Background: an optimization exercise with open tools, aiming at small area and a short achievable clock period. Do not read the settings as production practice. Only simulation tests tie the RTL to the original design; equivalence was not proved. Not every run is shown, and edits may drop behaviour that the tests do not exercise.

`flow/design.v`:
```
module MacUnit(
  input  [7:0]  io_in_a,
  input  [7:0]  io_in_b,
  input  [19:0] io_in_c,
  output [19:0] io_out_d
);
  wire pp_0_0 = io_in_a[0] & io_in_b[0];
  wire pp_0_1 = io_in_a[0] & io_in_b[1];
  wire pp_0_2 = io_in_a[0] & io_in_b[2];
  wire pp_0_3 = io_in_a[0] & io_in_b[3];
  wire pp_0_4 = io_in_a[0] & io_in_b[4];
  wire pp_0_5 = io_in_a[0] & io_in_b[5];
  wire pp_0_6 = io_in_a[0] & io_in_b[6];
  wire pp_0_7 = ~(io_in_a[0] & io_in_b[7]);
  wire pp_1_0 = io_in_a[1] & io_in_b[0];
  wire pp_1_1 = io_in_a[1] & io_in_b[1];
  wire pp_1_2 = io_in_a[1] & io_in_b[2];
  wire pp_1_3 = io_in_a[1] & io_in_b[3];
  wire pp_1_4 = io_in_a[1] & io_in_b[4];
  wire pp_1_5 = io_in_a[1] & io_in_b[5];
  wire pp_1_6 = io_in_a[1] & io_in_b[6];
  wire pp_1_7 = ~(io_in_a[1] & io_in_b[7]);
  wire pp_2_0 = io_in_a[2] & io_in_b[0];
  wire pp_2_1 = io_in_a[2] & io_in_b[1];
  wire pp_2_2 = io_in_a[2] & io_in_b[2];
  wire pp_2_3 = io_in_a[2] & io_in_b[3];
  wire pp_2_4 = io_in_a[2] & io_in_b[4];
  wire pp_2_5 = io_in_a[2] & io_in_b[5];
  wire pp_2_6 = io_in_a[2] & io_in_b[6];
  wire pp_2_7 = ~(io_in_a[2] & io_in_b[7]);
  wire pp_3_0 = io_in_a[3] & io_in_b[0];
  wire pp_3_1 = io_in_a[3] & io_in_b[1];
  wire pp_3_2 = io_in_a[3] & io_in_b[2];
  wire pp_3_3 = io_in_a[3] & io_in_b[3];
  wire pp_3_4 = io_in_a[3] & io_in_b[4];
  wire pp_3_5 = io_in_a[3] & io_in_b[5];
  wire pp_3_6 = io_in_a[3] & io_in_b[6];
  wire pp_3_7 = ~(io_in_a[3] & io_in_b[7]);
  wire pp_4_0 = io_in_a[4] & io_in_b[0];
  wire pp_4_1 = io_in_a[4] & io_in_b[1];
  wire pp_4_2 = io_in_a[4] & io_in_b[2];
  wire pp_4_3 = io_in_a[4] & io_in_b[3];
  wire pp_4_4 = io_in_a[4] & io_in_b[4];
  wire pp_4_5 = io_in_a[4] & io_in_b[5];
  wire pp_4_6 = io_in_a[4] & io_in_b[6];
  wire pp_4_7 = ~(io_in_a[4] & io_in_b[7]);
  wire pp_5_0 = io_in_a[5] & io_in_b[0];
  wire pp_5_1 = io_in_a[5] & io_in_b[1];
  wire pp_5_2 = io_in_a[5] & io_in_b[2];
  wire pp_5_3 = io_in_a[5] & io_in_b[3];
  wire pp_5_4 = io_in_a[5] & io_in_b[4];
  wire pp_5_5 = io_in_a[5] & io_in_b[5];
  wire pp_5_6 = io_in_a[5] & io_in_b[6];
  wire pp_5_7 = ~(io_in_a[5] & io_in_b[7]);
  wire pp_6_0 = io_in_a[6] & io_in_b[0];
  wire pp_6_1 = io_in_a[6] & io_in_b[1];
  wire pp_6_2 = io_in_a[6] & io_in_b[2];
  wire pp_6_3 = io_in_a[6] & io_in_b[3];
  wire pp_6_4 = io_in_a[6] & io_in_b[4];
  wire pp_6_5 = io_in_a[6] & io_in_b[5];
  wire pp_6_6 = io_in_a[6] & io_in_b[6];
  wire pp_6_7 = ~(io_in_a[6] & io_in_b[7]);
  wire pp_7_0 = ~(io_in_a[7] & io_in_b[0]);
  wire pp_7_1 = ~(io_in_a[7] & io_in_b[1]);
  wire pp_7_2 = ~(io_in_a[7] & io_in_b[2]);
  wire pp_7_3 = ~(io_in_a[7] & io_in_b[3]);
  wire pp_7_4 = ~(io_in_a[7] & io_in_b[4]);
  wire pp_7_5 = ~(io_in_a[7] & io_in_b[5]);
  wire pp_7_6 = ~(io_in_a[7] & io_in_b[6]);
  wire pp_7_7 = io_in_a[7] & io_in_b[7];
  wire s0 = pp_0_5 ^ pp_1_4;
  wire c0 = pp_0_5 & pp_1_4;
  wire s1 = pp_0_6 ^ pp_1_5 ^ pp_2_4;
  wire c1 = (pp_0_6 & pp_1_5) | (pp_0_6 & pp_2_4) | (pp_1_5 & pp_2_4);
  wire s2 = pp_3_3 ^ pp_4_2;
  wire c2 = pp_3_3 & pp_4_2;
  wire s3 = pp_0_7 ^ pp_1_6 ^ pp_2_5;
  wire c3 = (pp_0_7 & pp_1_6) | (pp_0_7 & pp_2_5) | (pp_1_6 & pp_2_5);
  wire s4 = pp_3_4 ^ pp_4_3 ^ pp_5_2;
  wire c4 = (pp_3_4 & pp_4_3) | (pp_3_4 & pp_5_2) | (pp_4_3 & pp_5_2);
  wire s5 = pp_6_1 ^ pp_7_0;
  wire c5 = pp_6_1 & pp_7_0;
  wire s6 = pp_1_7 ^ pp_2_6 ^ pp_3_5;
  wire c6 = (pp_1_7 & pp_2_6) | (pp_1_7 & pp_3_5) | (pp_2_6 & pp_3_5);
  wire s7 = pp_4_4 ^ pp_5_3 ^ pp_6_2;
  wire c7 = (pp_4_4 & pp_5_3) | (pp_4_4 & pp_6_2) | (pp_5_3 & pp_6_2);
  wire s8 = pp_7_1 ^ io_in_c[8] ^ 1'b1;
  wire c8 = (pp_7_1 & io_in_c[8]) | (pp_7_1 & 1'b1) | (io_in_c[8] & 1'b1);
  wire s9 = pp_2_7 ^ pp_3_6 ^ pp_4_5;
  wire c9 = (pp_2_7 & pp_3_6) | (pp_2_7 & pp_4_5) | (pp_3_6 & pp_4_5);
  wire s10 = pp_5_4 ^ pp_6_3 ^ pp_7_2;
  wire c10 = (pp_5_4 & pp_6_3) | (pp_5_4 & pp_7_2) | (pp_6_3 & pp_7_2);
  wire s11 = pp_3_7 ^ pp_4_6 ^ pp_5_5;
  wire c11 = (pp_3_7 & pp_4_6) | (pp_3_7 & pp_5_5) | (pp_4_6 & pp_5_5);
  wire s12 = pp_0_3 ^ pp_1_2;
  wire c12 = pp_0_3 & pp_1_2;
  wire s13 = pp_0_4 ^ pp_1_3 ^ pp_2_2;
  wire c13 = (pp_0_4 & pp_1_3) | (pp_0_4 & pp_2_2) | (pp_1_3 & pp_2_2);
  wire s14 = pp_3_1 ^ pp_4_0;
  wire c14 = pp_3_1 & pp_4_0;
  wire s15 = pp_2_3 ^ pp_3_2 ^ pp_4_1;
  wire c15 = (pp_2_3 & pp_3_2) | (pp_2_3 & pp_4_1) | (pp_3_2 & pp_4_1);
  wire s16 = pp_5_0 ^ io_in_c[5] ^ s0;
  wire c16 = (pp_5_0 & io_in_c[5]) | (pp_5_0 & s0) | (io_in_c[5] & s0);
  wire s17 = pp_5_1 ^ pp_6_0 ^ io_in_c[6];
  wire c17 = (pp_5_1 & pp_6_0) | (pp_5_1 & io_in_c[6]) | (pp_6_0 & io_in_c[6]);
  wire s18 = c0 ^ s1 ^ s2;
  wire c18 = (c0 & s1) | (c0 & s2) | (s1 & s2);
  wire s19 = io_in_c[7] ^ c1 ^ c2;
  wire c19 = (io_in_c[7] & c1) | (io_in_c[7] & c2) | (c1 & c2);
  wire s20 = s3 ^ s4 ^ s5;
  wire c20 = (s3 & s4) | (s3 & s5) | (s4 & s5);
  wire s21 = c3 ^ c4 ^ c5;
  wire c21 = (c3 & c4) | (c3 & c5) | (c4 & c5);
  wire s22 = s6 ^ s7 ^ s8;
  wire c22 = (s6 & s7) | (s6 & s8) | (s7 & s8);
  wire s23 = io_in_c[9] ^ c6 ^ c7;
  wire c23 = (io_in_c[9] & c6) | (io_in_c[9] & c7) | (c6 & c7);
  wire s24 = c8 ^ s9 ^ s10;
  wire c24 = (c8 & s9) | (c8 & s10) | (s9 & s10);
  wire s25 = pp_6_4 ^ pp_7_3 ^ io_in_c[10];
  wire c25 = (pp_6_4 & pp_7_3) | (pp_6_4 & io_in_c[10]) | (pp_7_3 & io_in_c[10]);
  wire s26 = c9 ^ c10 ^ s11;
  wire c26 = (c9 & c10) | (c9 & s11) | (c10 & s11);
  wire s27 = pp_4_7 ^ pp_5_6 ^ pp_6_5;
  wire c27 = (pp_4_7 & pp_5_6) | (pp_4_7 & pp_6_5) | (pp_5_6 & pp_6_5);
  wire s28 = pp_7_4 ^ io_in_c[11] ^ c11;
  wire c28 = (pp_7_4 & io_in_c[11]) | (pp_7_4 & c11) | (io_in_c[11] & c11);
  wire s29 = pp_5_7 ^ pp_6_6 ^ pp_7_5;
  wire c29 = (pp_5_7 & pp_6_6) | (pp_5_7 & pp_7_5) | (pp_6_6 & pp_7_5);
  wire s30 = pp_0_2 ^ pp_1_1;
  wire c30 = pp_0_2 & pp_1_1;
  wire s31 = pp_2_1 ^ pp_3_0 ^ io_in_c[3];
  wire c31 = (pp_2_1 & pp_3_0) | (pp_2_1 & io_in_c[3]) | (pp_3_0 & io_in_c[3]);
  wire s32 = io_in_c[4] ^ c12 ^ s13;
  wire c32 = (io_in_c[4] & c12) | (io_in_c[4] & s13) | (c12 & s13);
  wire s33 = c13 ^ c14 ^ s15;
  wire c33 = (c13 & c14) | (c13 & s15) | (c14 & s15);
  wire s34 = c15 ^ c16 ^ s17;
  wire c34 = (c15 & c16) | (c15 & s17) | (c16 & s17);
  wire s35 = c17 ^ c18 ^ s19;
  wire c35 = (c17 & c18) | (c17 & s19) | (c18 & s19);
  wire s36 = c19 ^ c20 ^ s21;
  wire c36 = (c19 & c20) | (c19 & s21) | (c20 & s21);
  wire s37 = c21 ^ c22 ^ s23;
  wire c37 = (c21 & c22) | (c21 & s23) | (c22 & s23);
  wire s38 = c23 ^ c24 ^ s25;
  wire c38 = (c23 & c24) | (c23 & s25) | (c24 & s25);
  wire s39 = c25 ^ c26 ^ s27;
  wire c39 = (c25 & c26) | (c25 & s27) | (c26 & s27);
  wire s40 = io_in_c[12] ^ c27 ^ c28;
  wire c40 = (io_in_c[12] & c27) | (io_in_c[12] & c28) | (c27 & c28);
  wire s41 = pp_6_7 ^ pp_7_6 ^ io_in_c[13];
  wire c41 = (pp_6_7 & pp_7_6) | (pp_6_7 & io_in_c[13]) | (pp_7_6 & io_in_c[13]);
  wire s42 = pp_0_1 ^ pp_1_0;
  wire c42 = pp_0_1 & pp_1_0;
  wire s43 = pp_2_0 ^ io_in_c[2] ^ s30;
  wire c43 = (pp_2_0 & io_in_c[2]) | (pp_2_0 & s30) | (io_in_c[2] & s30);
  wire s44 = s12 ^ c30 ^ s31;
  wire c44 = (s12 & c30) | (s12 & s31) | (c30 & s31);
  wire s45 = s14 ^ c31 ^ s32;
  wire c45 = (s14 & c31) | (s14 & s32) | (c31 & s32);
  wire s46 = s16 ^ c32 ^ s33;
  wire c46 = (s16 & c32) | (s16 & s33) | (c32 & s33);
  wire s47 = s18 ^ c33 ^ s34;
  wire c47 = (s18 & c33) | (s18 & s34) | (c33 & s34);
  wire s48 = s20 ^ c34 ^ s35;
  wire c48 = (s20 & c34) | (s20 & s35) | (c34 & s35);
  wire s49 = s22 ^ c35 ^ s36;
  wire c49 = (s22 & c35) | (s22 & s36) | (c35 & s36);
  wire s50 = s24 ^ c36 ^ s37;
  wire c50 = (s24 & c36) | (s24 & s37) | (c36 & s37);
  wire s51 = s26 ^ c37 ^ s38;
  wire c51 = (s26 & c37) | (s26 & s38) | (c37 & s38);
  wire s52 = s28 ^ c38 ^ s39;
  wire c52 = (s28 & c38) | (s28 & s39) | (c38 & s39);
  wire s53 = s29 ^ c39 ^ s40;
  wire c53 = (s29 & c39) | (s29 & s40) | (c39 & s40);
  wire s54 = c29 ^ c40 ^ s41;
  wire c54 = (c29 & c40) | (c29 & s41) | (c40 & s41);
  wire s55 = pp_7_7 ^ io_in_c[14] ^ c41;
  wire c55 = (pp_7_7 & io_in_c[14]) | (pp_7_7 & c41) | (io_in_c[14] & c41);
  wire s56 = io_in_c[15] ^ 1'b1;
  wire c56 = io_in_c[15] & 1'b1;
  wire s57 = io_in_c[16] ^ 1'b1;
  wire c57 = io_in_c[16] & 1'b1;
  wire s58 = io_in_c[17] ^ 1'b1;
  wire c58 = io_in_c[17] & 1'b1;
  wire s59 = io_in_c[18] ^ 1'b1;
  wire c59 = io_in_c[18] & 1'b1;
  wire s60 = io_in_c[19] ^ 1'b1;
  wire c60 = io_in_c[19] & 1'b1;
  wire [19:0] sum_x = {c59, c58, c57, c56, c55, c54, c53, c52, c51, c50, c49, c48, c47, c46, c45, c44, c43, c42, io_in_c[1], pp_0_0};
  wire [19:0] sum_y = {s60, s59, s58, s57, s56, s55, s54, s53, s52, s51, s50, s49, s48, s47, s46, s45, s44, s43, s42, io_in_c[0]};
  assign io_out_d = sum_x + sum_y;
endmodule
module PE_256(
  input         clock,
  input  [7:0]  io_in_a,
  input  [19:0] io_in_b,
  input  [19:0] io_in_d,
  input         io_in_control_dataflow,
  input         io_in_control_propagate,
  input  [4:0]  io_in_control_shift,
  input         io_in_valid,
  input         io_next_propagate,
  output [19:0] io_out_b,
  output [19:0] io_out_c
);
  reg  [19:0] sel;
  reg  [19:0] oth;
  reg         last_s;
  wire        df   = io_in_control_dataflow;
  wire        prop = io_in_control_propagate;
  wire [19:0] mac;
  MacUnit mac_unit (
    .io_in_a (io_in_a),
    .io_in_b (df ? oth[7:0] : io_in_b[7:0]),
    .io_in_c (df ? io_in_b : oth),
    .io_out_d(mac)
  );
  wire [4:0]  s = (~df & (last_s ^ prop)) ? io_in_control_shift : 5'd0;
  wire signed [20:0] z = $signed({sel, 1'b0}) >>> s;    
  wire [18:0] below;                                   
  genvar j;
  generate
    for (j = 0; j < 19; j = j + 1) begin : m
      assign below[j] = sel[j] & (s >= j + 2);
    end
  endgenerate
  wire        rnd = z[0] & ((|below) | z[1]);
  assign io_out_c = z[20:1] + {19'd0, rnd};
  assign io_out_b = df ? mac : io_in_b;
  wire [19:0] sel_new = io_in_valid ? io_in_d : sel;
  wire [19:0] oth_new = (io_in_valid & ~df) ? mac : oth;
  wire        swap    = io_next_propagate ^ prop;
  always @(posedge clock) begin
    sel <= swap ? oth_new : sel_new;
    oth <= swap ? sel_new : oth_new;
    if (io_in_valid) last_s <= prop;
  end
endmodule
module Tile(
  input         clock,
  input  [7:0]  io_in_a,
  input  [19:0] io_in_b,
  input  [19:0] io_in_d,
  input         io_in_dataflow,
  input         io_in_propagate,
  input  [4:0]  io_in_shift,
  input         io_in_valid,
  output [7:0]  io_out_a,
  output [19:0] io_out_b,
  output [19:0] io_out_c,
  output        io_out_dataflow,
  output        io_out_propagate,
  output [4:0]  io_out_shift,
  output        io_out_valid
);
  reg [7:0]  in_a;
  reg [19:0] in_b;
  reg [19:0] in_d;
  reg        in_dataflow;
  reg        in_propagate;
  reg [4:0]  in_shift;
  reg        in_valid;
  always @(posedge clock) begin
    in_a         <= io_in_a;
    in_b         <= io_in_b;
    in_d         <= io_in_d;
    in_dataflow  <= io_in_dataflow;
    in_propagate <= io_in_propagate;
    in_shift     <= io_in_shift;
    in_valid     <= io_in_valid;
  end
  PE_256 pe (
    .clock                  (clock),
    .io_in_a                (in_a),
    .io_in_b                (in_b),
    .io_in_d                (in_d),
    .io_in_control_dataflow (in_dataflow),
    .io_in_control_propagate(in_propagate),
    .io_in_control_shift    (in_shift),
    .io_in_valid            (in_valid),
    .io_next_propagate      (io_in_propagate),
    .io_out_b               (io_out_b),
    .io_out_c               (io_out_c)
  );
  assign io_out_a         = in_a;
  assign io_out_dataflow  = in_dataflow;
  assign io_out_propagate = in_propagate;
  assign io_out_shift     = in_shift;
  assign io_out_valid     = in_valid;
endmodule
module Mesh(
  input         clock,
  input  [7:0]  io_in_a_0_0,
  input  [7:0]  io_in_a_1_0,
  input  [7:0]  io_in_a_2_0,
  input  [7:0]  io_in_a_3_0,
  input  [7:0]  io_in_a_4_0,
  input  [7:0]  io_in_a_5_0,
  input  [7:0]  io_in_a_6_0,
  input  [7:0]  io_in_a_7_0,
  input  [19:0] io_in_b_0_0,
  input  [19:0] io_in_b_1_0,
  input  [19:0] io_in_b_2_0,
  input  [19:0] io_in_b_3_0,
  input  [19:0] io_in_b_4_0,
  input  [19:0] io_in_b_5_0,
  input  [19:0] io_in_b_6_0,
  input  [19:0] io_in_b_7_0,
  input  [19:0] io_in_d_0_0,
  input  [19:0] io_in_d_1_0,
  input  [19:0] io_in_d_2_0,
  input  [19:0] io_in_d_3_0,
  input  [19:0] io_in_d_4_0,
  input  [19:0] io_in_d_5_0,
  input  [19:0] io_in_d_6_0,
  input  [19:0] io_in_d_7_0,
  input         io_in_control_0_0_dataflow,
  input         io_in_control_0_0_propagate,
  input  [4:0]  io_in_control_0_0_shift,
  input         io_in_control_1_0_dataflow,
  input         io_in_control_1_0_propagate,
  input  [4:0]  io_in_control_1_0_shift,
  input         io_in_control_2_0_dataflow,
  input         io_in_control_2_0_propagate,
  input  [4:0]  io_in_control_2_0_shift,
  input         io_in_control_3_0_dataflow,
  input         io_in_control_3_0_propagate,
  input  [4:0]  io_in_control_3_0_shift,
  input         io_in_control_4_0_dataflow,
  input         io_in_control_4_0_propagate,
  input  [4:0]  io_in_control_4_0_shift,
  input         io_in_control_5_0_dataflow,
  input         io_in_control_5_0_propagate,
  input  [4:0]  io_in_control_5_0_shift,
  input         io_in_control_6_0_dataflow,
  input         io_in_control_6_0_propagate,
  input  [4:0]  io_in_control_6_0_shift,
  input         io_in_control_7_0_dataflow,
  input         io_in_control_7_0_propagate,
  input  [4:0]  io_in_control_7_0_shift,
  input  [2:0]  io_in_id_0_0,
  input  [2:0]  io_in_id_1_0,
  input  [2:0]  io_in_id_2_0,
  input  [2:0]  io_in_id_3_0,
  input  [2:0]  io_in_id_4_0,
  input  [2:0]  io_in_id_5_0,
  input  [2:0]  io_in_id_6_0,
  input  [2:0]  io_in_id_7_0,
  input         io_in_last_0_0,
  input         io_in_last_1_0,
  input         io_in_last_2_0,
  input         io_in_last_3_0,
  input         io_in_last_4_0,
  input         io_in_last_5_0,
  input         io_in_last_6_0,
  input         io_in_last_7_0,
  input         io_in_valid_0_0,
  input         io_in_valid_1_0,
  input         io_in_valid_2_0,
  input         io_in_valid_3_0,
  input         io_in_valid_4_0,
  input         io_in_valid_5_0,
  input         io_in_valid_6_0,
  input         io_in_valid_7_0,
  output [19:0] io_out_b_0_0,
  output [19:0] io_out_b_1_0,
  output [19:0] io_out_b_2_0,
  output [19:0] io_out_b_3_0,
  output [19:0] io_out_b_4_0,
  output [19:0] io_out_b_5_0,
  output [19:0] io_out_b_6_0,
  output [19:0] io_out_b_7_0,
  output [19:0] io_out_c_0_0,
  output [19:0] io_out_c_1_0,
  output [19:0] io_out_c_2_0,
  output [19:0] io_out_c_3_0,
  output [19:0] io_out_c_4_0,
  output [19:0] io_out_c_5_0,
  output [19:0] io_out_c_6_0,
  output [19:0] io_out_c_7_0,
  output        io_out_valid_0_0,
  output        io_out_control_0_0_dataflow,
  output [2:0]  io_out_id_0_0,
  output        io_out_last_0_0
);
  localparam N = 8;
  wire [8*N*(N+1)-1:0]  a_h;
  wire [20*N*(N+1)-1:0] b_v;
  wire [20*N*(N+1)-1:0] d_v;
  wire [N*(N+1)-1:0]    df_v;
  wire [N*(N+1)-1:0]    pr_v;
  wire [5*N*(N+1)-1:0]  sh_v;
  wire [N*(N+1)-1:0]    v_v;
  assign a_h[8*(0*(N+1))+:8] = io_in_a_0_0;
  assign a_h[8*(1*(N+1))+:8] = io_in_a_1_0;
  assign a_h[8*(2*(N+1))+:8] = io_in_a_2_0;
  assign a_h[8*(3*(N+1))+:8] = io_in_a_3_0;
  assign a_h[8*(4*(N+1))+:8] = io_in_a_4_0;
  assign a_h[8*(5*(N+1))+:8] = io_in_a_5_0;
  assign a_h[8*(6*(N+1))+:8] = io_in_a_6_0;
  assign a_h[8*(7*(N+1))+:8] = io_in_a_7_0;
  assign b_v[20*0+:20] = io_in_b_0_0;
  assign d_v[20*0+:20] = io_in_d_0_0;
  assign df_v[0] = io_in_control_0_0_dataflow;
  assign pr_v[0] = io_in_control_0_0_propagate;
  assign sh_v[5*0+:5] = io_in_control_0_0_shift;
  assign v_v[0] = io_in_valid_0_0;
  assign b_v[20*1+:20] = io_in_b_1_0;
  assign d_v[20*1+:20] = io_in_d_1_0;
  assign df_v[1] = io_in_control_1_0_dataflow;
  assign pr_v[1] = io_in_control_1_0_propagate;
  assign sh_v[5*1+:5] = io_in_control_1_0_shift;
  assign v_v[1] = io_in_valid_1_0;
  assign b_v[20*2+:20] = io_in_b_2_0;
  assign d_v[20*2+:20] = io_in_d_2_0;
  assign df_v[2] = io_in_control_2_0_dataflow;
  assign pr_v[2] = io_in_control_2_0_propagate;
  assign sh_v[5*2+:5] = io_in_control_2_0_shift;
  assign v_v[2] = io_in_valid_2_0;
  assign b_v[20*3+:20] = io_in_b_3_0;
  assign d_v[20*3+:20] = io_in_d_3_0;
  assign df_v[3] = io_in_control_3_0_dataflow;
  assign pr_v[3] = io_in_control_3_0_propagate;
  assign sh_v[5*3+:5] = io_in_control_3_0_shift;
  assign v_v[3] = io_in_valid_3_0;
  assign b_v[20*4+:20] = io_in_b_4_0;
  assign d_v[20*4+:20] = io_in_d_4_0;
  assign df_v[4] = io_in_control_4_0_dataflow;
  assign pr_v[4] = io_in_control_4_0_propagate;
  assign sh_v[5*4+:5] = io_in_control_4_0_shift;
  assign v_v[4] = io_in_valid_4_0;
  assign b_v[20*5+:20] = io_in_b_5_0;
  assign d_v[20*5+:20] = io_in_d_5_0;
  assign df_v[5] = io_in_control_5_0_dataflow;
  assign pr_v[5] = io_in_control_5_0_propagate;
  assign sh_v[5*5+:5] = io_in_control_5_0_shift;
  assign v_v[5] = io_in_valid_5_0;
  assign b_v[20*6+:20] = io_in_b_6_0;
  assign d_v[20*6+:20] = io_in_d_6_0;
  assign df_v[6] = io_in_control_6_0_dataflow;
  assign pr_v[6] = io_in_control_6_0_propagate;
  assign sh_v[5*6+:5] = io_in_control_6_0_shift;
  assign v_v[6] = io_in_valid_6_0;
  assign b_v[20*7+:20] = io_in_b_7_0;
  assign d_v[20*7+:20] = io_in_d_7_0;
  assign df_v[7] = io_in_control_7_0_dataflow;
  assign pr_v[7] = io_in_control_7_0_propagate;
  assign sh_v[5*7+:5] = io_in_control_7_0_shift;
  assign v_v[7] = io_in_valid_7_0;
  genvar r, c;
  generate
    for (r = 0; r < N; r = r + 1) begin : row
      for (c = 0; c < N; c = c + 1) begin : col
        Tile t (
          .clock         (clock),
          .io_in_a       (a_h[8*(r*(N+1)+c)+:8]),
          .io_in_b       (b_v[20*(r*N+c)+:20]),
          .io_in_d       (d_v[20*(r*N+c)+:20]),
          .io_in_dataflow(df_v[r*N+c]),
          .io_in_propagate(pr_v[r*N+c]),
          .io_in_shift   (sh_v[5*(r*N+c)+:5]),
          .io_in_valid   (v_v[r*N+c]),
          .io_out_a      (a_h[8*(r*(N+1)+c+1)+:8]),
          .io_out_b      (b_v[20*((r+1)*N+c)+:20]),
          .io_out_c      (d_v[20*((r+1)*N+c)+:20]),
          .io_out_dataflow(df_v[(r+1)*N+c]),
          .io_out_propagate(pr_v[(r+1)*N+c]),
          .io_out_shift  (sh_v[5*((r+1)*N+c)+:5]),
          .io_out_valid  (v_v[(r+1)*N+c])
        );
      end
    end
  endgenerate
  reg [3*(N+1)-1:0] id_pipe;
  reg [N:0]         last_pipe;
  always @(posedge clock) begin
    id_pipe   <= {id_pipe[3*N-1:0], io_in_id_0_0};
    last_pipe <= {last_pipe[N-1:0], io_in_last_0_0};
  end
  reg [20*N-1:0] out_b;
  reg [20*N-1:0] out_c;
  reg            out_valid;
  reg            out_dataflow;
  always @(posedge clock) begin
    out_b        <= b_v[20*N*N+:20*N];
    out_c        <= d_v[20*N*N+:20*N];
    out_valid    <= v_v[N*N];
    out_dataflow <= df_v[N*N];
  end
  assign io_out_b_0_0 = out_b[20*0+:20];
  assign io_out_c_0_0 = out_c[20*0+:20];
  assign io_out_b_1_0 = out_b[20*1+:20];
  assign io_out_c_1_0 = out_c[20*1+:20];
  assign io_out_b_2_0 = out_b[20*2+:20];
  assign io_out_c_2_0 = out_c[20*2+:20];
  assign io_out_b_3_0 = out_b[20*3+:20];
  assign io_out_c_3_0 = out_c[20*3+:20];
  assign io_out_b_4_0 = out_b[20*4+:20];
  assign io_out_c_4_0 = out_c[20*4+:20];
  assign io_out_b_5_0 = out_b[20*5+:20];
  assign io_out_c_5_0 = out_c[20*5+:20];
  assign io_out_b_6_0 = out_b[20*6+:20];
  assign io_out_c_6_0 = out_c[20*6+:20];
  assign io_out_b_7_0 = out_b[20*7+:20];
  assign io_out_c_7_0 = out_c[20*7+:20];
  assign io_out_valid_0_0 = out_valid;
  assign io_out_control_0_0_dataflow = out_dataflow;
  assign io_out_id_0_0 = id_pipe[3*N+:3];
  assign io_out_last_0_0 = last_pipe[N];
endmodule
```
`flow/constraint.sdc`:
```
create_clock -name core_clock -period 8.5 [get_ports {clock}]
set_input_delay 1.7000 -clock core_clock [delete_from_list [all_inputs] [get_ports {clock}]]
set_output_delay 1.7000 -clock core_clock [all_outputs]
set_load 0.01 [all_outputs]
```
`flow/run.sh`:
```
#!/bin/bash
# synth_recipe.tcl (not shown) runs the flow's synth.tcl, then flattens the netlist and writes it again
# the make line also repeats each setting of config.mk as NAME=value (left out here)
make -C /OpenROAD-flow-scripts/flow DESIGN_CONFIG=/design/flow/config.mk WORK_HOME=/design/flow/orfs CLKGATE_MAP_FILE= SYNTH_SCRIPT=/design/flow/synth_recipe.tcl finish
```
`flow/config.mk`:
```
export PLATFORM = sky130hd
export DESIGN_NAME = Mesh
export DESIGN_NICKNAME = Mesh
export VERILOG_FILES = /design/flow/design.v
export SDC_FILE = /design/flow/constraint.sdc
export NUM_CORES = 8
export LEC_CHECK = 0
export ABC_AREA = 1
export CAP_MARGIN = 20
export CORE_MARGIN = 2
export CORE_UTILIZATION = 45
export SETUP_SLACK_MARGIN = 0.2
export SLEW_MARGIN = 20
```
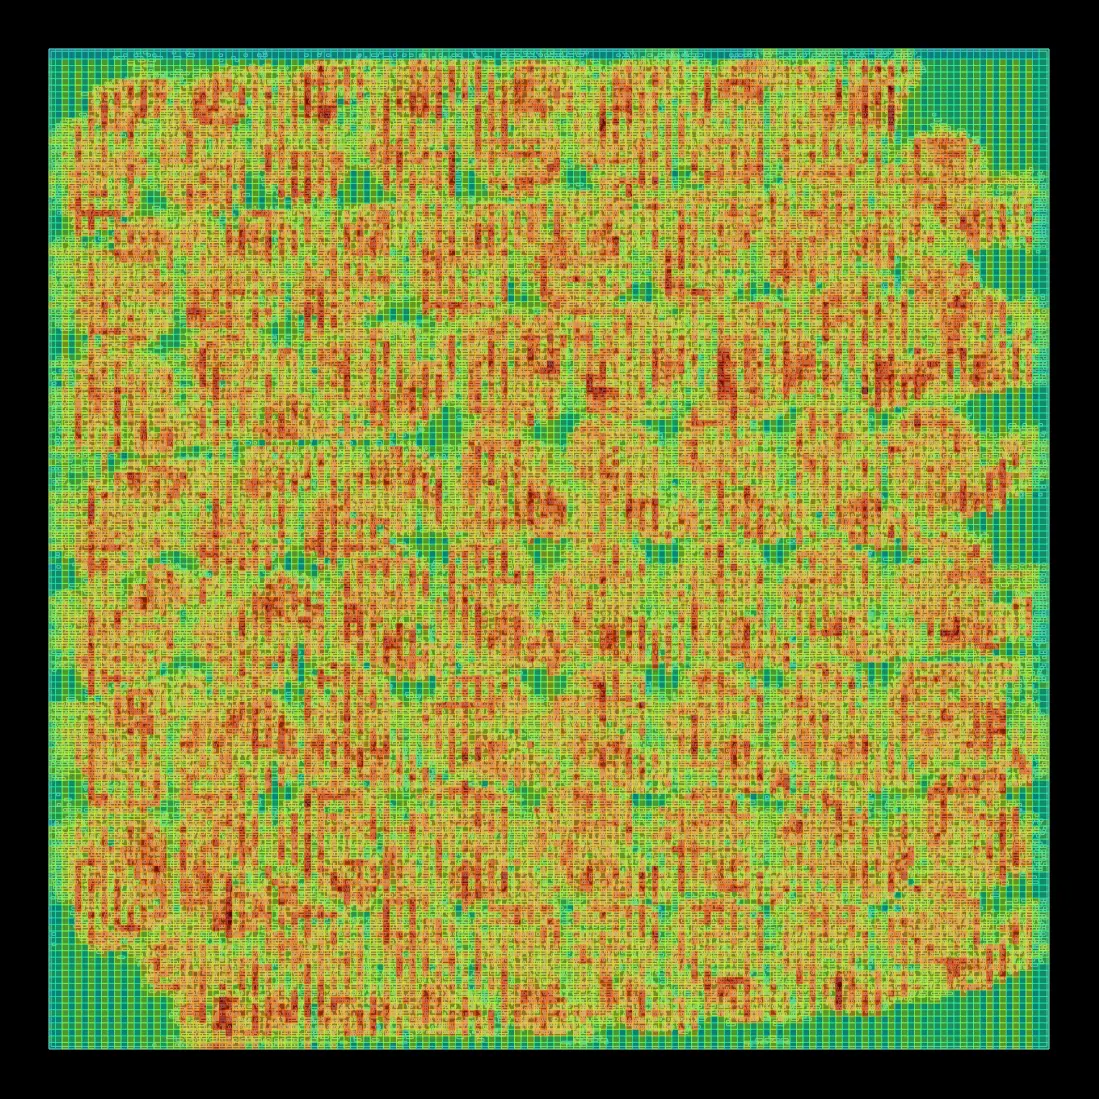
Run 1: routing congestion
global routing usage on met2: 0.412
most utilized layer in the global route result: met1
post-layout util: 0.491
average detailed-routed wire length per instance: 18.2 um

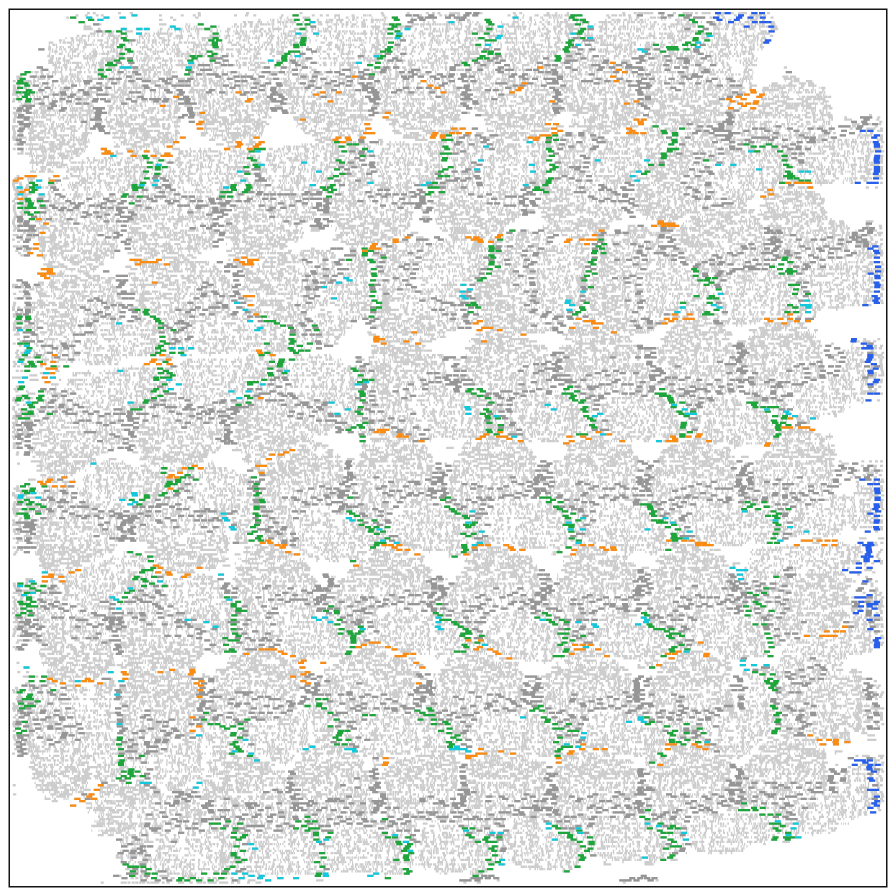
Run 1: where the registers sit
Other sequential cells in the stronger grey, the rest of the logic in the fainter grey.
legend:
  cyan:
    name_in_the_netlist: `row.col.t.in_shift`
    placed_flops: 320
    where: all over the die
  green:
    name_in_the_netlist: `row.col.t.in_d`
    placed_flops: 1,280
    where: all over the die
  orange:
    name_in_the_netlist: `row.col.t.in_a`
    placed_flops: 512
    where: all over the die
  blue:
    name_in_the_netlist: `out_c`
    placed_flops: 160
    where: a vertical strip on the right
not coloured: 4,294

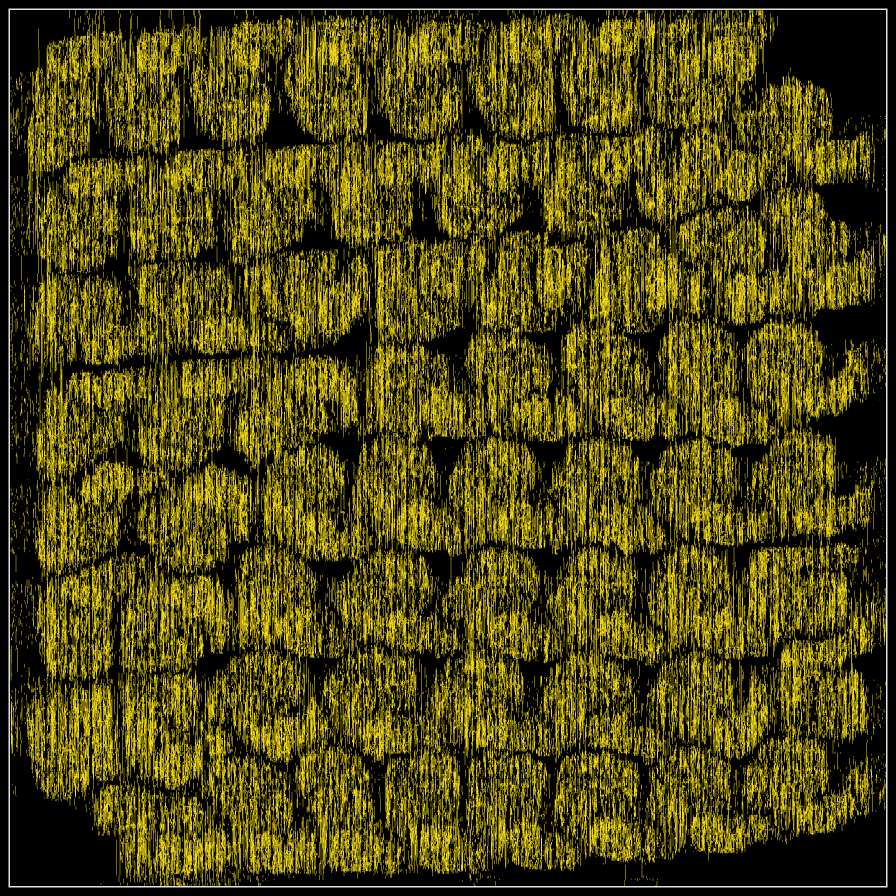
Run 1: metal 2
main direction: vertical
share of all routed wire: 41%
nets with wire on the layer: 61,507

==> flow_summary.yaml, run 1 <==
global_routing:
  grt_antenna_before_repair: 91
  number_of_global_route_vias_before_repair: 439000
  grt-ovfl-total: 0
  largest_net_degree_at_the_start_of_global_routing: 51
clock_tree:
  cts_setup_buffers: 0
  postCtsHoldBufs: 0
  cts_htree_levels: 6
  clock_path_buffers: 5
  resize_count_post_cts: 0
  cts_tree: "built"
  cts_inserted_buffers: 752
  worst_skew_pair.late_latency_ns: 1.17
cells_and_area:
  biggestCellCategory: "multi-input combinational cells"
  areaGrowthSynthToFinish_pct: 8.99
  multi_input_comb_area_mm2: 0.321
  layout-drive-gt1-share: 0.0423
  seqAreaFraction: 0.245
placed_design:
  dp.final_hpwl_um: 1280000
  placement.io_buffers: 778
run:
  timing.max_cap.violations: 0
status:
  layout.failed_checks: "antenna violations"
  outcome: "failed layout checks"
sta:
  final.min_clock_period_ns: 6.28
  unrepaired_setup_endpoints_after_global_routing: "false"
  part_of_the_cycle_the_worst_path_needs: 0.739
  final_hold_viol_count: 0
  timing.max_slew.rel_slack: 0.249
  finalMaxSlewViolations: 0
critical_path:
  timing.reg2reg.worst_path_depth: 19
  timing.critical_path.mode_cell: "sky130_fd_sc_hd__fa_1"
  cp_data_required_time_ns: 9.46
  critPathArrivalTime_ns: 7.24
die:
  die_w_um: 1050
  die_h_um: 1050
  io-pin-count: 807
drt:
  drcViolationCount: 0
  wl_um: 1590000
  via_count: 470000
  antenna_violating_nets_post_route: 1
  detail_route.vias_per_cell: 5.38
hold_path:
  whs_path_depth: 0
synth:
  yosys-top-cells-area: "sky130_fd_sc_hd__dfxtp_1 26%, sky130_fd_sc_hd__nand2_1 17%, sky130_fd_sc_hd__fa_1 13%, sky130_fd_sc_hd__nand3_1 8.1%, sky130_fd_sc_hd__o21ai_0 7.3%"
  combinational_family_with_the_most_area_after_synthesis: "simple AND/OR/NAND/NOR gates"
  synth-edff-count: 64
  dominantRegCellSynth: "sky130_fd_sc_hd__dfxtp_1"
  synthesis.area_mm2: 0.495
[run 1: worst register-to-register path, cell delays in order (launching register included)]
cell and delay, ns:
sky130_fd_sc_hd__dfxtp_1 0.30, sky130_fd_sc_hd__buf_4 0.25, sky130_fd_sc_hd__inv_2 0.63, sky130_fd_sc_hd__nand2_1 0.16, sky130_fd_sc_hd__nand2_1 0.32, sky130_fd_sc_hd__inv_1 0.16
sky130_fd_sc_hd__nor2_1 0.15, sky130_fd_sc_hd__fa_1 0.45, sky130_fd_sc_hd__fa_1 0.45, sky130_fd_sc_hd__fa_1 0.54, sky130_fd_sc_hd__fa_1 0.43, sky130_fd_sc_hd__ha_1 0.36
sky130_fd_sc_hd__nand2_1 0.08, sky130_fd_sc_hd__nor2_1 0.11, sky130_fd_sc_hd__inv_1 0.04, sky130_fd_sc_hd__o21ai_0 0.32, sky130_fd_sc_hd__a21oi_1 0.18, sky130_fd_sc_hd__o21ai_0 0.45
sky130_fd_sc_hd__xnor2_1 0.15, sky130_fd_sc_hd__o21ai_0 0.56
[run 1: metal layers]
layer	share of wire	track usage
met1	0.50	0.436
met2	0.41	0.412
met3	0.072	0.0314
met4	0.020	0.0535
met5	0.000094	0
Run 1, the clock network:
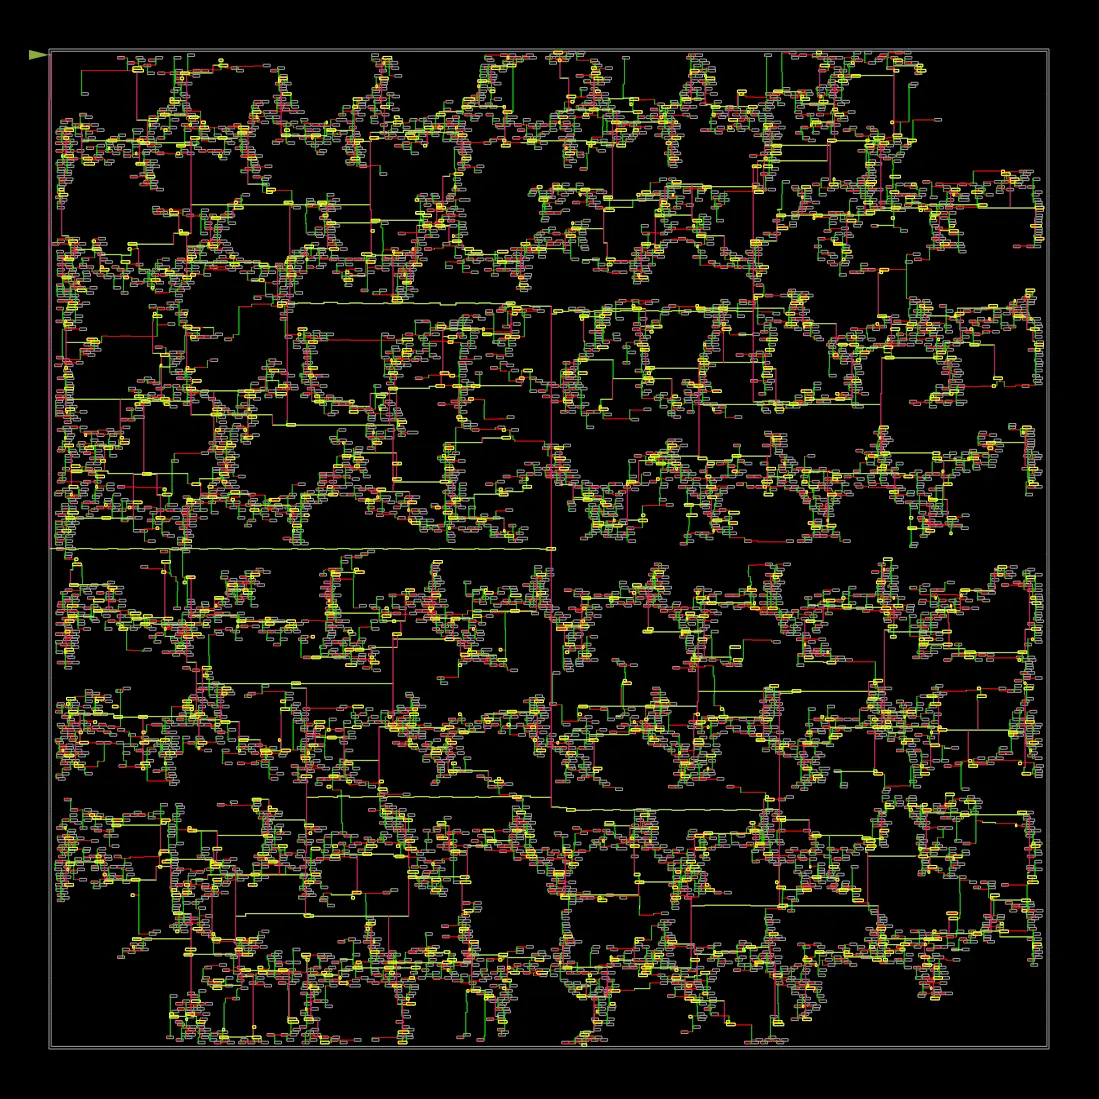

--- run 2 (changed files replaced; the others as in run 1) ---
==> flow/design.v <==
module MacUnit(
  input  [11:0] io_in_a,    
  input  [7:0]  io_in_b,
  input  [19:0] io_in_c,
  output [19:0] io_out_d
);
  wire [9:0] x = {{2{io_in_b[7]}}, io_in_b};
  wire one0 = io_in_a[0];
  wire two0 = io_in_a[1];
  wire neg0 = io_in_a[2];
  wire sel0_0 = (one0 & x[0]) | (two0 & 1'b0);
  wire sel0_1 = (one0 & x[1]) | (two0 & x[0]);
  wire sel0_2 = (one0 & x[2]) | (two0 & x[1]);
  wire sel0_3 = (one0 & x[3]) | (two0 & x[2]);
  wire sel0_4 = (one0 & x[4]) | (two0 & x[3]);
  wire sel0_5 = (one0 & x[5]) | (two0 & x[4]);
  wire sel0_6 = (one0 & x[6]) | (two0 & x[5]);
  wire sel0_7 = (one0 & x[7]) | (two0 & x[6]);
  wire sel0_8 = (one0 & x[8]) | (two0 & x[7]);
  wire sel0_9 = (one0 & x[9]) | (two0 & x[8]);
  wire one1 = io_in_a[3];
  wire two1 = io_in_a[4];
  wire neg1 = io_in_a[5];
  wire sel1_0 = (one1 & x[0]) | (two1 & 1'b0);
  wire sel1_1 = (one1 & x[1]) | (two1 & x[0]);
  wire sel1_2 = (one1 & x[2]) | (two1 & x[1]);
  wire sel1_3 = (one1 & x[3]) | (two1 & x[2]);
  wire sel1_4 = (one1 & x[4]) | (two1 & x[3]);
  wire sel1_5 = (one1 & x[5]) | (two1 & x[4]);
  wire sel1_6 = (one1 & x[6]) | (two1 & x[5]);
  wire sel1_7 = (one1 & x[7]) | (two1 & x[6]);
  wire sel1_8 = (one1 & x[8]) | (two1 & x[7]);
  wire sel1_9 = (one1 & x[9]) | (two1 & x[8]);
  wire one2 = io_in_a[6];
  wire two2 = io_in_a[7];
  wire neg2 = io_in_a[8];
  wire sel2_0 = (one2 & x[0]) | (two2 & 1'b0);
  wire sel2_1 = (one2 & x[1]) | (two2 & x[0]);
  wire sel2_2 = (one2 & x[2]) | (two2 & x[1]);
  wire sel2_3 = (one2 & x[3]) | (two2 & x[2]);
  wire sel2_4 = (one2 & x[4]) | (two2 & x[3]);
  wire sel2_5 = (one2 & x[5]) | (two2 & x[4]);
  wire sel2_6 = (one2 & x[6]) | (two2 & x[5]);
  wire sel2_7 = (one2 & x[7]) | (two2 & x[6]);
  wire sel2_8 = (one2 & x[8]) | (two2 & x[7]);
  wire sel2_9 = (one2 & x[9]) | (two2 & x[8]);
  wire one3 = io_in_a[9];
  wire two3 = io_in_a[10];
  wire neg3 = io_in_a[11];
  wire sel3_0 = (one3 & x[0]) | (two3 & 1'b0);
  wire sel3_1 = (one3 & x[1]) | (two3 & x[0]);
  wire sel3_2 = (one3 & x[2]) | (two3 & x[1]);
  wire sel3_3 = (one3 & x[3]) | (two3 & x[2]);
  wire sel3_4 = (one3 & x[4]) | (two3 & x[3]);
  wire sel3_5 = (one3 & x[5]) | (two3 & x[4]);
  wire sel3_6 = (one3 & x[6]) | (two3 & x[5]);
  wire sel3_7 = (one3 & x[7]) | (two3 & x[6]);
  wire sel3_8 = (one3 & x[8]) | (two3 & x[7]);
  wire sel3_9 = (one3 & x[9]) | (two3 & x[8]);
  wire s0 = (sel0_4 ^ neg0) ^ (sel1_2 ^ neg1);
  wire c0 = (sel0_4 ^ neg0) & (sel1_2 ^ neg1);
  wire s1 = (sel0_5 ^ neg0) ^ (sel1_3 ^ neg1);
  wire c1 = (sel0_5 ^ neg0) & (sel1_3 ^ neg1);
  wire s2 = (sel0_6 ^ neg0) ^ (sel1_4 ^ neg1) ^ (sel2_2 ^ neg2);
  wire c2 = ((sel0_6 ^ neg0) & (sel1_4 ^ neg1)) | ((sel0_6 ^ neg0) & (sel2_2 ^ neg2)) | ((sel1_4 ^ neg1) & (sel2_2 ^ neg2));
  wire s3 = (sel3_0 ^ neg3) ^ neg3;
  wire c3 = (sel3_0 ^ neg3) & neg3;
  wire s4 = (sel0_7 ^ neg0) ^ (sel1_5 ^ neg1) ^ (sel2_3 ^ neg2);
  wire c4 = ((sel0_7 ^ neg0) & (sel1_5 ^ neg1)) | ((sel0_7 ^ neg0) & (sel2_3 ^ neg2)) | ((sel1_5 ^ neg1) & (sel2_3 ^ neg2));
  wire s5 = (sel3_1 ^ neg3) ^ io_in_c[7];
  wire c5 = (sel3_1 ^ neg3) & io_in_c[7];
  wire s6 = (sel0_8 ^ neg0) ^ (sel1_6 ^ neg1) ^ (sel2_4 ^ neg2);
  wire c6 = ((sel0_8 ^ neg0) & (sel1_6 ^ neg1)) | ((sel0_8 ^ neg0) & (sel2_4 ^ neg2)) | ((sel1_6 ^ neg1) & (sel2_4 ^ neg2));
  wire s7 = (sel3_2 ^ neg3) ^ io_in_c[8];
  wire c7 = (sel3_2 ^ neg3) & io_in_c[8];
  wire s8 = ~(sel0_9 ^ neg0) ^ (sel1_7 ^ neg1) ^ (sel2_5 ^ neg2);
  wire c8 = (~(sel0_9 ^ neg0) & (sel1_7 ^ neg1)) | (~(sel0_9 ^ neg0) & (sel2_5 ^ neg2)) | ((sel1_7 ^ neg1) & (sel2_5 ^ neg2));
  wire s9 = (sel3_3 ^ neg3) ^ io_in_c[9] ^ 1'b1;
  wire c9 = ((sel3_3 ^ neg3) & io_in_c[9]) | ((sel3_3 ^ neg3) & 1'b1) | (io_in_c[9] & 1'b1);
  wire s10 = (sel1_8 ^ neg1) ^ (sel2_6 ^ neg2) ^ (sel3_4 ^ neg3);
  wire c10 = ((sel1_8 ^ neg1) & (sel2_6 ^ neg2)) | ((sel1_8 ^ neg1) & (sel3_4 ^ neg3)) | ((sel2_6 ^ neg2) & (sel3_4 ^ neg3));
  wire s11 = io_in_c[10] ^ 1'b1;
  wire c11 = io_in_c[10] & 1'b1;
  wire s12 = ~(sel1_9 ^ neg1) ^ (sel2_7 ^ neg2) ^ (sel3_5 ^ neg3);
  wire c12 = (~(sel1_9 ^ neg1) & (sel2_7 ^ neg2)) | (~(sel1_9 ^ neg1) & (sel3_5 ^ neg3)) | ((sel2_7 ^ neg2) & (sel3_5 ^ neg3));
  wire s13 = (sel2_8 ^ neg2) ^ (sel3_6 ^ neg3);
  wire c13 = (sel2_8 ^ neg2) & (sel3_6 ^ neg3);
  wire s14 = (sel0_2 ^ neg0) ^ (sel1_0 ^ neg1);
  wire c14 = (sel0_2 ^ neg0) & (sel1_0 ^ neg1);
  wire s15 = (sel0_3 ^ neg0) ^ (sel1_1 ^ neg1);
  wire c15 = (sel0_3 ^ neg0) & (sel1_1 ^ neg1);
  wire s16 = s0 ^ (sel2_0 ^ neg2) ^ neg2;
  wire c16 = (s0 & (sel2_0 ^ neg2)) | (s0 & neg2) | ((sel2_0 ^ neg2) & neg2);
  wire s17 = c0 ^ s1 ^ (sel2_1 ^ neg2);
  wire c17 = (c0 & s1) | (c0 & (sel2_1 ^ neg2)) | (s1 & (sel2_1 ^ neg2));
  wire s18 = c1 ^ s2 ^ s3;
  wire c18 = (c1 & s2) | (c1 & s3) | (s2 & s3);
  wire s19 = c2 ^ c3 ^ s4;
  wire c19 = (c2 & c3) | (c2 & s4) | (c3 & s4);
  wire s20 = c4 ^ c5 ^ s6;
  wire c20 = (c4 & c5) | (c4 & s6) | (c5 & s6);
  wire s21 = c6 ^ c7 ^ s8;
  wire c21 = (c6 & c7) | (c6 & s8) | (c7 & s8);
  wire s22 = c8 ^ c9 ^ s10;
  wire c22 = (c8 & c9) | (c8 & s10) | (c9 & s10);
  wire s23 = c10 ^ c11 ^ s12;
  wire c23 = (c10 & c11) | (c10 & s12) | (c11 & s12);
  wire s24 = c12 ^ s13 ^ io_in_c[12];
  wire c24 = (c12 & s13) | (c12 & io_in_c[12]) | (s13 & io_in_c[12]);
  wire s25 = c13 ^ ~(sel2_9 ^ neg2) ^ (sel3_7 ^ neg3);
  wire c25 = (c13 & ~(sel2_9 ^ neg2)) | (c13 & (sel3_7 ^ neg3)) | (~(sel2_9 ^ neg2) & (sel3_7 ^ neg3));
  wire s26 = (sel3_8 ^ neg3) ^ io_in_c[14];
  wire c26 = (sel3_8 ^ neg3) & io_in_c[14];
  wire s27 = (sel0_0 ^ neg0) ^ neg0;
  wire c27 = (sel0_0 ^ neg0) & neg0;
  wire s28 = (sel0_1 ^ neg0) ^ io_in_c[1];
  wire c28 = (sel0_1 ^ neg0) & io_in_c[1];
  wire s29 = s14 ^ neg1 ^ io_in_c[2];
  wire c29 = (s14 & neg1) | (s14 & io_in_c[2]) | (neg1 & io_in_c[2]);
  wire s30 = c14 ^ s15 ^ io_in_c[3];
  wire c30 = (c14 & s15) | (c14 & io_in_c[3]) | (s15 & io_in_c[3]);
  wire s31 = c15 ^ s16 ^ io_in_c[4];
  wire c31 = (c15 & s16) | (c15 & io_in_c[4]) | (s16 & io_in_c[4]);
  wire s32 = c16 ^ s17 ^ io_in_c[5];
  wire c32 = (c16 & s17) | (c16 & io_in_c[5]) | (s17 & io_in_c[5]);
  wire s33 = c17 ^ s18 ^ io_in_c[6];
  wire c33 = (c17 & s18) | (c17 & io_in_c[6]) | (s18 & io_in_c[6]);
  wire s34 = s5 ^ c18 ^ s19;
  wire c34 = (s5 & c18) | (s5 & s19) | (c18 & s19);
  wire s35 = s7 ^ c19 ^ s20;
  wire c35 = (s7 & c19) | (s7 & s20) | (c19 & s20);
  wire s36 = s9 ^ c20 ^ s21;
  wire c36 = (s9 & c20) | (s9 & s21) | (c20 & s21);
  wire s37 = s11 ^ c21 ^ s22;
  wire c37 = (s11 & c21) | (s11 & s22) | (c21 & s22);
  wire s38 = c22 ^ s23 ^ io_in_c[11];
  wire c38 = (c22 & s23) | (c22 & io_in_c[11]) | (s23 & io_in_c[11]);
  wire s39 = c23 ^ s24 ^ 1'b1;
  wire c39 = (c23 & s24) | (c23 & 1'b1) | (s24 & 1'b1);
  wire s40 = c24 ^ s25 ^ io_in_c[13];
  wire c40 = (c24 & s25) | (c24 & io_in_c[13]) | (s25 & io_in_c[13]);
  wire s41 = c25 ^ s26 ^ 1'b1;
  wire c41 = (c25 & s26) | (c25 & 1'b1) | (s26 & 1'b1);
  wire s42 = c26 ^ ~(sel3_9 ^ neg3) ^ io_in_c[15];
  wire c42 = (c26 & ~(sel3_9 ^ neg3)) | (c26 & io_in_c[15]) | (~(sel3_9 ^ neg3) & io_in_c[15]);
  wire s43 = io_in_c[16] ^ 1'b1;
  wire c43 = io_in_c[16] & 1'b1;
  wire s44 = io_in_c[17] ^ 1'b1;
  wire c44 = io_in_c[17] & 1'b1;
  wire s45 = io_in_c[18] ^ 1'b1;
  wire c45 = io_in_c[18] & 1'b1;
  wire s46 = io_in_c[19] ^ 1'b1;
  wire c46 = io_in_c[19] & 1'b1;
  wire [19:0] sum_x = {c45, c44, c43, c42, c41, c40, c39, c38, c37, c36, c35, c34, c33, c32, c31, c30, c29, c28, c27, io_in_c[0]};
  wire [19:0] sum_y = {s46, s45, s44, s43, s42, s41, s40, s39, s38, s37, s36, s35, s34, s33, s32, s31, s30, s29, s28, s27};
  assign io_out_d = sum_x + sum_y;
endmodule
module BoothEncode(
  input  [7:0]  a,
  output [11:0] digits
);
  wire [8:0] y = {a, 1'b0};
  assign digits[0] = y[1] ^ y[0];
  assign digits[1] = (y[2] & ~y[1] & ~y[0]) | (~y[2] & y[1] & y[0]);
  assign digits[2] = y[2];
  assign digits[3] = y[3] ^ y[2];
  assign digits[4] = (y[4] & ~y[3] & ~y[2]) | (~y[4] & y[3] & y[2]);
  assign digits[5] = y[4];
  assign digits[6] = y[5] ^ y[4];
  assign digits[7] = (y[6] & ~y[5] & ~y[4]) | (~y[6] & y[5] & y[4]);
  assign digits[8] = y[6];
  assign digits[9] = y[7] ^ y[6];
  assign digits[10] = (y[8] & ~y[7] & ~y[6]) | (~y[8] & y[7] & y[6]);
  assign digits[11] = y[8];
endmodule
module PE_256(
  input         clock,
  input  [11:0] io_in_a,    
  input  [19:0] io_in_b,
  input  [19:0] io_in_d,
  input         io_in_control_dataflow,
  input         io_in_control_propagate,
  input  [4:0]  io_in_control_shift,
  input         io_in_valid,
  input         io_next_dataflow,
  input         io_next_propagate,
  input  [7:0]  io_next_b,
  output [19:0] io_out_b,
  output [19:0] io_out_c
);
  reg  [19:0] sel;
  reg  [19:0] oth;
  reg  [7:0]  mb;
  reg         last_s;
  wire        df   = io_in_control_dataflow;
  wire        prop = io_in_control_propagate;
  wire [19:0] mac;
  MacUnit mac_unit (
    .io_in_a (io_in_a),
    .io_in_b (mb),
    .io_in_c (df ? io_in_b : oth),
    .io_out_d(mac)
  );
  wire [4:0]  s = (~df & (last_s ^ prop)) ? io_in_control_shift : 5'd0;
  wire signed [20:0] z = $signed({sel, 1'b0}) >>> s;    
  wire [18:0] below;                                   
  genvar j;
  generate
    for (j = 0; j < 19; j = j + 1) begin : m
      assign below[j] = sel[j] & (s >= j + 2);
    end
  endgenerate
  wire        rnd = z[0] & ((|below) | z[1]);
  assign io_out_c = z[20:1] + {19'd0, rnd};
  assign io_out_b = df ? mac : io_in_b;
  wire        swap     = io_next_propagate ^ prop;
  wire        acc      = io_in_valid & ~df;
  wire [19:0] sel_new  = io_in_valid ? io_in_d : sel;
  wire [19:0] sel_nm   = swap ? oth : sel_new;    
  wire [19:0] oth_nm   = swap ? sel_new : oth;    
  wire [19:0] oth_next = (~swap & acc) ? mac : oth_nm;
  always @(posedge clock) begin
    sel    <= (swap & acc) ? mac : sel_nm;
    oth    <= oth_next;
    mb     <= io_next_dataflow ? oth_next[7:0] : io_next_b;
    if (io_in_valid) last_s <= prop;
  end
endmodule
module Tile(
  input         clock,
  input  [11:0] io_in_a,    
  input  [19:0] io_in_b,
  input  [7:0]  io_in_b_reg,
  input  [19:0] io_in_d,
  input         io_in_dataflow,
  input         io_in_propagate,
  input  [4:0]  io_in_shift,
  input         io_in_valid,
  output [11:0] io_out_a,
  output [19:0] io_out_b,
  output [7:0]  io_out_b_reg,
  output [19:0] io_out_c,
  output        io_out_dataflow,
  output        io_out_propagate,
  output [4:0]  io_out_shift,
  output        io_out_valid
);
  reg [11:0] in_a;
  reg [19:0] in_b;
  reg [19:0] in_d;
  reg        in_dataflow;
  reg        in_propagate;
  reg [4:0]  in_shift;
  reg        in_valid;
  always @(posedge clock) begin
    in_a         <= io_in_a;
    in_b         <= io_in_b;
    in_d         <= io_in_d;
    in_dataflow  <= io_in_dataflow;
    in_propagate <= io_in_propagate;
    in_shift     <= io_in_shift;
    in_valid     <= io_in_valid;
  end
  PE_256 pe (
    .clock                  (clock),
    .io_in_a                (in_a),
    .io_in_b                (in_b),
    .io_in_d                (in_d),
    .io_in_control_dataflow (in_dataflow),
    .io_in_control_propagate(in_propagate),
    .io_in_control_shift    (in_shift),
    .io_in_valid            (in_valid),
    .io_next_dataflow       (io_in_dataflow),
    .io_next_propagate      (io_in_propagate),
    .io_next_b              (io_in_b_reg),
    .io_out_b               (io_out_b),
    .io_out_c               (io_out_c)
  );
  assign io_out_a         = in_a;
  assign io_out_b_reg     = in_b[7:0];
  assign io_out_dataflow  = in_dataflow;
  assign io_out_propagate = in_propagate;
  assign io_out_shift     = in_shift;
  assign io_out_valid     = in_valid;
endmodule
module Mesh(
  input         clock,
  input  [7:0]  io_in_a_0_0,
  input  [7:0]  io_in_a_1_0,
  input  [7:0]  io_in_a_2_0,
  input  [7:0]  io_in_a_3_0,
  input  [7:0]  io_in_a_4_0,
  input  [7:0]  io_in_a_5_0,
  input  [7:0]  io_in_a_6_0,
  input  [7:0]  io_in_a_7_0,
  input  [19:0] io_in_b_0_0,
  input  [19:0] io_in_b_1_0,
  input  [19:0] io_in_b_2_0,
  input  [19:0] io_in_b_3_0,
  input  [19:0] io_in_b_4_0,
  input  [19:0] io_in_b_5_0,
  input  [19:0] io_in_b_6_0,
  input  [19:0] io_in_b_7_0,
  input  [19:0] io_in_d_0_0,
  input  [19:0] io_in_d_1_0,
  input  [19:0] io_in_d_2_0,
  input  [19:0] io_in_d_3_0,
  input  [19:0] io_in_d_4_0,
  input  [19:0] io_in_d_5_0,
  input  [19:0] io_in_d_6_0,
  input  [19:0] io_in_d_7_0,
  input         io_in_control_0_0_dataflow,
  input         io_in_control_0_0_propagate,
  input  [4:0]  io_in_control_0_0_shift,
  input         io_in_control_1_0_dataflow,
  input         io_in_control_1_0_propagate,
  input  [4:0]  io_in_control_1_0_shift,
  input         io_in_control_2_0_dataflow,
  input         io_in_control_2_0_propagate,
  input  [4:0]  io_in_control_2_0_shift,
  input         io_in_control_3_0_dataflow,
  input         io_in_control_3_0_propagate,
  input  [4:0]  io_in_control_3_0_shift,
  input         io_in_control_4_0_dataflow,
  input         io_in_control_4_0_propagate,
  input  [4:0]  io_in_control_4_0_shift,
  input         io_in_control_5_0_dataflow,
  input         io_in_control_5_0_propagate,
  input  [4:0]  io_in_control_5_0_shift,
  input         io_in_control_6_0_dataflow,
  input         io_in_control_6_0_propagate,
  input  [4:0]  io_in_control_6_0_shift,
  input         io_in_control_7_0_dataflow,
  input         io_in_control_7_0_propagate,
  input  [4:0]  io_in_control_7_0_shift,
  input  [2:0]  io_in_id_0_0,
  input  [2:0]  io_in_id_1_0,
  input  [2:0]  io_in_id_2_0,
  input  [2:0]  io_in_id_3_0,
  input  [2:0]  io_in_id_4_0,
  input  [2:0]  io_in_id_5_0,
  input  [2:0]  io_in_id_6_0,
  input  [2:0]  io_in_id_7_0,
  input         io_in_last_0_0,
  input         io_in_last_1_0,
  input         io_in_last_2_0,
  input         io_in_last_3_0,
  input         io_in_last_4_0,
  input         io_in_last_5_0,
  input         io_in_last_6_0,
  input         io_in_last_7_0,
  input         io_in_valid_0_0,
  input         io_in_valid_1_0,
  input         io_in_valid_2_0,
  input         io_in_valid_3_0,
  input         io_in_valid_4_0,
  input         io_in_valid_5_0,
  input         io_in_valid_6_0,
  input         io_in_valid_7_0,
  output [19:0] io_out_b_0_0,
  output [19:0] io_out_b_1_0,
  output [19:0] io_out_b_2_0,
  output [19:0] io_out_b_3_0,
  output [19:0] io_out_b_4_0,
  output [19:0] io_out_b_5_0,
  output [19:0] io_out_b_6_0,
  output [19:0] io_out_b_7_0,
  output [19:0] io_out_c_0_0,
  output [19:0] io_out_c_1_0,
  output [19:0] io_out_c_2_0,
  output [19:0] io_out_c_3_0,
  output [19:0] io_out_c_4_0,
  output [19:0] io_out_c_5_0,
  output [19:0] io_out_c_6_0,
  output [19:0] io_out_c_7_0,
  output        io_out_valid_0_0,
  output        io_out_control_0_0_dataflow,
  output [2:0]  io_out_id_0_0,
  output        io_out_last_0_0
);
  localparam N = 8;
  wire [12*N*(N+1)-1:0] a_h;     
  wire [20*N*(N+1)-1:0] b_v;
  wire [8*N*(N+1)-1:0]  bp_v;    
  wire [20*N*(N+1)-1:0] d_v;
  wire [N*(N+1)-1:0]    df_v;
  wire [N*(N+1)-1:0]    pr_v;
  wire [5*N*(N+1)-1:0]  sh_v;
  wire [N*(N+1)-1:0]    v_v;
  BoothEncode enc_0 (.a(io_in_a_0_0), .digits(a_h[12*(0*(N+1))+:12]));
  BoothEncode enc_1 (.a(io_in_a_1_0), .digits(a_h[12*(1*(N+1))+:12]));
  BoothEncode enc_2 (.a(io_in_a_2_0), .digits(a_h[12*(2*(N+1))+:12]));
  BoothEncode enc_3 (.a(io_in_a_3_0), .digits(a_h[12*(3*(N+1))+:12]));
  BoothEncode enc_4 (.a(io_in_a_4_0), .digits(a_h[12*(4*(N+1))+:12]));
  BoothEncode enc_5 (.a(io_in_a_5_0), .digits(a_h[12*(5*(N+1))+:12]));
  BoothEncode enc_6 (.a(io_in_a_6_0), .digits(a_h[12*(6*(N+1))+:12]));
  BoothEncode enc_7 (.a(io_in_a_7_0), .digits(a_h[12*(7*(N+1))+:12]));
  assign b_v[20*0+:20] = io_in_b_0_0;
  assign bp_v[8*0+:8] = io_in_b_0_0[7:0];
  assign d_v[20*0+:20] = io_in_d_0_0;
  assign df_v[0] = io_in_control_0_0_dataflow;
  assign pr_v[0] = io_in_control_0_0_propagate;
  assign sh_v[5*0+:5] = io_in_control_0_0_shift;
  assign v_v[0] = io_in_valid_0_0;
  assign b_v[20*1+:20] = io_in_b_1_0;
  assign bp_v[8*1+:8] = io_in_b_1_0[7:0];
  assign d_v[20*1+:20] = io_in_d_1_0;
  assign df_v[1] = io_in_control_1_0_dataflow;
  assign pr_v[1] = io_in_control_1_0_propagate;
  assign sh_v[5*1+:5] = io_in_control_1_0_shift;
  assign v_v[1] = io_in_valid_1_0;
  assign b_v[20*2+:20] = io_in_b_2_0;
  assign bp_v[8*2+:8] = io_in_b_2_0[7:0];
  assign d_v[20*2+:20] = io_in_d_2_0;
  assign df_v[2] = io_in_control_2_0_dataflow;
  assign pr_v[2] = io_in_control_2_0_propagate;
  assign sh_v[5*2+:5] = io_in_control_2_0_shift;
  assign v_v[2] = io_in_valid_2_0;
  assign b_v[20*3+:20] = io_in_b_3_0;
  assign bp_v[8*3+:8] = io_in_b_3_0[7:0];
  assign d_v[20*3+:20] = io_in_d_3_0;
  assign df_v[3] = io_in_control_3_0_dataflow;
  assign pr_v[3] = io_in_control_3_0_propagate;
  assign sh_v[5*3+:5] = io_in_control_3_0_shift;
  assign v_v[3] = io_in_valid_3_0;
  assign b_v[20*4+:20] = io_in_b_4_0;
  assign bp_v[8*4+:8] = io_in_b_4_0[7:0];
  assign d_v[20*4+:20] = io_in_d_4_0;
  assign df_v[4] = io_in_control_4_0_dataflow;
  assign pr_v[4] = io_in_control_4_0_propagate;
  assign sh_v[5*4+:5] = io_in_control_4_0_shift;
  assign v_v[4] = io_in_valid_4_0;
  assign b_v[20*5+:20] = io_in_b_5_0;
  assign bp_v[8*5+:8] = io_in_b_5_0[7:0];
  assign d_v[20*5+:20] = io_in_d_5_0;
  assign df_v[5] = io_in_control_5_0_dataflow;
  assign pr_v[5] = io_in_control_5_0_propagate;
  assign sh_v[5*5+:5] = io_in_control_5_0_shift;
  assign v_v[5] = io_in_valid_5_0;
  assign b_v[20*6+:20] = io_in_b_6_0;
  assign bp_v[8*6+:8] = io_in_b_6_0[7:0];
  assign d_v[20*6+:20] = io_in_d_6_0;
  assign df_v[6] = io_in_control_6_0_dataflow;
  assign pr_v[6] = io_in_control_6_0_propagate;
  assign sh_v[5*6+:5] = io_in_control_6_0_shift;
  assign v_v[6] = io_in_valid_6_0;
  assign b_v[20*7+:20] = io_in_b_7_0;
  assign bp_v[8*7+:8] = io_in_b_7_0[7:0];
  assign d_v[20*7+:20] = io_in_d_7_0;
  assign df_v[7] = io_in_control_7_0_dataflow;
  assign pr_v[7] = io_in_control_7_0_propagate;
  assign sh_v[5*7+:5] = io_in_control_7_0_shift;
  assign v_v[7] = io_in_valid_7_0;
  genvar r, c;
  generate
    for (r = 0; r < N; r = r + 1) begin : row
      for (c = 0; c < N; c = c + 1) begin : col
        Tile t (
          .clock         (clock),
          .io_in_a       (a_h[12*(r*(N+1)+c)+:12]),
          .io_in_b       (b_v[20*(r*N+c)+:20]),
          .io_in_b_reg   (bp_v[8*(r*N+c)+:8]),
          .io_in_d       (d_v[20*(r*N+c)+:20]),
          .io_in_dataflow(df_v[r*N+c]),
          .io_in_propagate(pr_v[r*N+c]),
          .io_in_shift   (sh_v[5*(r*N+c)+:5]),
          .io_in_valid   (v_v[r*N+c]),
          .io_out_a      (a_h[12*(r*(N+1)+c+1)+:12]),
          .io_out_b      (b_v[20*((r+1)*N+c)+:20]),
          .io_out_b_reg  (bp_v[8*((r+1)*N+c)+:8]),
          .io_out_c      (d_v[20*((r+1)*N+c)+:20]),
          .io_out_dataflow(df_v[(r+1)*N+c]),
          .io_out_propagate(pr_v[(r+1)*N+c]),
          .io_out_shift  (sh_v[5*((r+1)*N+c)+:5]),
          .io_out_valid  (v_v[(r+1)*N+c])
        );
      end
    end
  endgenerate
  reg [3*(N+1)-1:0] id_pipe;
  reg [N:0]         last_pipe;
  always @(posedge clock) begin
    id_pipe   <= {id_pipe[3*N-1:0], io_in_id_0_0};
    last_pipe <= {last_pipe[N-1:0], io_in_last_0_0};
  end
  reg [20*N-1:0] out_b;
  reg [20*N-1:0] out_c;
  reg            out_valid;
  reg            out_dataflow;
  always @(posedge clock) begin
    out_b        <= b_v[20*N*N+:20*N];
    out_c        <= d_v[20*N*N+:20*N];
    out_valid    <= v_v[N*N];
    out_dataflow <= df_v[N*N];
  end
  assign io_out_b_0_0 = out_b[20*0+:20];
  assign io_out_c_0_0 = out_c[20*0+:20];
  assign io_out_b_1_0 = out_b[20*1+:20];
  assign io_out_c_1_0 = out_c[20*1+:20];
  assign io_out_b_2_0 = out_b[20*2+:20];
  assign io_out_c_2_0 = out_c[20*2+:20];
  assign io_out_b_3_0 = out_b[20*3+:20];
  assign io_out_c_3_0 = out_c[20*3+:20];
  assign io_out_b_4_0 = out_b[20*4+:20];
  assign io_out_c_4_0 = out_c[20*4+:20];
  assign io_out_b_5_0 = out_b[20*5+:20];
  assign io_out_c_5_0 = out_c[20*5+:20];
  assign io_out_b_6_0 = out_b[20*6+:20];
  assign io_out_c_6_0 = out_c[20*6+:20];
  assign io_out_b_7_0 = out_b[20*7+:20];
  assign io_out_c_7_0 = out_c[20*7+:20];
  assign io_out_valid_0_0 = out_valid;
  assign io_out_control_0_0_dataflow = out_dataflow;
  assign io_out_id_0_0 = id_pipe[3*N+:3];
  assign io_out_last_0_0 = last_pipe[N];
endmodule
==> flow/config.mk <==
export PLATFORM = sky130hd
export DESIGN_NAME = Mesh
export DESIGN_NICKNAME = Mesh
export VERILOG_FILES = /design/flow/design.v
export SDC_FILE = /design/flow/constraint.sdc
export NUM_CORES = 8
export LEC_CHECK = 0
export ABC_AREA = 1
export CAP_MARGIN = 20
export CORE_MARGIN = 2
export CORE_UTILIZATION = 45
export SETUP_SLACK_MARGIN = 4.5
export SLEW_MARGIN = 20
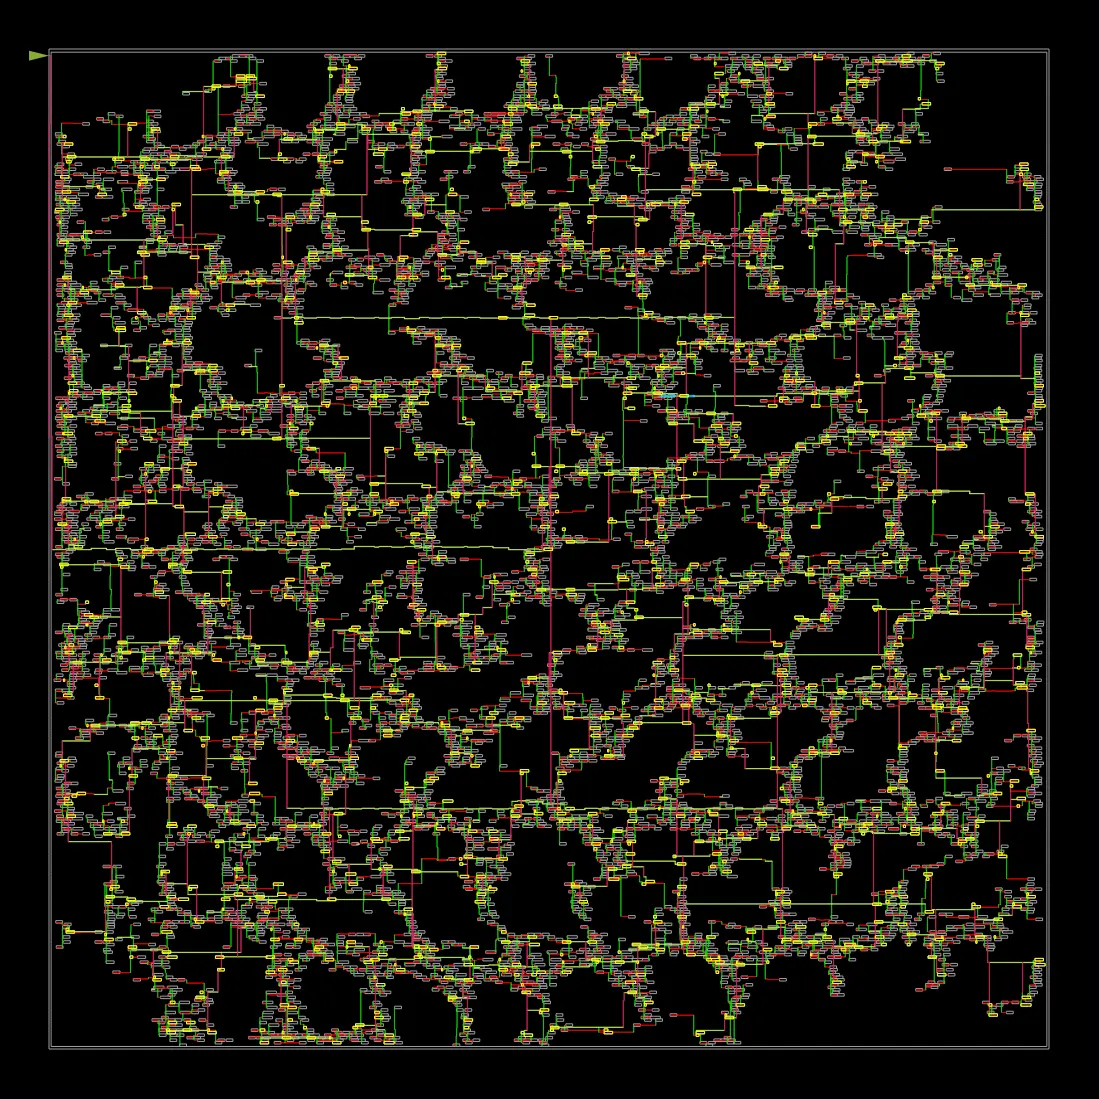
Run 2: the clock network
worst-skew pair later-pin latency: 1.21 ns
number of flip-flops and latches: 7,334
Clock Buffer Count: 1,147

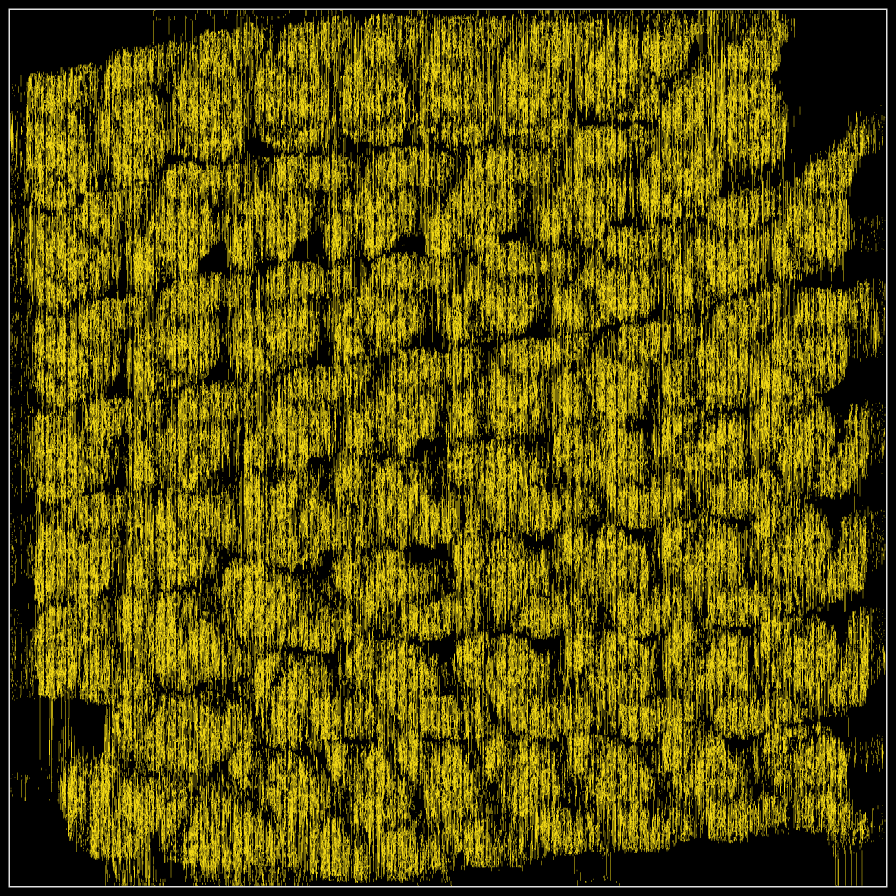
Run 2: metal 2
share of all routed wire: 43%
main direction: vertical
Total Routed Length: 1,930,000 um
global routing usage on met2: 0.454
via count: 528,000

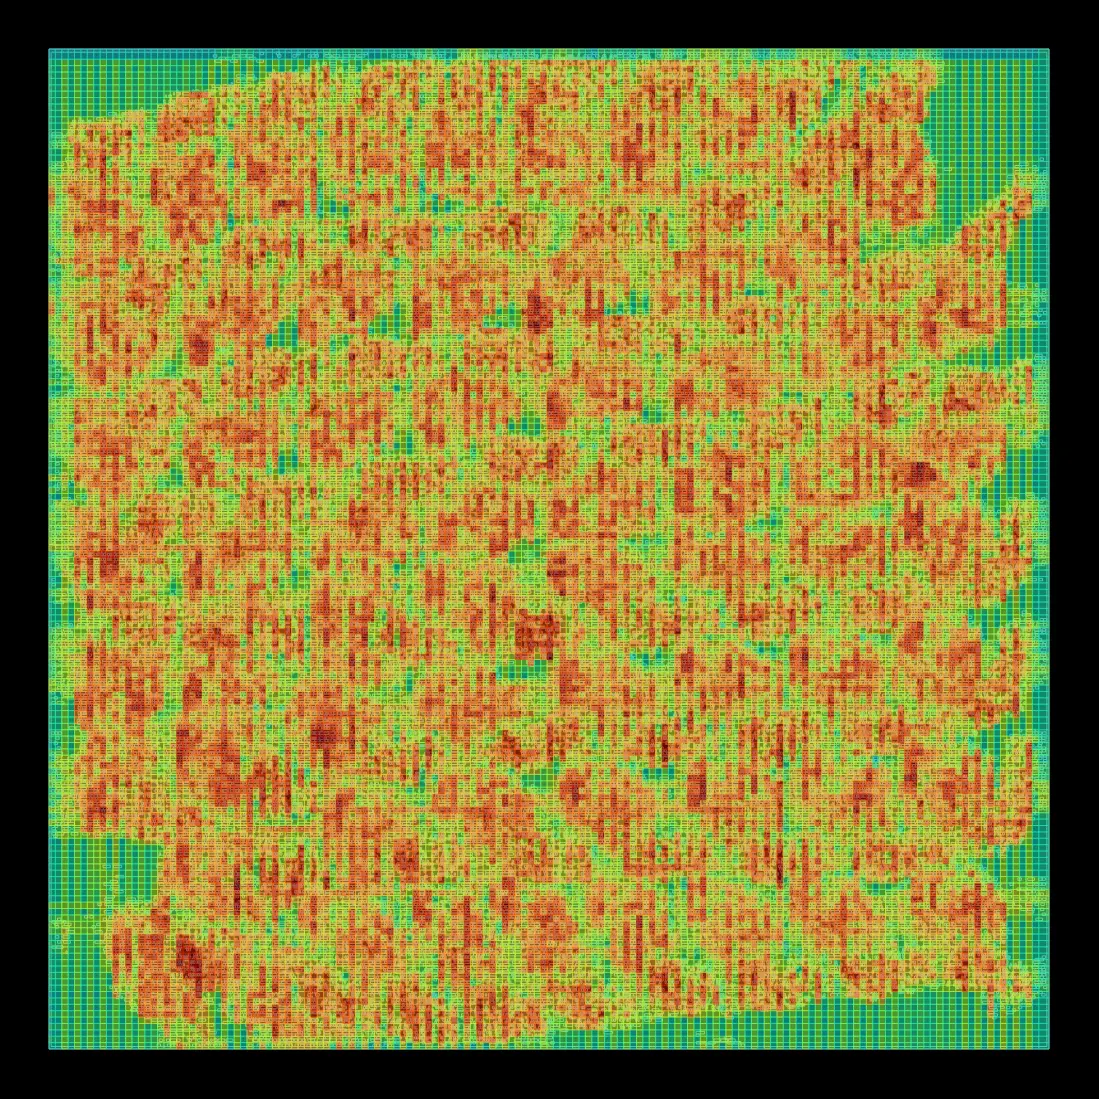
Run 2: routing congestion
GRT Resource Usage Total: 0.300
M3 GR Usage: 0.0393
GR Util met1: 0.450

==> run 2 against run 1 <==
Compared with the run above: synthesized cell count rose by 1.8%; critical endpoint is now row[6].col[5].t.pe.oth[15]$_DFFE_PP_; critical path type unchanged; clock skew about the same; largest cell class unchanged; worst hold slack improved by 0.0010 ns; non-clock buffer count grew 3850; now clean on timing, DRC and antenna; core utilization up 8.2 points; cell count grew 7.0%; sequential share of layout area decreased by 0.68 points.
==> flow_summary.yaml, run 2 <==
status:
  outcome: "timing/DRC/antenna clean"
drt:
  post_drt_wl_per_cell_um: 20.6
  drcViolationCount: 0
die:
  die_w_um: 1080
  io-pin-count: 807
  die_h_um: 1080
placed_design:
  placement.io_buffers: 778
clock_tree:
  cts_setup_buffers: 2113
  cts_htree_levels: 6
  cts_tree: "built"
  cts_inserted_buffers: 833
  resize_count_post_cts: 7015
synth:
  dominantRegCellSynth: "sky130_fd_sc_hd__dfxtp_1"
  synthesis.area_mm2: 0.522
  synth-edff-count: 832
  yosys-top-cells-area: "sky130_fd_sc_hd__dfxtp_1 25%, sky130_fd_sc_hd__nand2_1 14%, sky130_fd_sc_hd__nand3_1 8.6%, sky130_fd_sc_hd__inv_1 6.5%, sky130_fd_sc_hd__fa_1 5.7%"
  combinational_family_with_the_most_area_after_synthesis: "simple AND/OR/NAND/NOR gates"
global_routing:
  grt-ovfl-total: 0
sta:
  timing.max_slew.rel_slack: 0.333
  finalMaxSlewViolations: 0
  part_of_the_cycle_the_worst_path_needs: 0.528
  final.min_clock_period_ns: 4.49
critical_path:
  critPathArrivalTime_ns: 5.40
  timing.reg2reg.worst_path_depth: 22
cells_and_area:
  layout-drive-gt1-share: 0.213
  post_layout_util: 0.573
run:
  timing.max_cap.violations: 0
[run 2: cell types whose count changed in the layout (fill, tap and decap cells not counted), moves of 930 or more]
cell / delta
sky130_fd_sc_hd__xor2_1: +1849
sky130_fd_sc_hd__o22ai_1: +1537
sky130_fd_sc_hd__nor2_1: -1177
sky130_fd_sc_hd__o21ai_0: -5027
sky130_fd_sc_hd__buf_4: +2807
sky130_fd_sc_hd__fa_1: -1747
sky130_fd_sc_hd__nand2_1: -4842
sky130_fd_sc_hd__buf_6: +930
[run 2: cell type report]
cell class	instances	area [um2]	share of cell area
repair inverters	2	10.0	0.0000151
flip-flops and latches	7334	158000	0.238
multi-input cells	54500	372000	0.562
repair buffers	4986	44400	0.0670
diodes	23	57.6	0.0000869
inverters	9700	39800	0.0602
clock inverters	418	4380	0.00662
clock buffers	1147	24500	0.0370
well taps	15300	19100	0.0289
[run 2: routing by layer]
layer	global-route usage	share of wire	wire length, um
met3	0.0393	0.084	162000
met1	0.450	0.45	871000
met5	0	0.00015	291
met4	0.0740	0.030	58200
met2	0.454	0.43	834000
--- run 3 (diff from run 2) ---
==> flow/flow/run.sh (new file) <==
#!/bin/bash
# Layout flow: the standard flow (standard.sh, all steps) with these make settings:
#  - SYNTH_ARGS=-noabc: no generic ABC pass before Yosys extracts full adders, so the
#    carry-save trees keep their structure (registers and their names are unchanged)
#  - port buffers are buf_4 cells (BUFFER_PORTS_ARGS)
#  - sizing may change a cell's footprint (MATCH_CELL_FOOTPRINT=0)
#  - up to 10 antenna repair rounds after detailed routing (MAX_REPAIR_ANTENNAS_ITER_DRT)
# standard.sh's full output goes to standard.log here; ORFS's own logs are under orfs/logs.
set -euo pipefail
bash standard.sh \
  SYNTH_ARGS=-noabc \
  MATCH_CELL_FOOTPRINT=0 \
  "BUFFER_PORTS_ARGS=-buffer_cell sky130_fd_sc_hd__buf_4" \
  MAX_REPAIR_ANTENNAS_ITER_DRT=10 \
  finish > standard.log 2>&1
==> flow/standard.sh (new file) <==
#!/bin/bash
# synth_recipe.tcl (not shown) runs the flow's synth.tcl, then flattens the netlist and writes it again
# the make line also repeats each setting of config.mk as NAME=value (left out here)
make -C /OpenROAD-flow-scripts/flow DESIGN_CONFIG=/design/flow/config.mk WORK_HOME=/design/flow/orfs CLKGATE_MAP_FILE= SYNTH_SCRIPT=/design/flow/synth_recipe.tcl "${@:-finish}"
removed: flow/run.sh
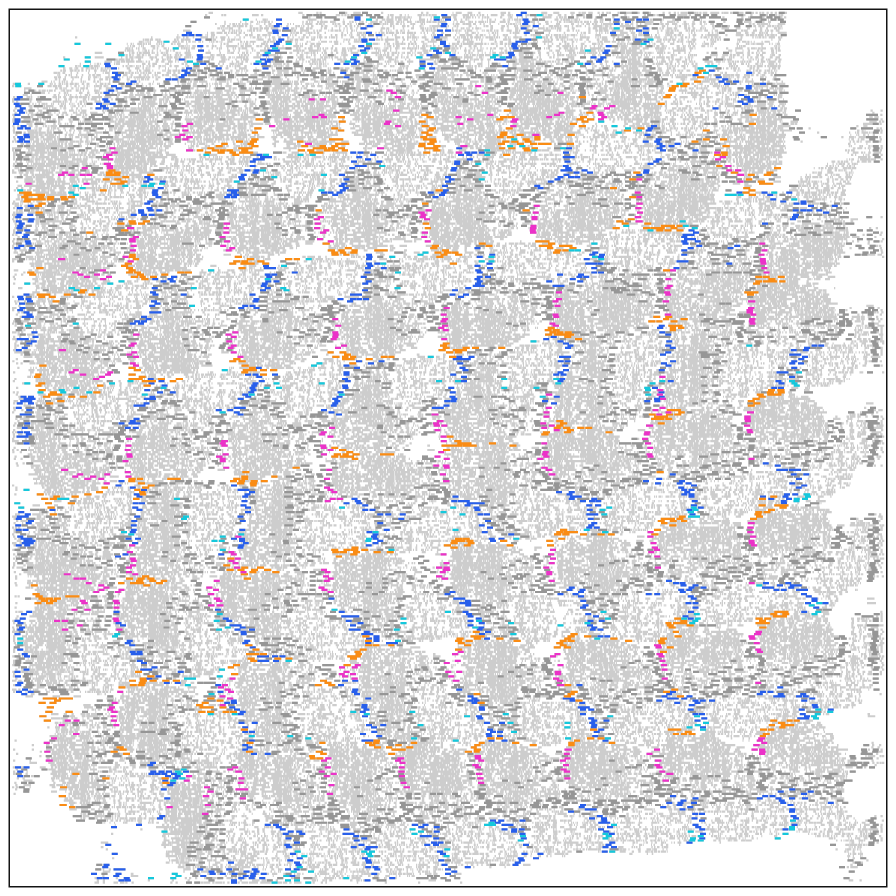
Run 3: where the registers sit
Other sequential cells in the stronger grey, the rest of the logic in the fainter grey.
legend:
  blue:
    name_in_the_netlist: `row.col.t.in_d`
    placed_flops: 1,280
    where: all over the die
  magenta:
    name_in_the_netlist: `row.col.t.pe.mb`
    placed_flops: 512
    where: all over the die
  cyan:
    name_in_the_netlist: `row.col.t.in_shift`
    placed_flops: 320
    where: all over the die
  orange:
    name_in_the_netlist: `row.col.t.in_a`
    placed_flops: 768
    where: all over the die
not coloured: 4,454
post-layout util: 0.571
sequential fraction of total cell area: 0.242

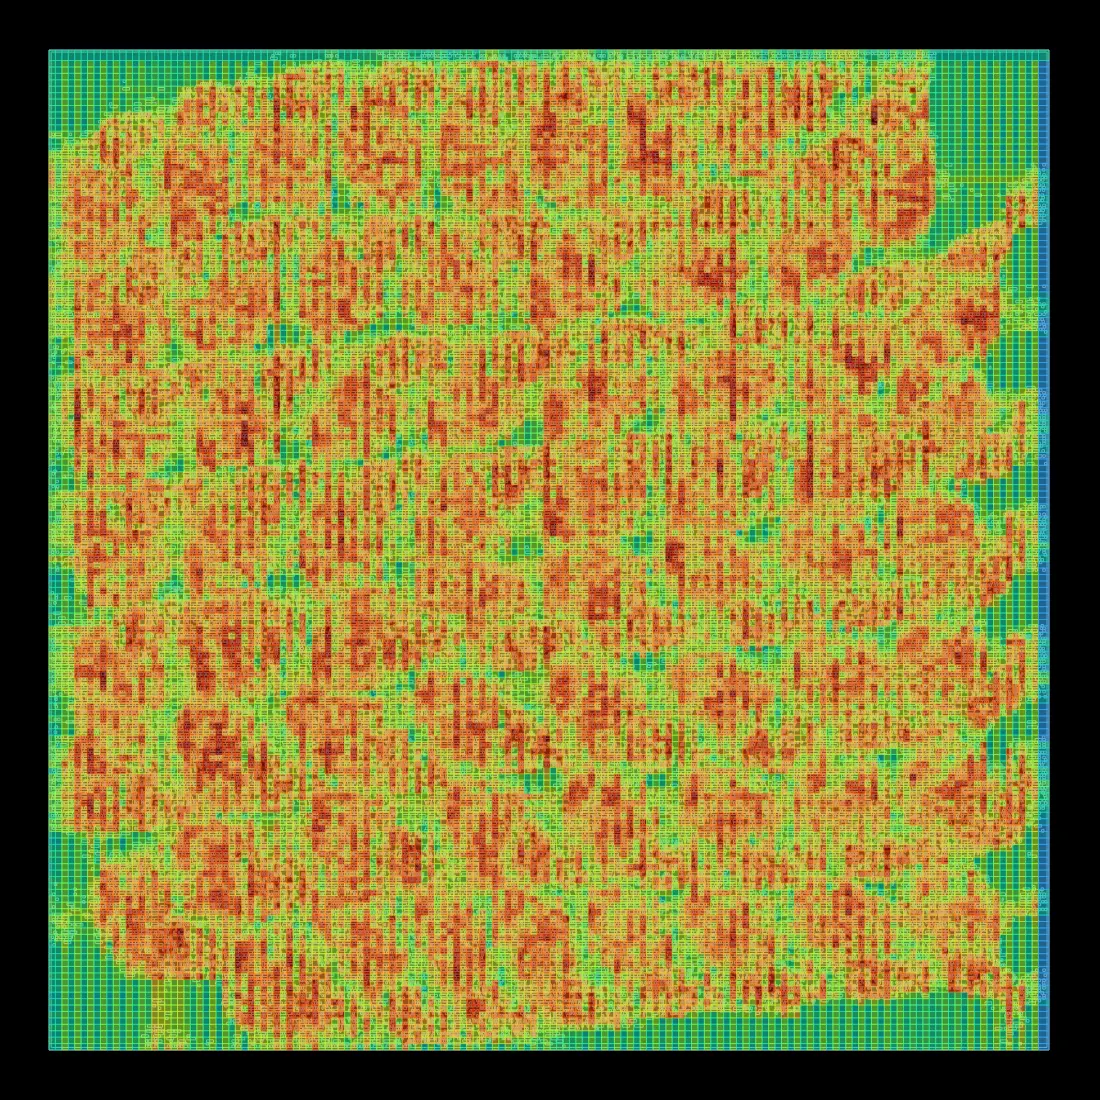
Run 3: routing congestion
GRT Resource Usage Total: 0.296
M3 GR Usage: 0.0364
global routing usage on met2: 0.445
average detailed-routed wire length per instance: 20.9 um
GR Util met1: 0.449

==> run 3 against run 2 <==
Compared with the run above: via count is 3.1% lower; largest cell class unchanged; synthesized area is 1.2% lower; cell area is 1.5% lower; setup slack worse by 0.013 ns; fmax is 0.28% lower; critical endpoint is now row[5].col[2].t.pe.oth[15]$_DFFE_PP_.
==> flow_summary.yaml, run 3 <==
drt:
  via_count: 512000
  drcViolationCount: 0
  wl_um: 1880000
clock_tree:
  resize_count_post_cts: 7580
  cts_tree: "built"
  cts_setup_buffers: 1716
  worst_skew_pair.late_latency_ns: 1.20
  cts_htree_levels: 6
  cts_inserted_buffers: 837
  clk_pin_slew_worst_paths_ns: 0.07
cells_and_area:
  most_frequent_standard_cell_in_the_layout_excluding_fill_and_tap_cells: "sky130_fd_sc_hd__nand2_1"
  multi_input_comb_area_mm2: 0.373
  sequential_cell_area_mm2: 0.158
  most_frequent_cells_in_the_layout: "16,700 x sky130_fd_sc_hd__nand2_1, 8,200 x sky130_fd_sc_hd__nand3_1, 6,402 x sky130_fd_sc_hd__inv_1"
  layout-drive-gt1-share: 0.229
sta:
  part_of_the_cycle_the_worst_path_needs: 0.529
  timing.max_slew.rel_slack: 0.216
  holdWs_ns: 0.315
  finalMaxSlewViolations: 0
  worst_pin_slew_ns: 1.17
  fmax_ghz: 0.222
  final.min_clock_period_ns: 4.50
global_routing:
  grt_antenna_before_repair: 108
  largest_net_degree_at_the_start_of_global_routing: 73
  grt-ovfl-total: 0
  grt-busiest-layer: "met1"
placed_design:
  placement.io_buffers: 778
  placed_cell_area_mm2: 0.533
die:
  die_h_um: 1070
  floorplan.initialDensity: 0.451
  floorplan.core_area_mm2: 1.14
  dieArea_mm2: 1.15
  io-pin-count: 807
  die_w_um: 1070
critical_path:
  timing.reg2reg.worst_path_depth: 20
  crit_path_cell_trace: "clkinvlp_4, buf_4, o22ai_4, xor2_2, fa_1, fa_1, fa_1, ha_4, buf_6, a21oi_4, o211ai_1, nand2_1, nand2_2, nand2_2, nand2_2, nand2_2, nand2_2, buf_6, xnor2_4, o22ai_1"
  critPathArrivalTime_ns: 5.41
  cp_data_required_time_ns: 9.41
synth:
  ys_async_sr_fraction: 0
  synth-edff-count: 832
  synthesis.area_mm2: 0.515
  yosys-top-cells-area: "sky130_fd_sc_hd__dfxtp_1 25%, sky130_fd_sc_hd__nand2_1 13%, sky130_fd_sc_hd__nand3_1 8.5%, sky130_fd_sc_hd__fa_1 7.2%, sky130_fd_sc_hd__ha_1 6.2%"
  dominantRegCellSynth: "sky130_fd_sc_hd__dfxtp_1"
  ys_seq_area_frac: 0.301
run:
  timing.max_cap.violations: 0
status:
  outcome: "timing/DRC/antenna clean"
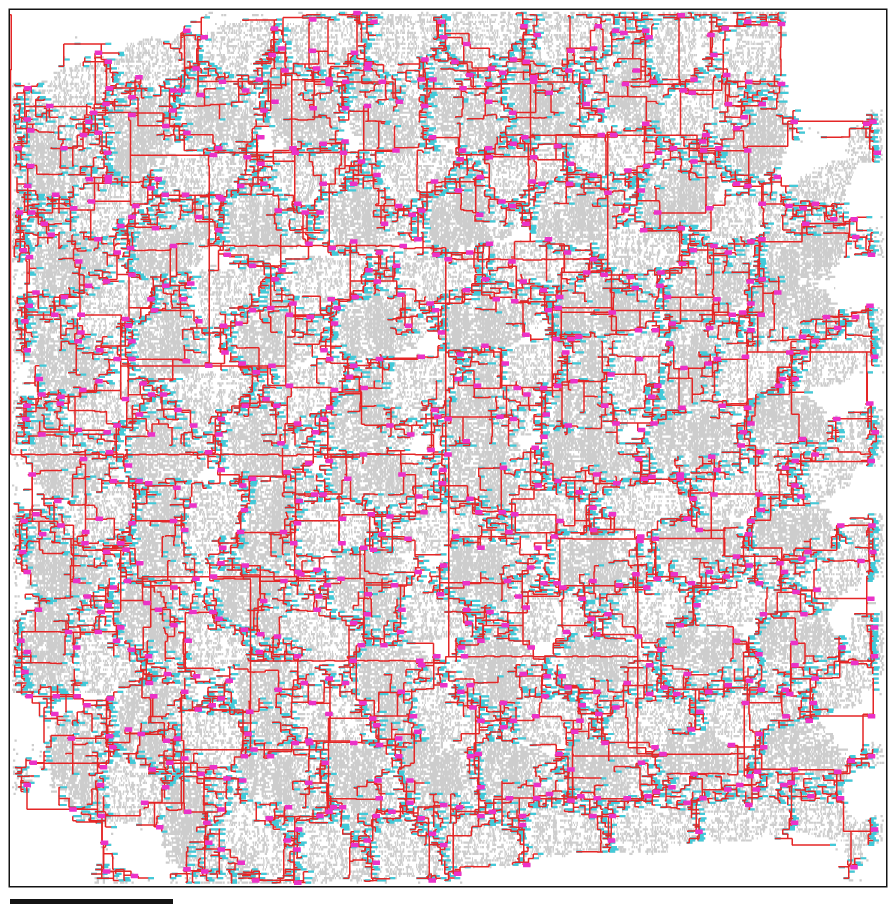
Run 3: routed clock nets over the placement
Bar = 200 um.
legend:
  cyan:
    item: flip-flops
    count: 7,334
  red:
    item: clock wires
    length: 103 mm
  magenta:
    item: clock-net drivers
    count: 837
flops lie: all over the die

## run 3: cell count changes after synthesis, sizes merged, moves of 165 or more
| cell | delta |
|---|---|
| fa | +384 |
| nand4 | +181 |
| xor2 | -219 |
| nand2 | -1285 |
| inv | -1365 |
| ha | +320 |
| nand3 | -211 |
| nor2 | -587 |
| o211ai | -165 |
| o221ai | +225 |
## run 3: area by class of cell
class                      instances  area share
antenna                           41    0.000157
timing repair buffer            4531      0.0607
multi-input combinational      52700       0.572
sequential                      7334       0.242
inverter                        8173      0.0512
clock buffer                    1108      0.0367
tap                            15200      0.0292
clock inverter                   456     0.00736
timing repair inverter             4   0.0000307
## run 3: routing by layer
metal	up-vias	part of all wire
met5	-	0.00015
met4	40	0.031
met3	3509	0.084
met2	22800	0.43
met1	242000	0.45
li1	243000	-
## run 3: cell families after synthesis
logic type | synth area share
buffers and inverters | 0.0824
xor gates and xnor gates | 0.0639
AOI/OAI and AO/OA | 0.134
and+or+nand+nor | 0.277
DFF | 0.301
muxes | 0.00704
adders and majority gates | 0.134
--- run 4 (diff from run 3) ---
==> flow/flow/run.sh (replaced) <==
#!/bin/bash
# Layout flow: the standard flow (standard.sh, all steps) with these make settings:
#  - SYNTH_ARGS=-noabc: no generic ABC pass before the final technology mapping
#  - ADDER_MAP_FILE empty: Yosys does not extract full/half adders into the library's
#    adder cells (which are slow); ABC maps the adder trees from plain gates
#    (registers and their names are unchanged)
#  - port buffers are buf_4 cells (BUFFER_PORTS_ARGS)
#  - sizing may change a cell's footprint (MATCH_CELL_FOOTPRINT=0)
#  - up to 10 antenna repair rounds after detailed routing (MAX_REPAIR_ANTENNAS_ITER_DRT)
# standard.sh's full output goes to standard.log here; ORFS's own logs are under orfs/logs.
set -euo pipefail
bash standard.sh \
  SYNTH_ARGS=-noabc \
  ADDER_MAP_FILE= \
  MATCH_CELL_FOOTPRINT=0 \
  "BUFFER_PORTS_ARGS=-buffer_cell sky130_fd_sc_hd__buf_4" \
  MAX_REPAIR_ANTENNAS_ITER_DRT=10 \
  finish > standard.log 2>&1
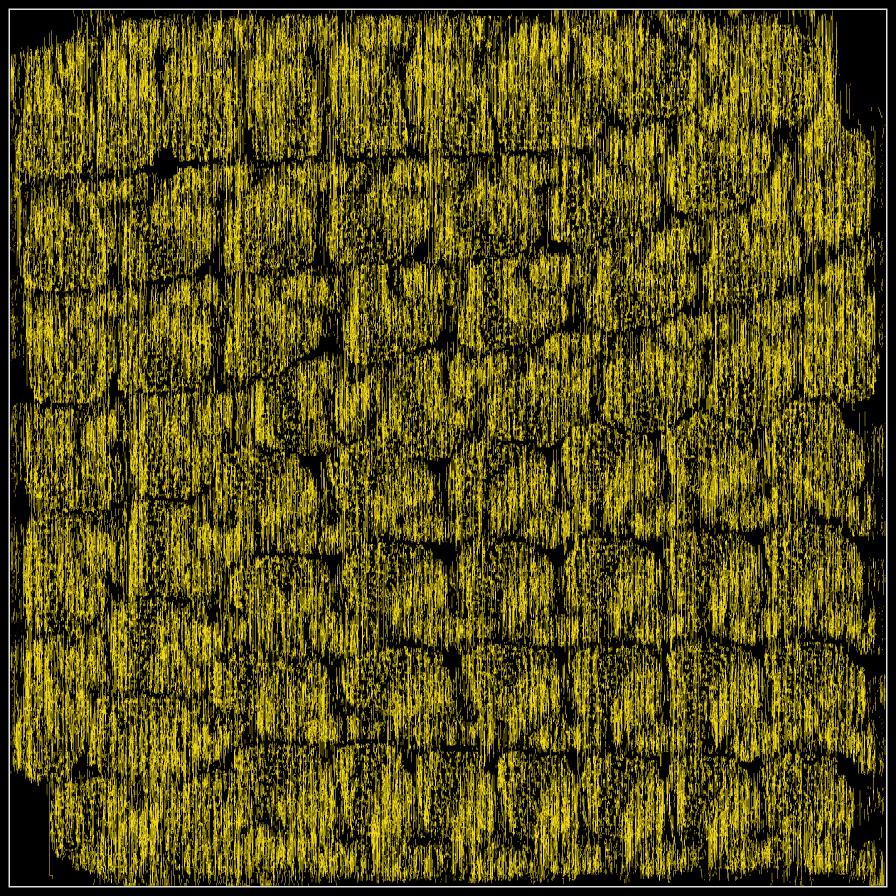
Run 4: metal 2
share of all routed wire: 41%
main direction: vertical
global routing usage on met2: 0.446
via count: 615,000
Total Routed Length: 1,990,000 um

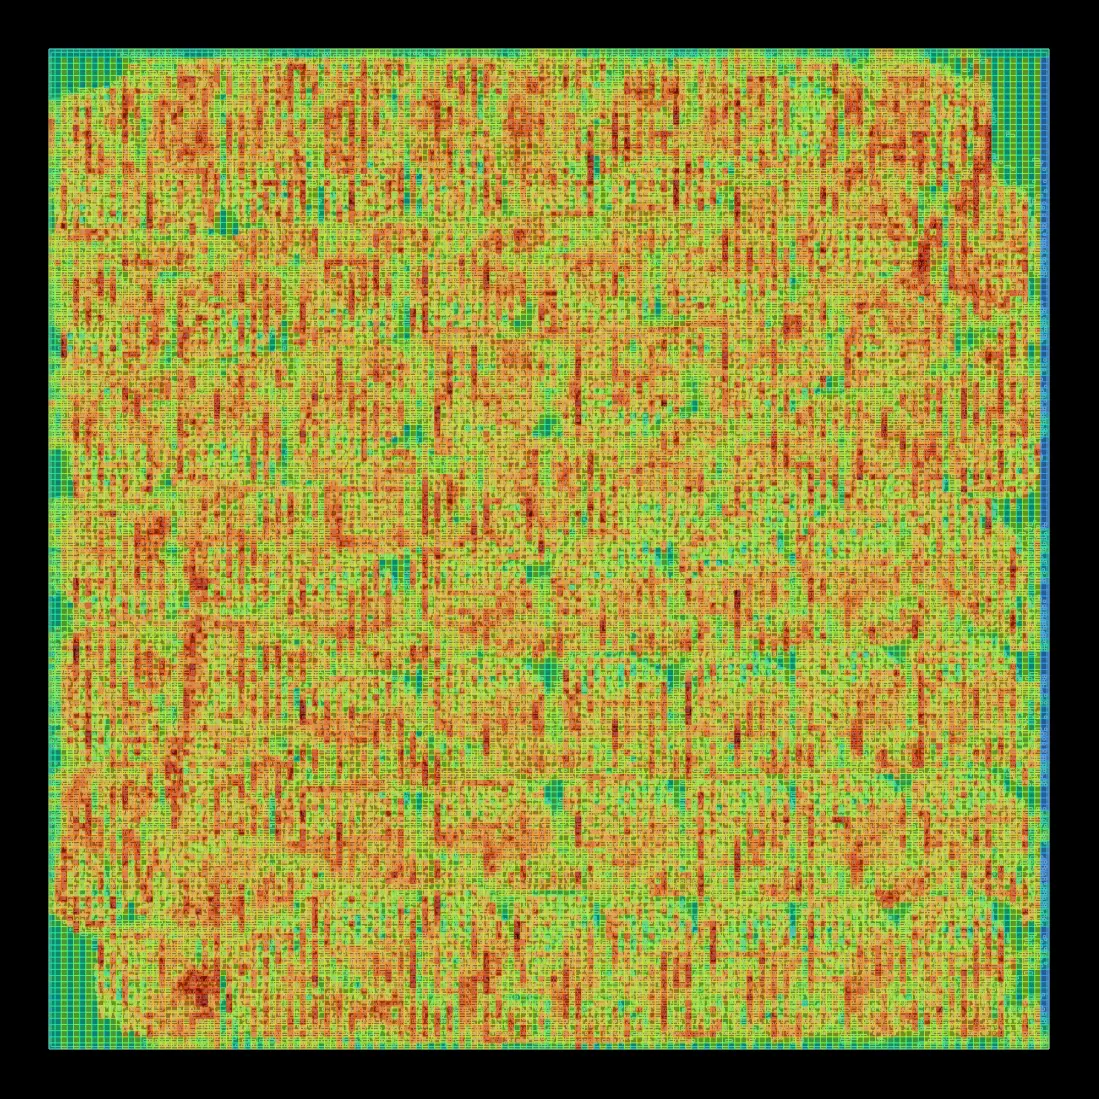
Run 4: routing congestion
GRT Resource Usage Total: 0.296
post-layout util: 0.490
average detailed-routed wire length per instance: 17.3 um

==> run 4 against run 3 <==
Compared with the run above: still clean on timing, DRC and antenna; critical path type unchanged; non-clock buffer count is 3131 lower; clock skew is 0.042 ns higher; highest routed layer unchanged; largest cell class unchanged.
==> flow_summary.yaml, run 4 <==
global_routing:
  grt_antenna_before_repair: 106
  globalRouteMet3Util: 0.0308
  largest_net_degree_at_the_start_of_global_routing: 54
  grt-busiest-layer: "met1"
  grt-ovfl-total: 0
sta:
  final.min_clock_period_ns: 3.82
  worst_pin_slew_ns: 1.17
  fmax_ghz: 0.262
  part_of_the_cycle_the_worst_path_needs: 0.450
  holdWs_ns: 0.315
synth:
  synth-edff-count: 832
  ys_seq_area_frac: 0.273
  muxShareOfSynthArea: 0.0131
  dominantRegCellSynth: "sky130_fd_sc_hd__dfxtp_1"
  synthesis.area_mm2: 0.568
  yosys-top-cells-area: "sky130_fd_sc_hd__nand2_1 27%, sky130_fd_sc_hd__dfxtp_1 23%, sky130_fd_sc_hd__nand3_1 9.8%, sky130_fd_sc_hd__inv_1 6.2%, sky130_fd_sc_hd__o21ai_0 4.8%"
  post_synth_fa_ha_maj_area_fraction: 0.0000176
placed_design:
  placement.io_buffers: 778
  placed_cell_area_mm2: 0.582
clock_tree:
  cts_inserted_buffers: 844
  worst_skew_pair.late_latency_ns: 1.26
  cts_tree: "built"
  clk_pin_slew_worst_paths_ns: 0.07
  cts_setup_buffers: 5
  resize_count_post_cts: 179
die:
  die_h_um: 1130
  floorplan.initialDensity: 0.451
  floorplan.core_area_mm2: 1.26
  io-pin-count: 807
  dieArea_mm2: 1.27
cells_and_area:
  layout-drive-gt1-share: 0.0598
  most_frequent_cells_in_the_layout: "40,700 x sky130_fd_sc_hd__nand2_1, 11,200 x sky130_fd_sc_hd__nand3_1, 9,258 x sky130_fd_sc_hd__inv_1"
critical_path:
  timing.reg2reg.worst_path_depth: 10
  cp_data_required_time_ns: 9.71
status:
  outcome: "timing/DRC/antenna clean"
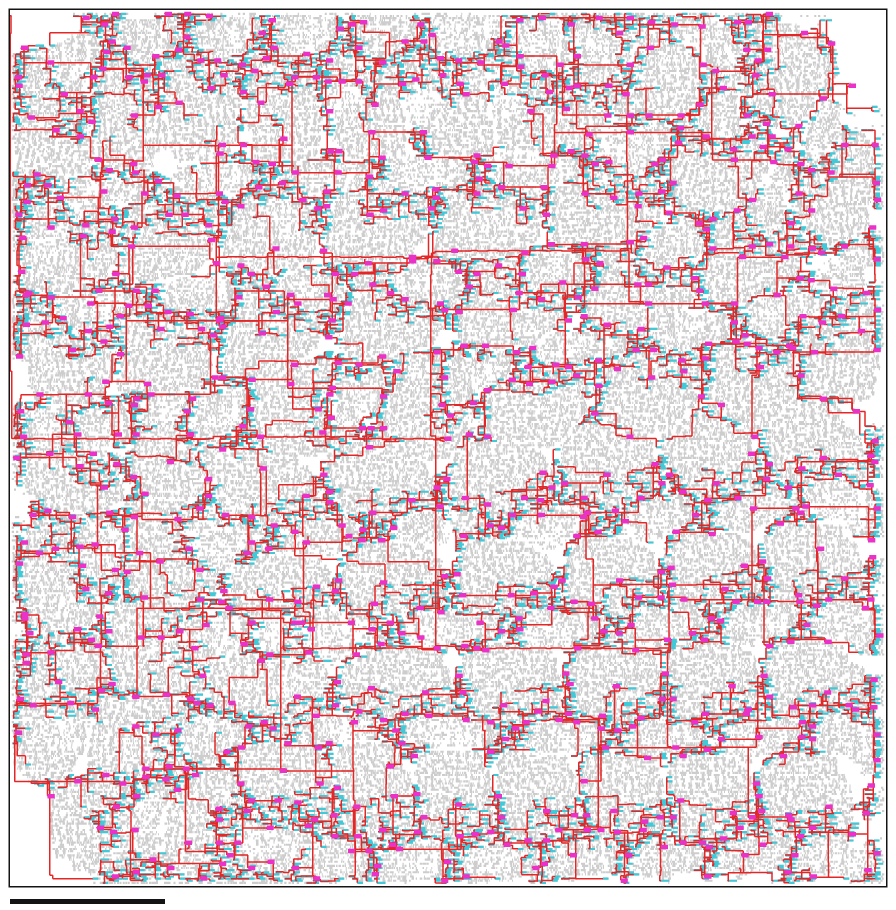
Run 4: routed clock nets over the placement
Bar = 200 um.
legend:
  cyan:
    item: flip-flops
    count: 7,334
  magenta:
    item: clock-net drivers
    count: 844
  red:
    item: clock wires
    length: 105 mm
routed clock nets: 845

==> run 4: changes by cell type in the layout (fill, tap and decap cells not counted), sizes merged, moves of 2379 or more <==
cell	delta
ha	-2560
o21ai	+3381
nand3	+2379
buf	-3112
nor2	+2657
nand2	+22800
==> run 4: through the flow <==
| step | instances |
|---|---|
| floorplan | 98700 |
| global placement | 113000 |
| detailed placement | 113000 |
| CTS | 115000 |
| global route | 115000 |
| finish | 115000 |
==> run 4: area by class of cell <==
class | count | area [um2]
timing repair buffer | 1400 | 11300
timing repair inverter | 4 | 22.5
fill | 134000 | 641000
inverter | 9967 | 38000
multi-input combinational | 77900 | 361000
clock inverter | 445 | 5040
sequential | 7334 | 155000
tap | 16800 | 21000
antenna | 30 | 75.1
clock buffer | 1137 | 24400
--- run 5 (diff from run 4) ---
--- a/flow/design.v
+++ b/flow/design.v
@@ -180,10 +180,10 @@
   input  [19:0] io_in_d,
   input         io_in_control_dataflow,
   input         io_in_control_propagate,
-  input  [4:0]  io_in_control_shift,
   input         io_in_valid,
   input         io_next_dataflow,
   input         io_next_propagate,
+  input  [4:0]  io_next_shift,
   input  [7:0]  io_next_b,
   output [19:0] io_out_b,
   output [19:0] io_out_c
@@ -191,6 +191,7 @@
   reg  [19:0] sel;
   reg  [19:0] oth;
   reg  [7:0]  mb;
+  reg  [4:0]  s;
   reg         last_s;
   wire        df   = io_in_control_dataflow;
   wire        prop = io_in_control_propagate;
@@ -201,7 +202,6 @@
     .io_in_c (df ? io_in_b : oth),
     .io_out_d(mac)
   );
-  wire [4:0]  s = (~df & (last_s ^ prop)) ? io_in_control_shift : 5'd0;
   wire signed [20:0] z = $signed({sel, 1'b0}) >>> s;    
   wire [18:0] below;                                   
   genvar j;
@@ -214,6 +214,7 @@
   assign io_out_c = z[20:1] + {19'd0, rnd};
   assign io_out_b = df ? mac : io_in_b;
   wire        swap     = io_next_propagate ^ prop;
+  wire        last_s_next = io_in_valid ? prop : last_s;
   wire        acc      = io_in_valid & ~df;
   wire [19:0] sel_new  = io_in_valid ? io_in_d : sel;
   wire [19:0] sel_nm   = swap ? oth : sel_new;    
@@ -223,7 +224,8 @@
     sel    <= (swap & acc) ? mac : sel_nm;
     oth    <= oth_next;
     mb     <= io_next_dataflow ? oth_next[7:0] : io_next_b;
-    if (io_in_valid) last_s <= prop;
+    s            <= (~io_next_dataflow & (last_s_next ^ io_next_propagate)) ? io_next_shift : 5'd0;
+    last_s       <= last_s_next;
   end
 endmodule
 module Tile(
@@ -268,10 +270,10 @@
     .io_in_d                (in_d),
     .io_in_control_dataflow (in_dataflow),
     .io_in_control_propagate(in_propagate),
-    .io_in_control_shift    (in_shift),
     .io_in_valid            (in_valid),
     .io_next_dataflow       (io_in_dataflow),
     .io_next_propagate      (io_in_propagate),
+    .io_next_shift          (io_in_shift),
     .io_next_b              (io_in_b_reg),
     .io_out_b               (io_out_b),
     .io_out_c               (io_out_c)
--- a/flow/config.mk
+++ b/flow/config.mk
@@ -9,5 +9,5 @@
 export CAP_MARGIN = 20
 export CORE_MARGIN = 2
 export CORE_UTILIZATION = 45
-export SETUP_SLACK_MARGIN = 4.5
+export SETUP_SLACK_MARGIN = 5.0
 export SLEW_MARGIN = 20
==> run 5 against run 4 <==
Compared with the run above: via count is 0.18% lower; register-to-register slack better by 0.36 ns; synthesized cell count is 0.97% lower; non-clock buffer count is 781 higher; worst hold slack better by 0.0059 ns; first-iteration DRC count is 0.21% lower.
==> flow_summary.yaml, run 5 <==
global_routing:
  largest_net_degree_at_the_start_of_global_routing: 58
  grt-busiest-layer: "met1"
  grt-ovfl-total: 0
  globalRouteMet3Util: 0.0343
cells_and_area:
  sequential_cell_area_mm2: 0.163
  antenna_cells: 36
  finalNonFillerCells: 115000
  biggestCellCategory: "multi-input combinational cells"
  multi_input_area_share: 0.568
  n_all_inverters: 9984
  nNonClkBuffers: 2181
  seqAreaFraction: 0.257
  nonClkBufAreaFrac: 0.0314
  num-clock-buffers: 1176
  most_frequent_cells_in_the_layout: "40,600 x sky130_fd_sc_hd__nand2_1, 11,000 x sky130_fd_sc_hd__nand3_1, 9,221 x sky130_fd_sc_hd__inv_1"
  post_layout_util: 0.504
  multi_input_comb_area_mm2: 0.361
  layout-drive-gt1-share: 0.0899
clock_tree:
  cts_tree: "built"
  cts_setup_buffers: 91
  cts_inserted_buffers: 881
  worst_skew_pair.late_latency_ns: 1.21
  clk_pin_slew_worst_paths_ns: 0.06
placed_design:
  placed_cell_area_mm2: 0.582
  placedCellCount: 112000
  placement.io_buffers: 778
status:
  outcome: "timing/DRC/antenna clean"
sta:
  final.min_clock_period_ns: 3.46
  holdWs_ns: 0.321
  part_of_the_cycle_the_worst_path_needs: 0.407
  worst_pin_slew_ns: 1.15
synth:
  ys_seq_area_frac: 0.282
  dominantRegCellSynth: "sky130_fd_sc_hd__dfxtp_1"
  synthesis.area_mm2: 0.568
  yosys-top-cells-area: "sky130_fd_sc_hd__nand2_1 27%, sky130_fd_sc_hd__dfxtp_1 24%, sky130_fd_sc_hd__nand3_1 9.8%, sky130_fd_sc_hd__inv_1 6.2%, sky130_fd_sc_hd__o21ai_0 5.8%"
die:
  tap-cell-count: 16800
  floorplan.core_area_mm2: 1.26
  dieArea_mm2: 1.27
  io-pin-count: 807
  die_h_um: 1130
drt:
  routed-wl-met3_um: 150000
critical_path:
  cp_data_required_time_ns: 9.62
  timing.reg2reg.worst_path_depth: 10
  critical_path.max_stage_delay_ns: 0.66
==> run 5: how the worst max path moves through the flow <==
stage / from / end / slack [ns] / depth (start not counted)
final: row[2].col[3].t.in_valid$_DFF_P_ / row[2].col[3].t.pe.mb[0]$_DFF_P_ / 5.04 / 10
after floorplan: io_in_control_4_0_propagate / row[0].col[4].t.pe.sel[3]$_DFF_P_ / 5.19 / 6
after global placement: io_in_control_2_0_propagate / row[0].col[2].t.pe.sel[2]$_DFF_P_ / 3.47 / 7
after detailed placement: io_in_control_2_0_propagate / row[0].col[2].t.pe.sel[3]$_DFF_P_ / 3.39 / 7
after global routing: row[2].col[3].t.in_valid$_DFF_P_ / row[2].col[3].t.pe.mb[0]$_DFF_P_ / 4.85 / 10
after CTS: row[4].col[5].t.pe.s[0]$_SDFF_PN0_ / row[5].col[5].t.in_d[14]$_DFF_P_ / 4.94 / 14
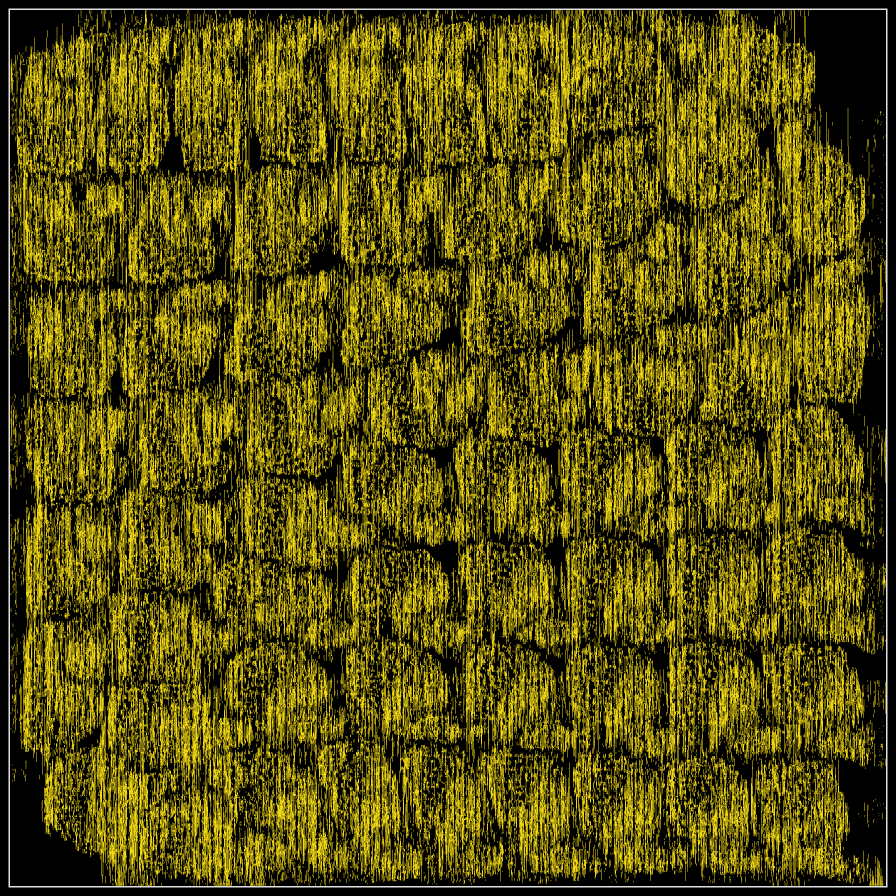
Run 5: metal 2
wire length on this layer: 822 mm
main direction: vertical
share of all routed wire: 41%
nets with wire on the layer: 75,270
via count: 614,000
global routing usage on met2: 0.439
Total Routed Length: 1,990,000 um

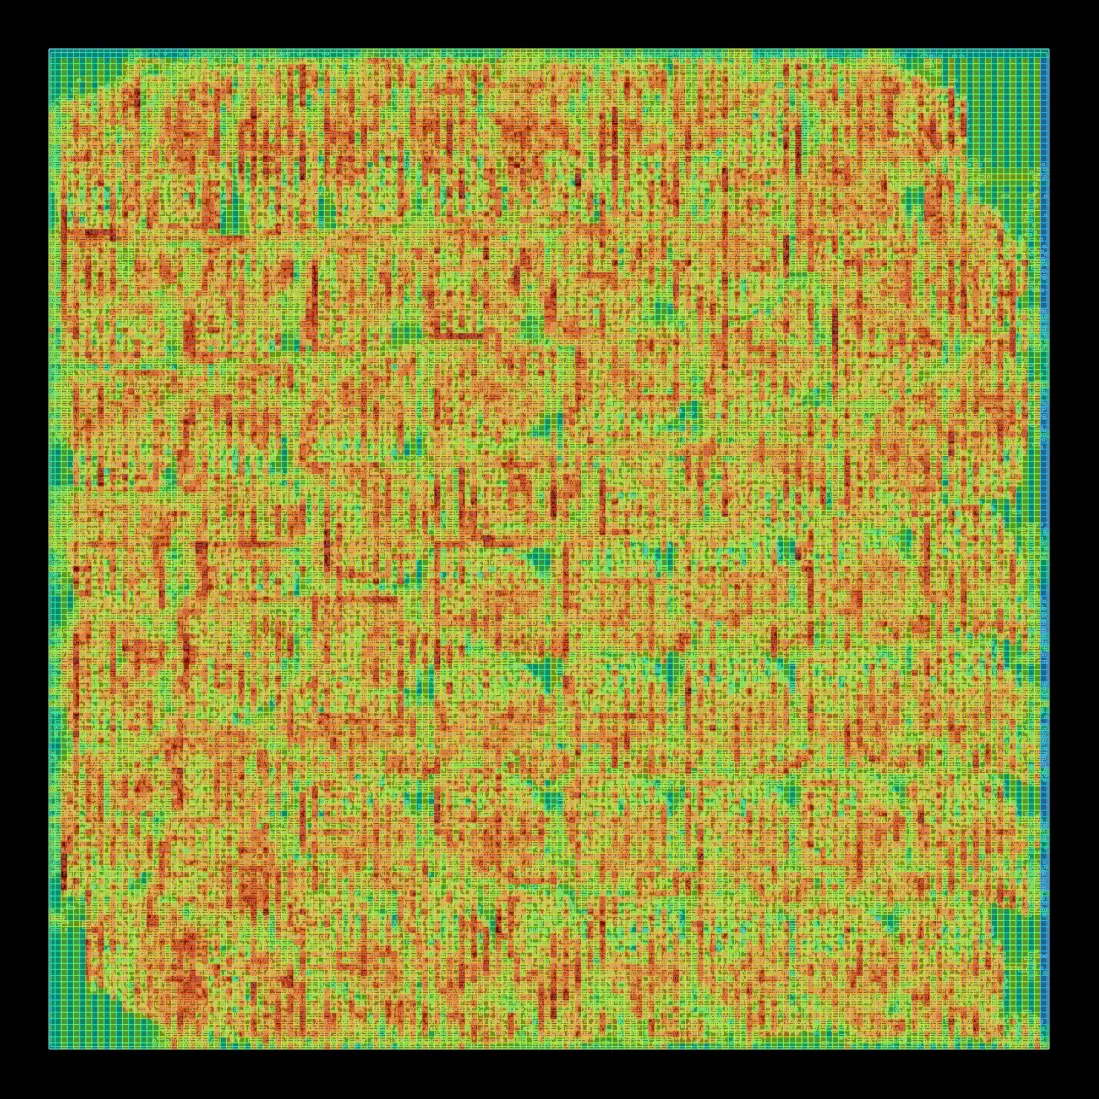
Run 5: routing congestion
average detailed-routed wire length per instance: 17.4 um
GRT Resource Usage Total: 0.292
GR Util met1: 0.448

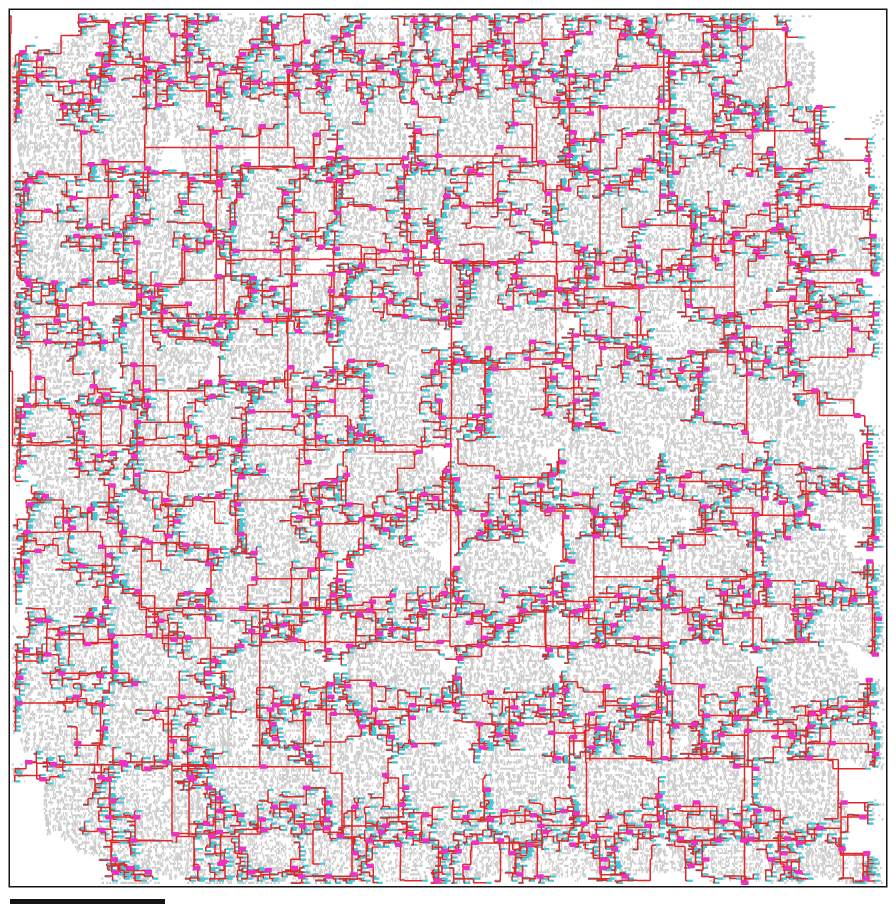
Run 5: routed clock nets over the placement
Bar = 200 um.
legend:
  red:
    item: clock wires
    length: 108 mm
  magenta:
    item: clock-net drivers
    count: 881
  cyan:
    item: flip-flops
    count: 7,614
flops lie: all over the die
routed clock nets: 882

static timing again, ports no longer ideal:
No port has a modelled driver above. Below, the same layouts with a new extraction and two added sets of constraints. Step 1 sets driving cells, clkbuf_16 on the clock port and buf_2 on the other inputs (assumed; they add their load-dependent delay and slew). Step 2, shift: input delay + t, output delay - t, t = (earliest + latest rising clock arrival at the registers) / 2. This alone moves slack from input paths to output paths. Slacks: ideal ports / drivers / drivers and shift; pairs: ideal ports / drivers.
| run | shift t [ns] | setup slack, ns | hold WS [ns] | worst setup path after step 2 |
|---|---|---|---|---|
| run 1 | 1.304 | 2.221 / 2.221 / 2.221 | 0.316 / 0.316 / 0.316 | register to register |
| run 2 | 1.359 | 4.013 / 4.013 / 3.348 | 0.317 / 0.317 / 0.317 | input to register |
| run 3 | 1.350 | 4.000 / 4.000 / 3.774 | 0.315 / 0.315 / 0.315 | input to register |
| run 4 | 1.399 | 4.678 / 4.678 / 3.867 | 0.315 / 0.315 / 0.315 | input to register |
| run 5 | 1.361 | 5.036 / 4.924 / 4.098 | 0.321 / 0.321 / 0.321 | input to register |
The setup slack of run 5, which loses most, moves by -0.112 ns with the drivers and by -0.938 ns with both steps.
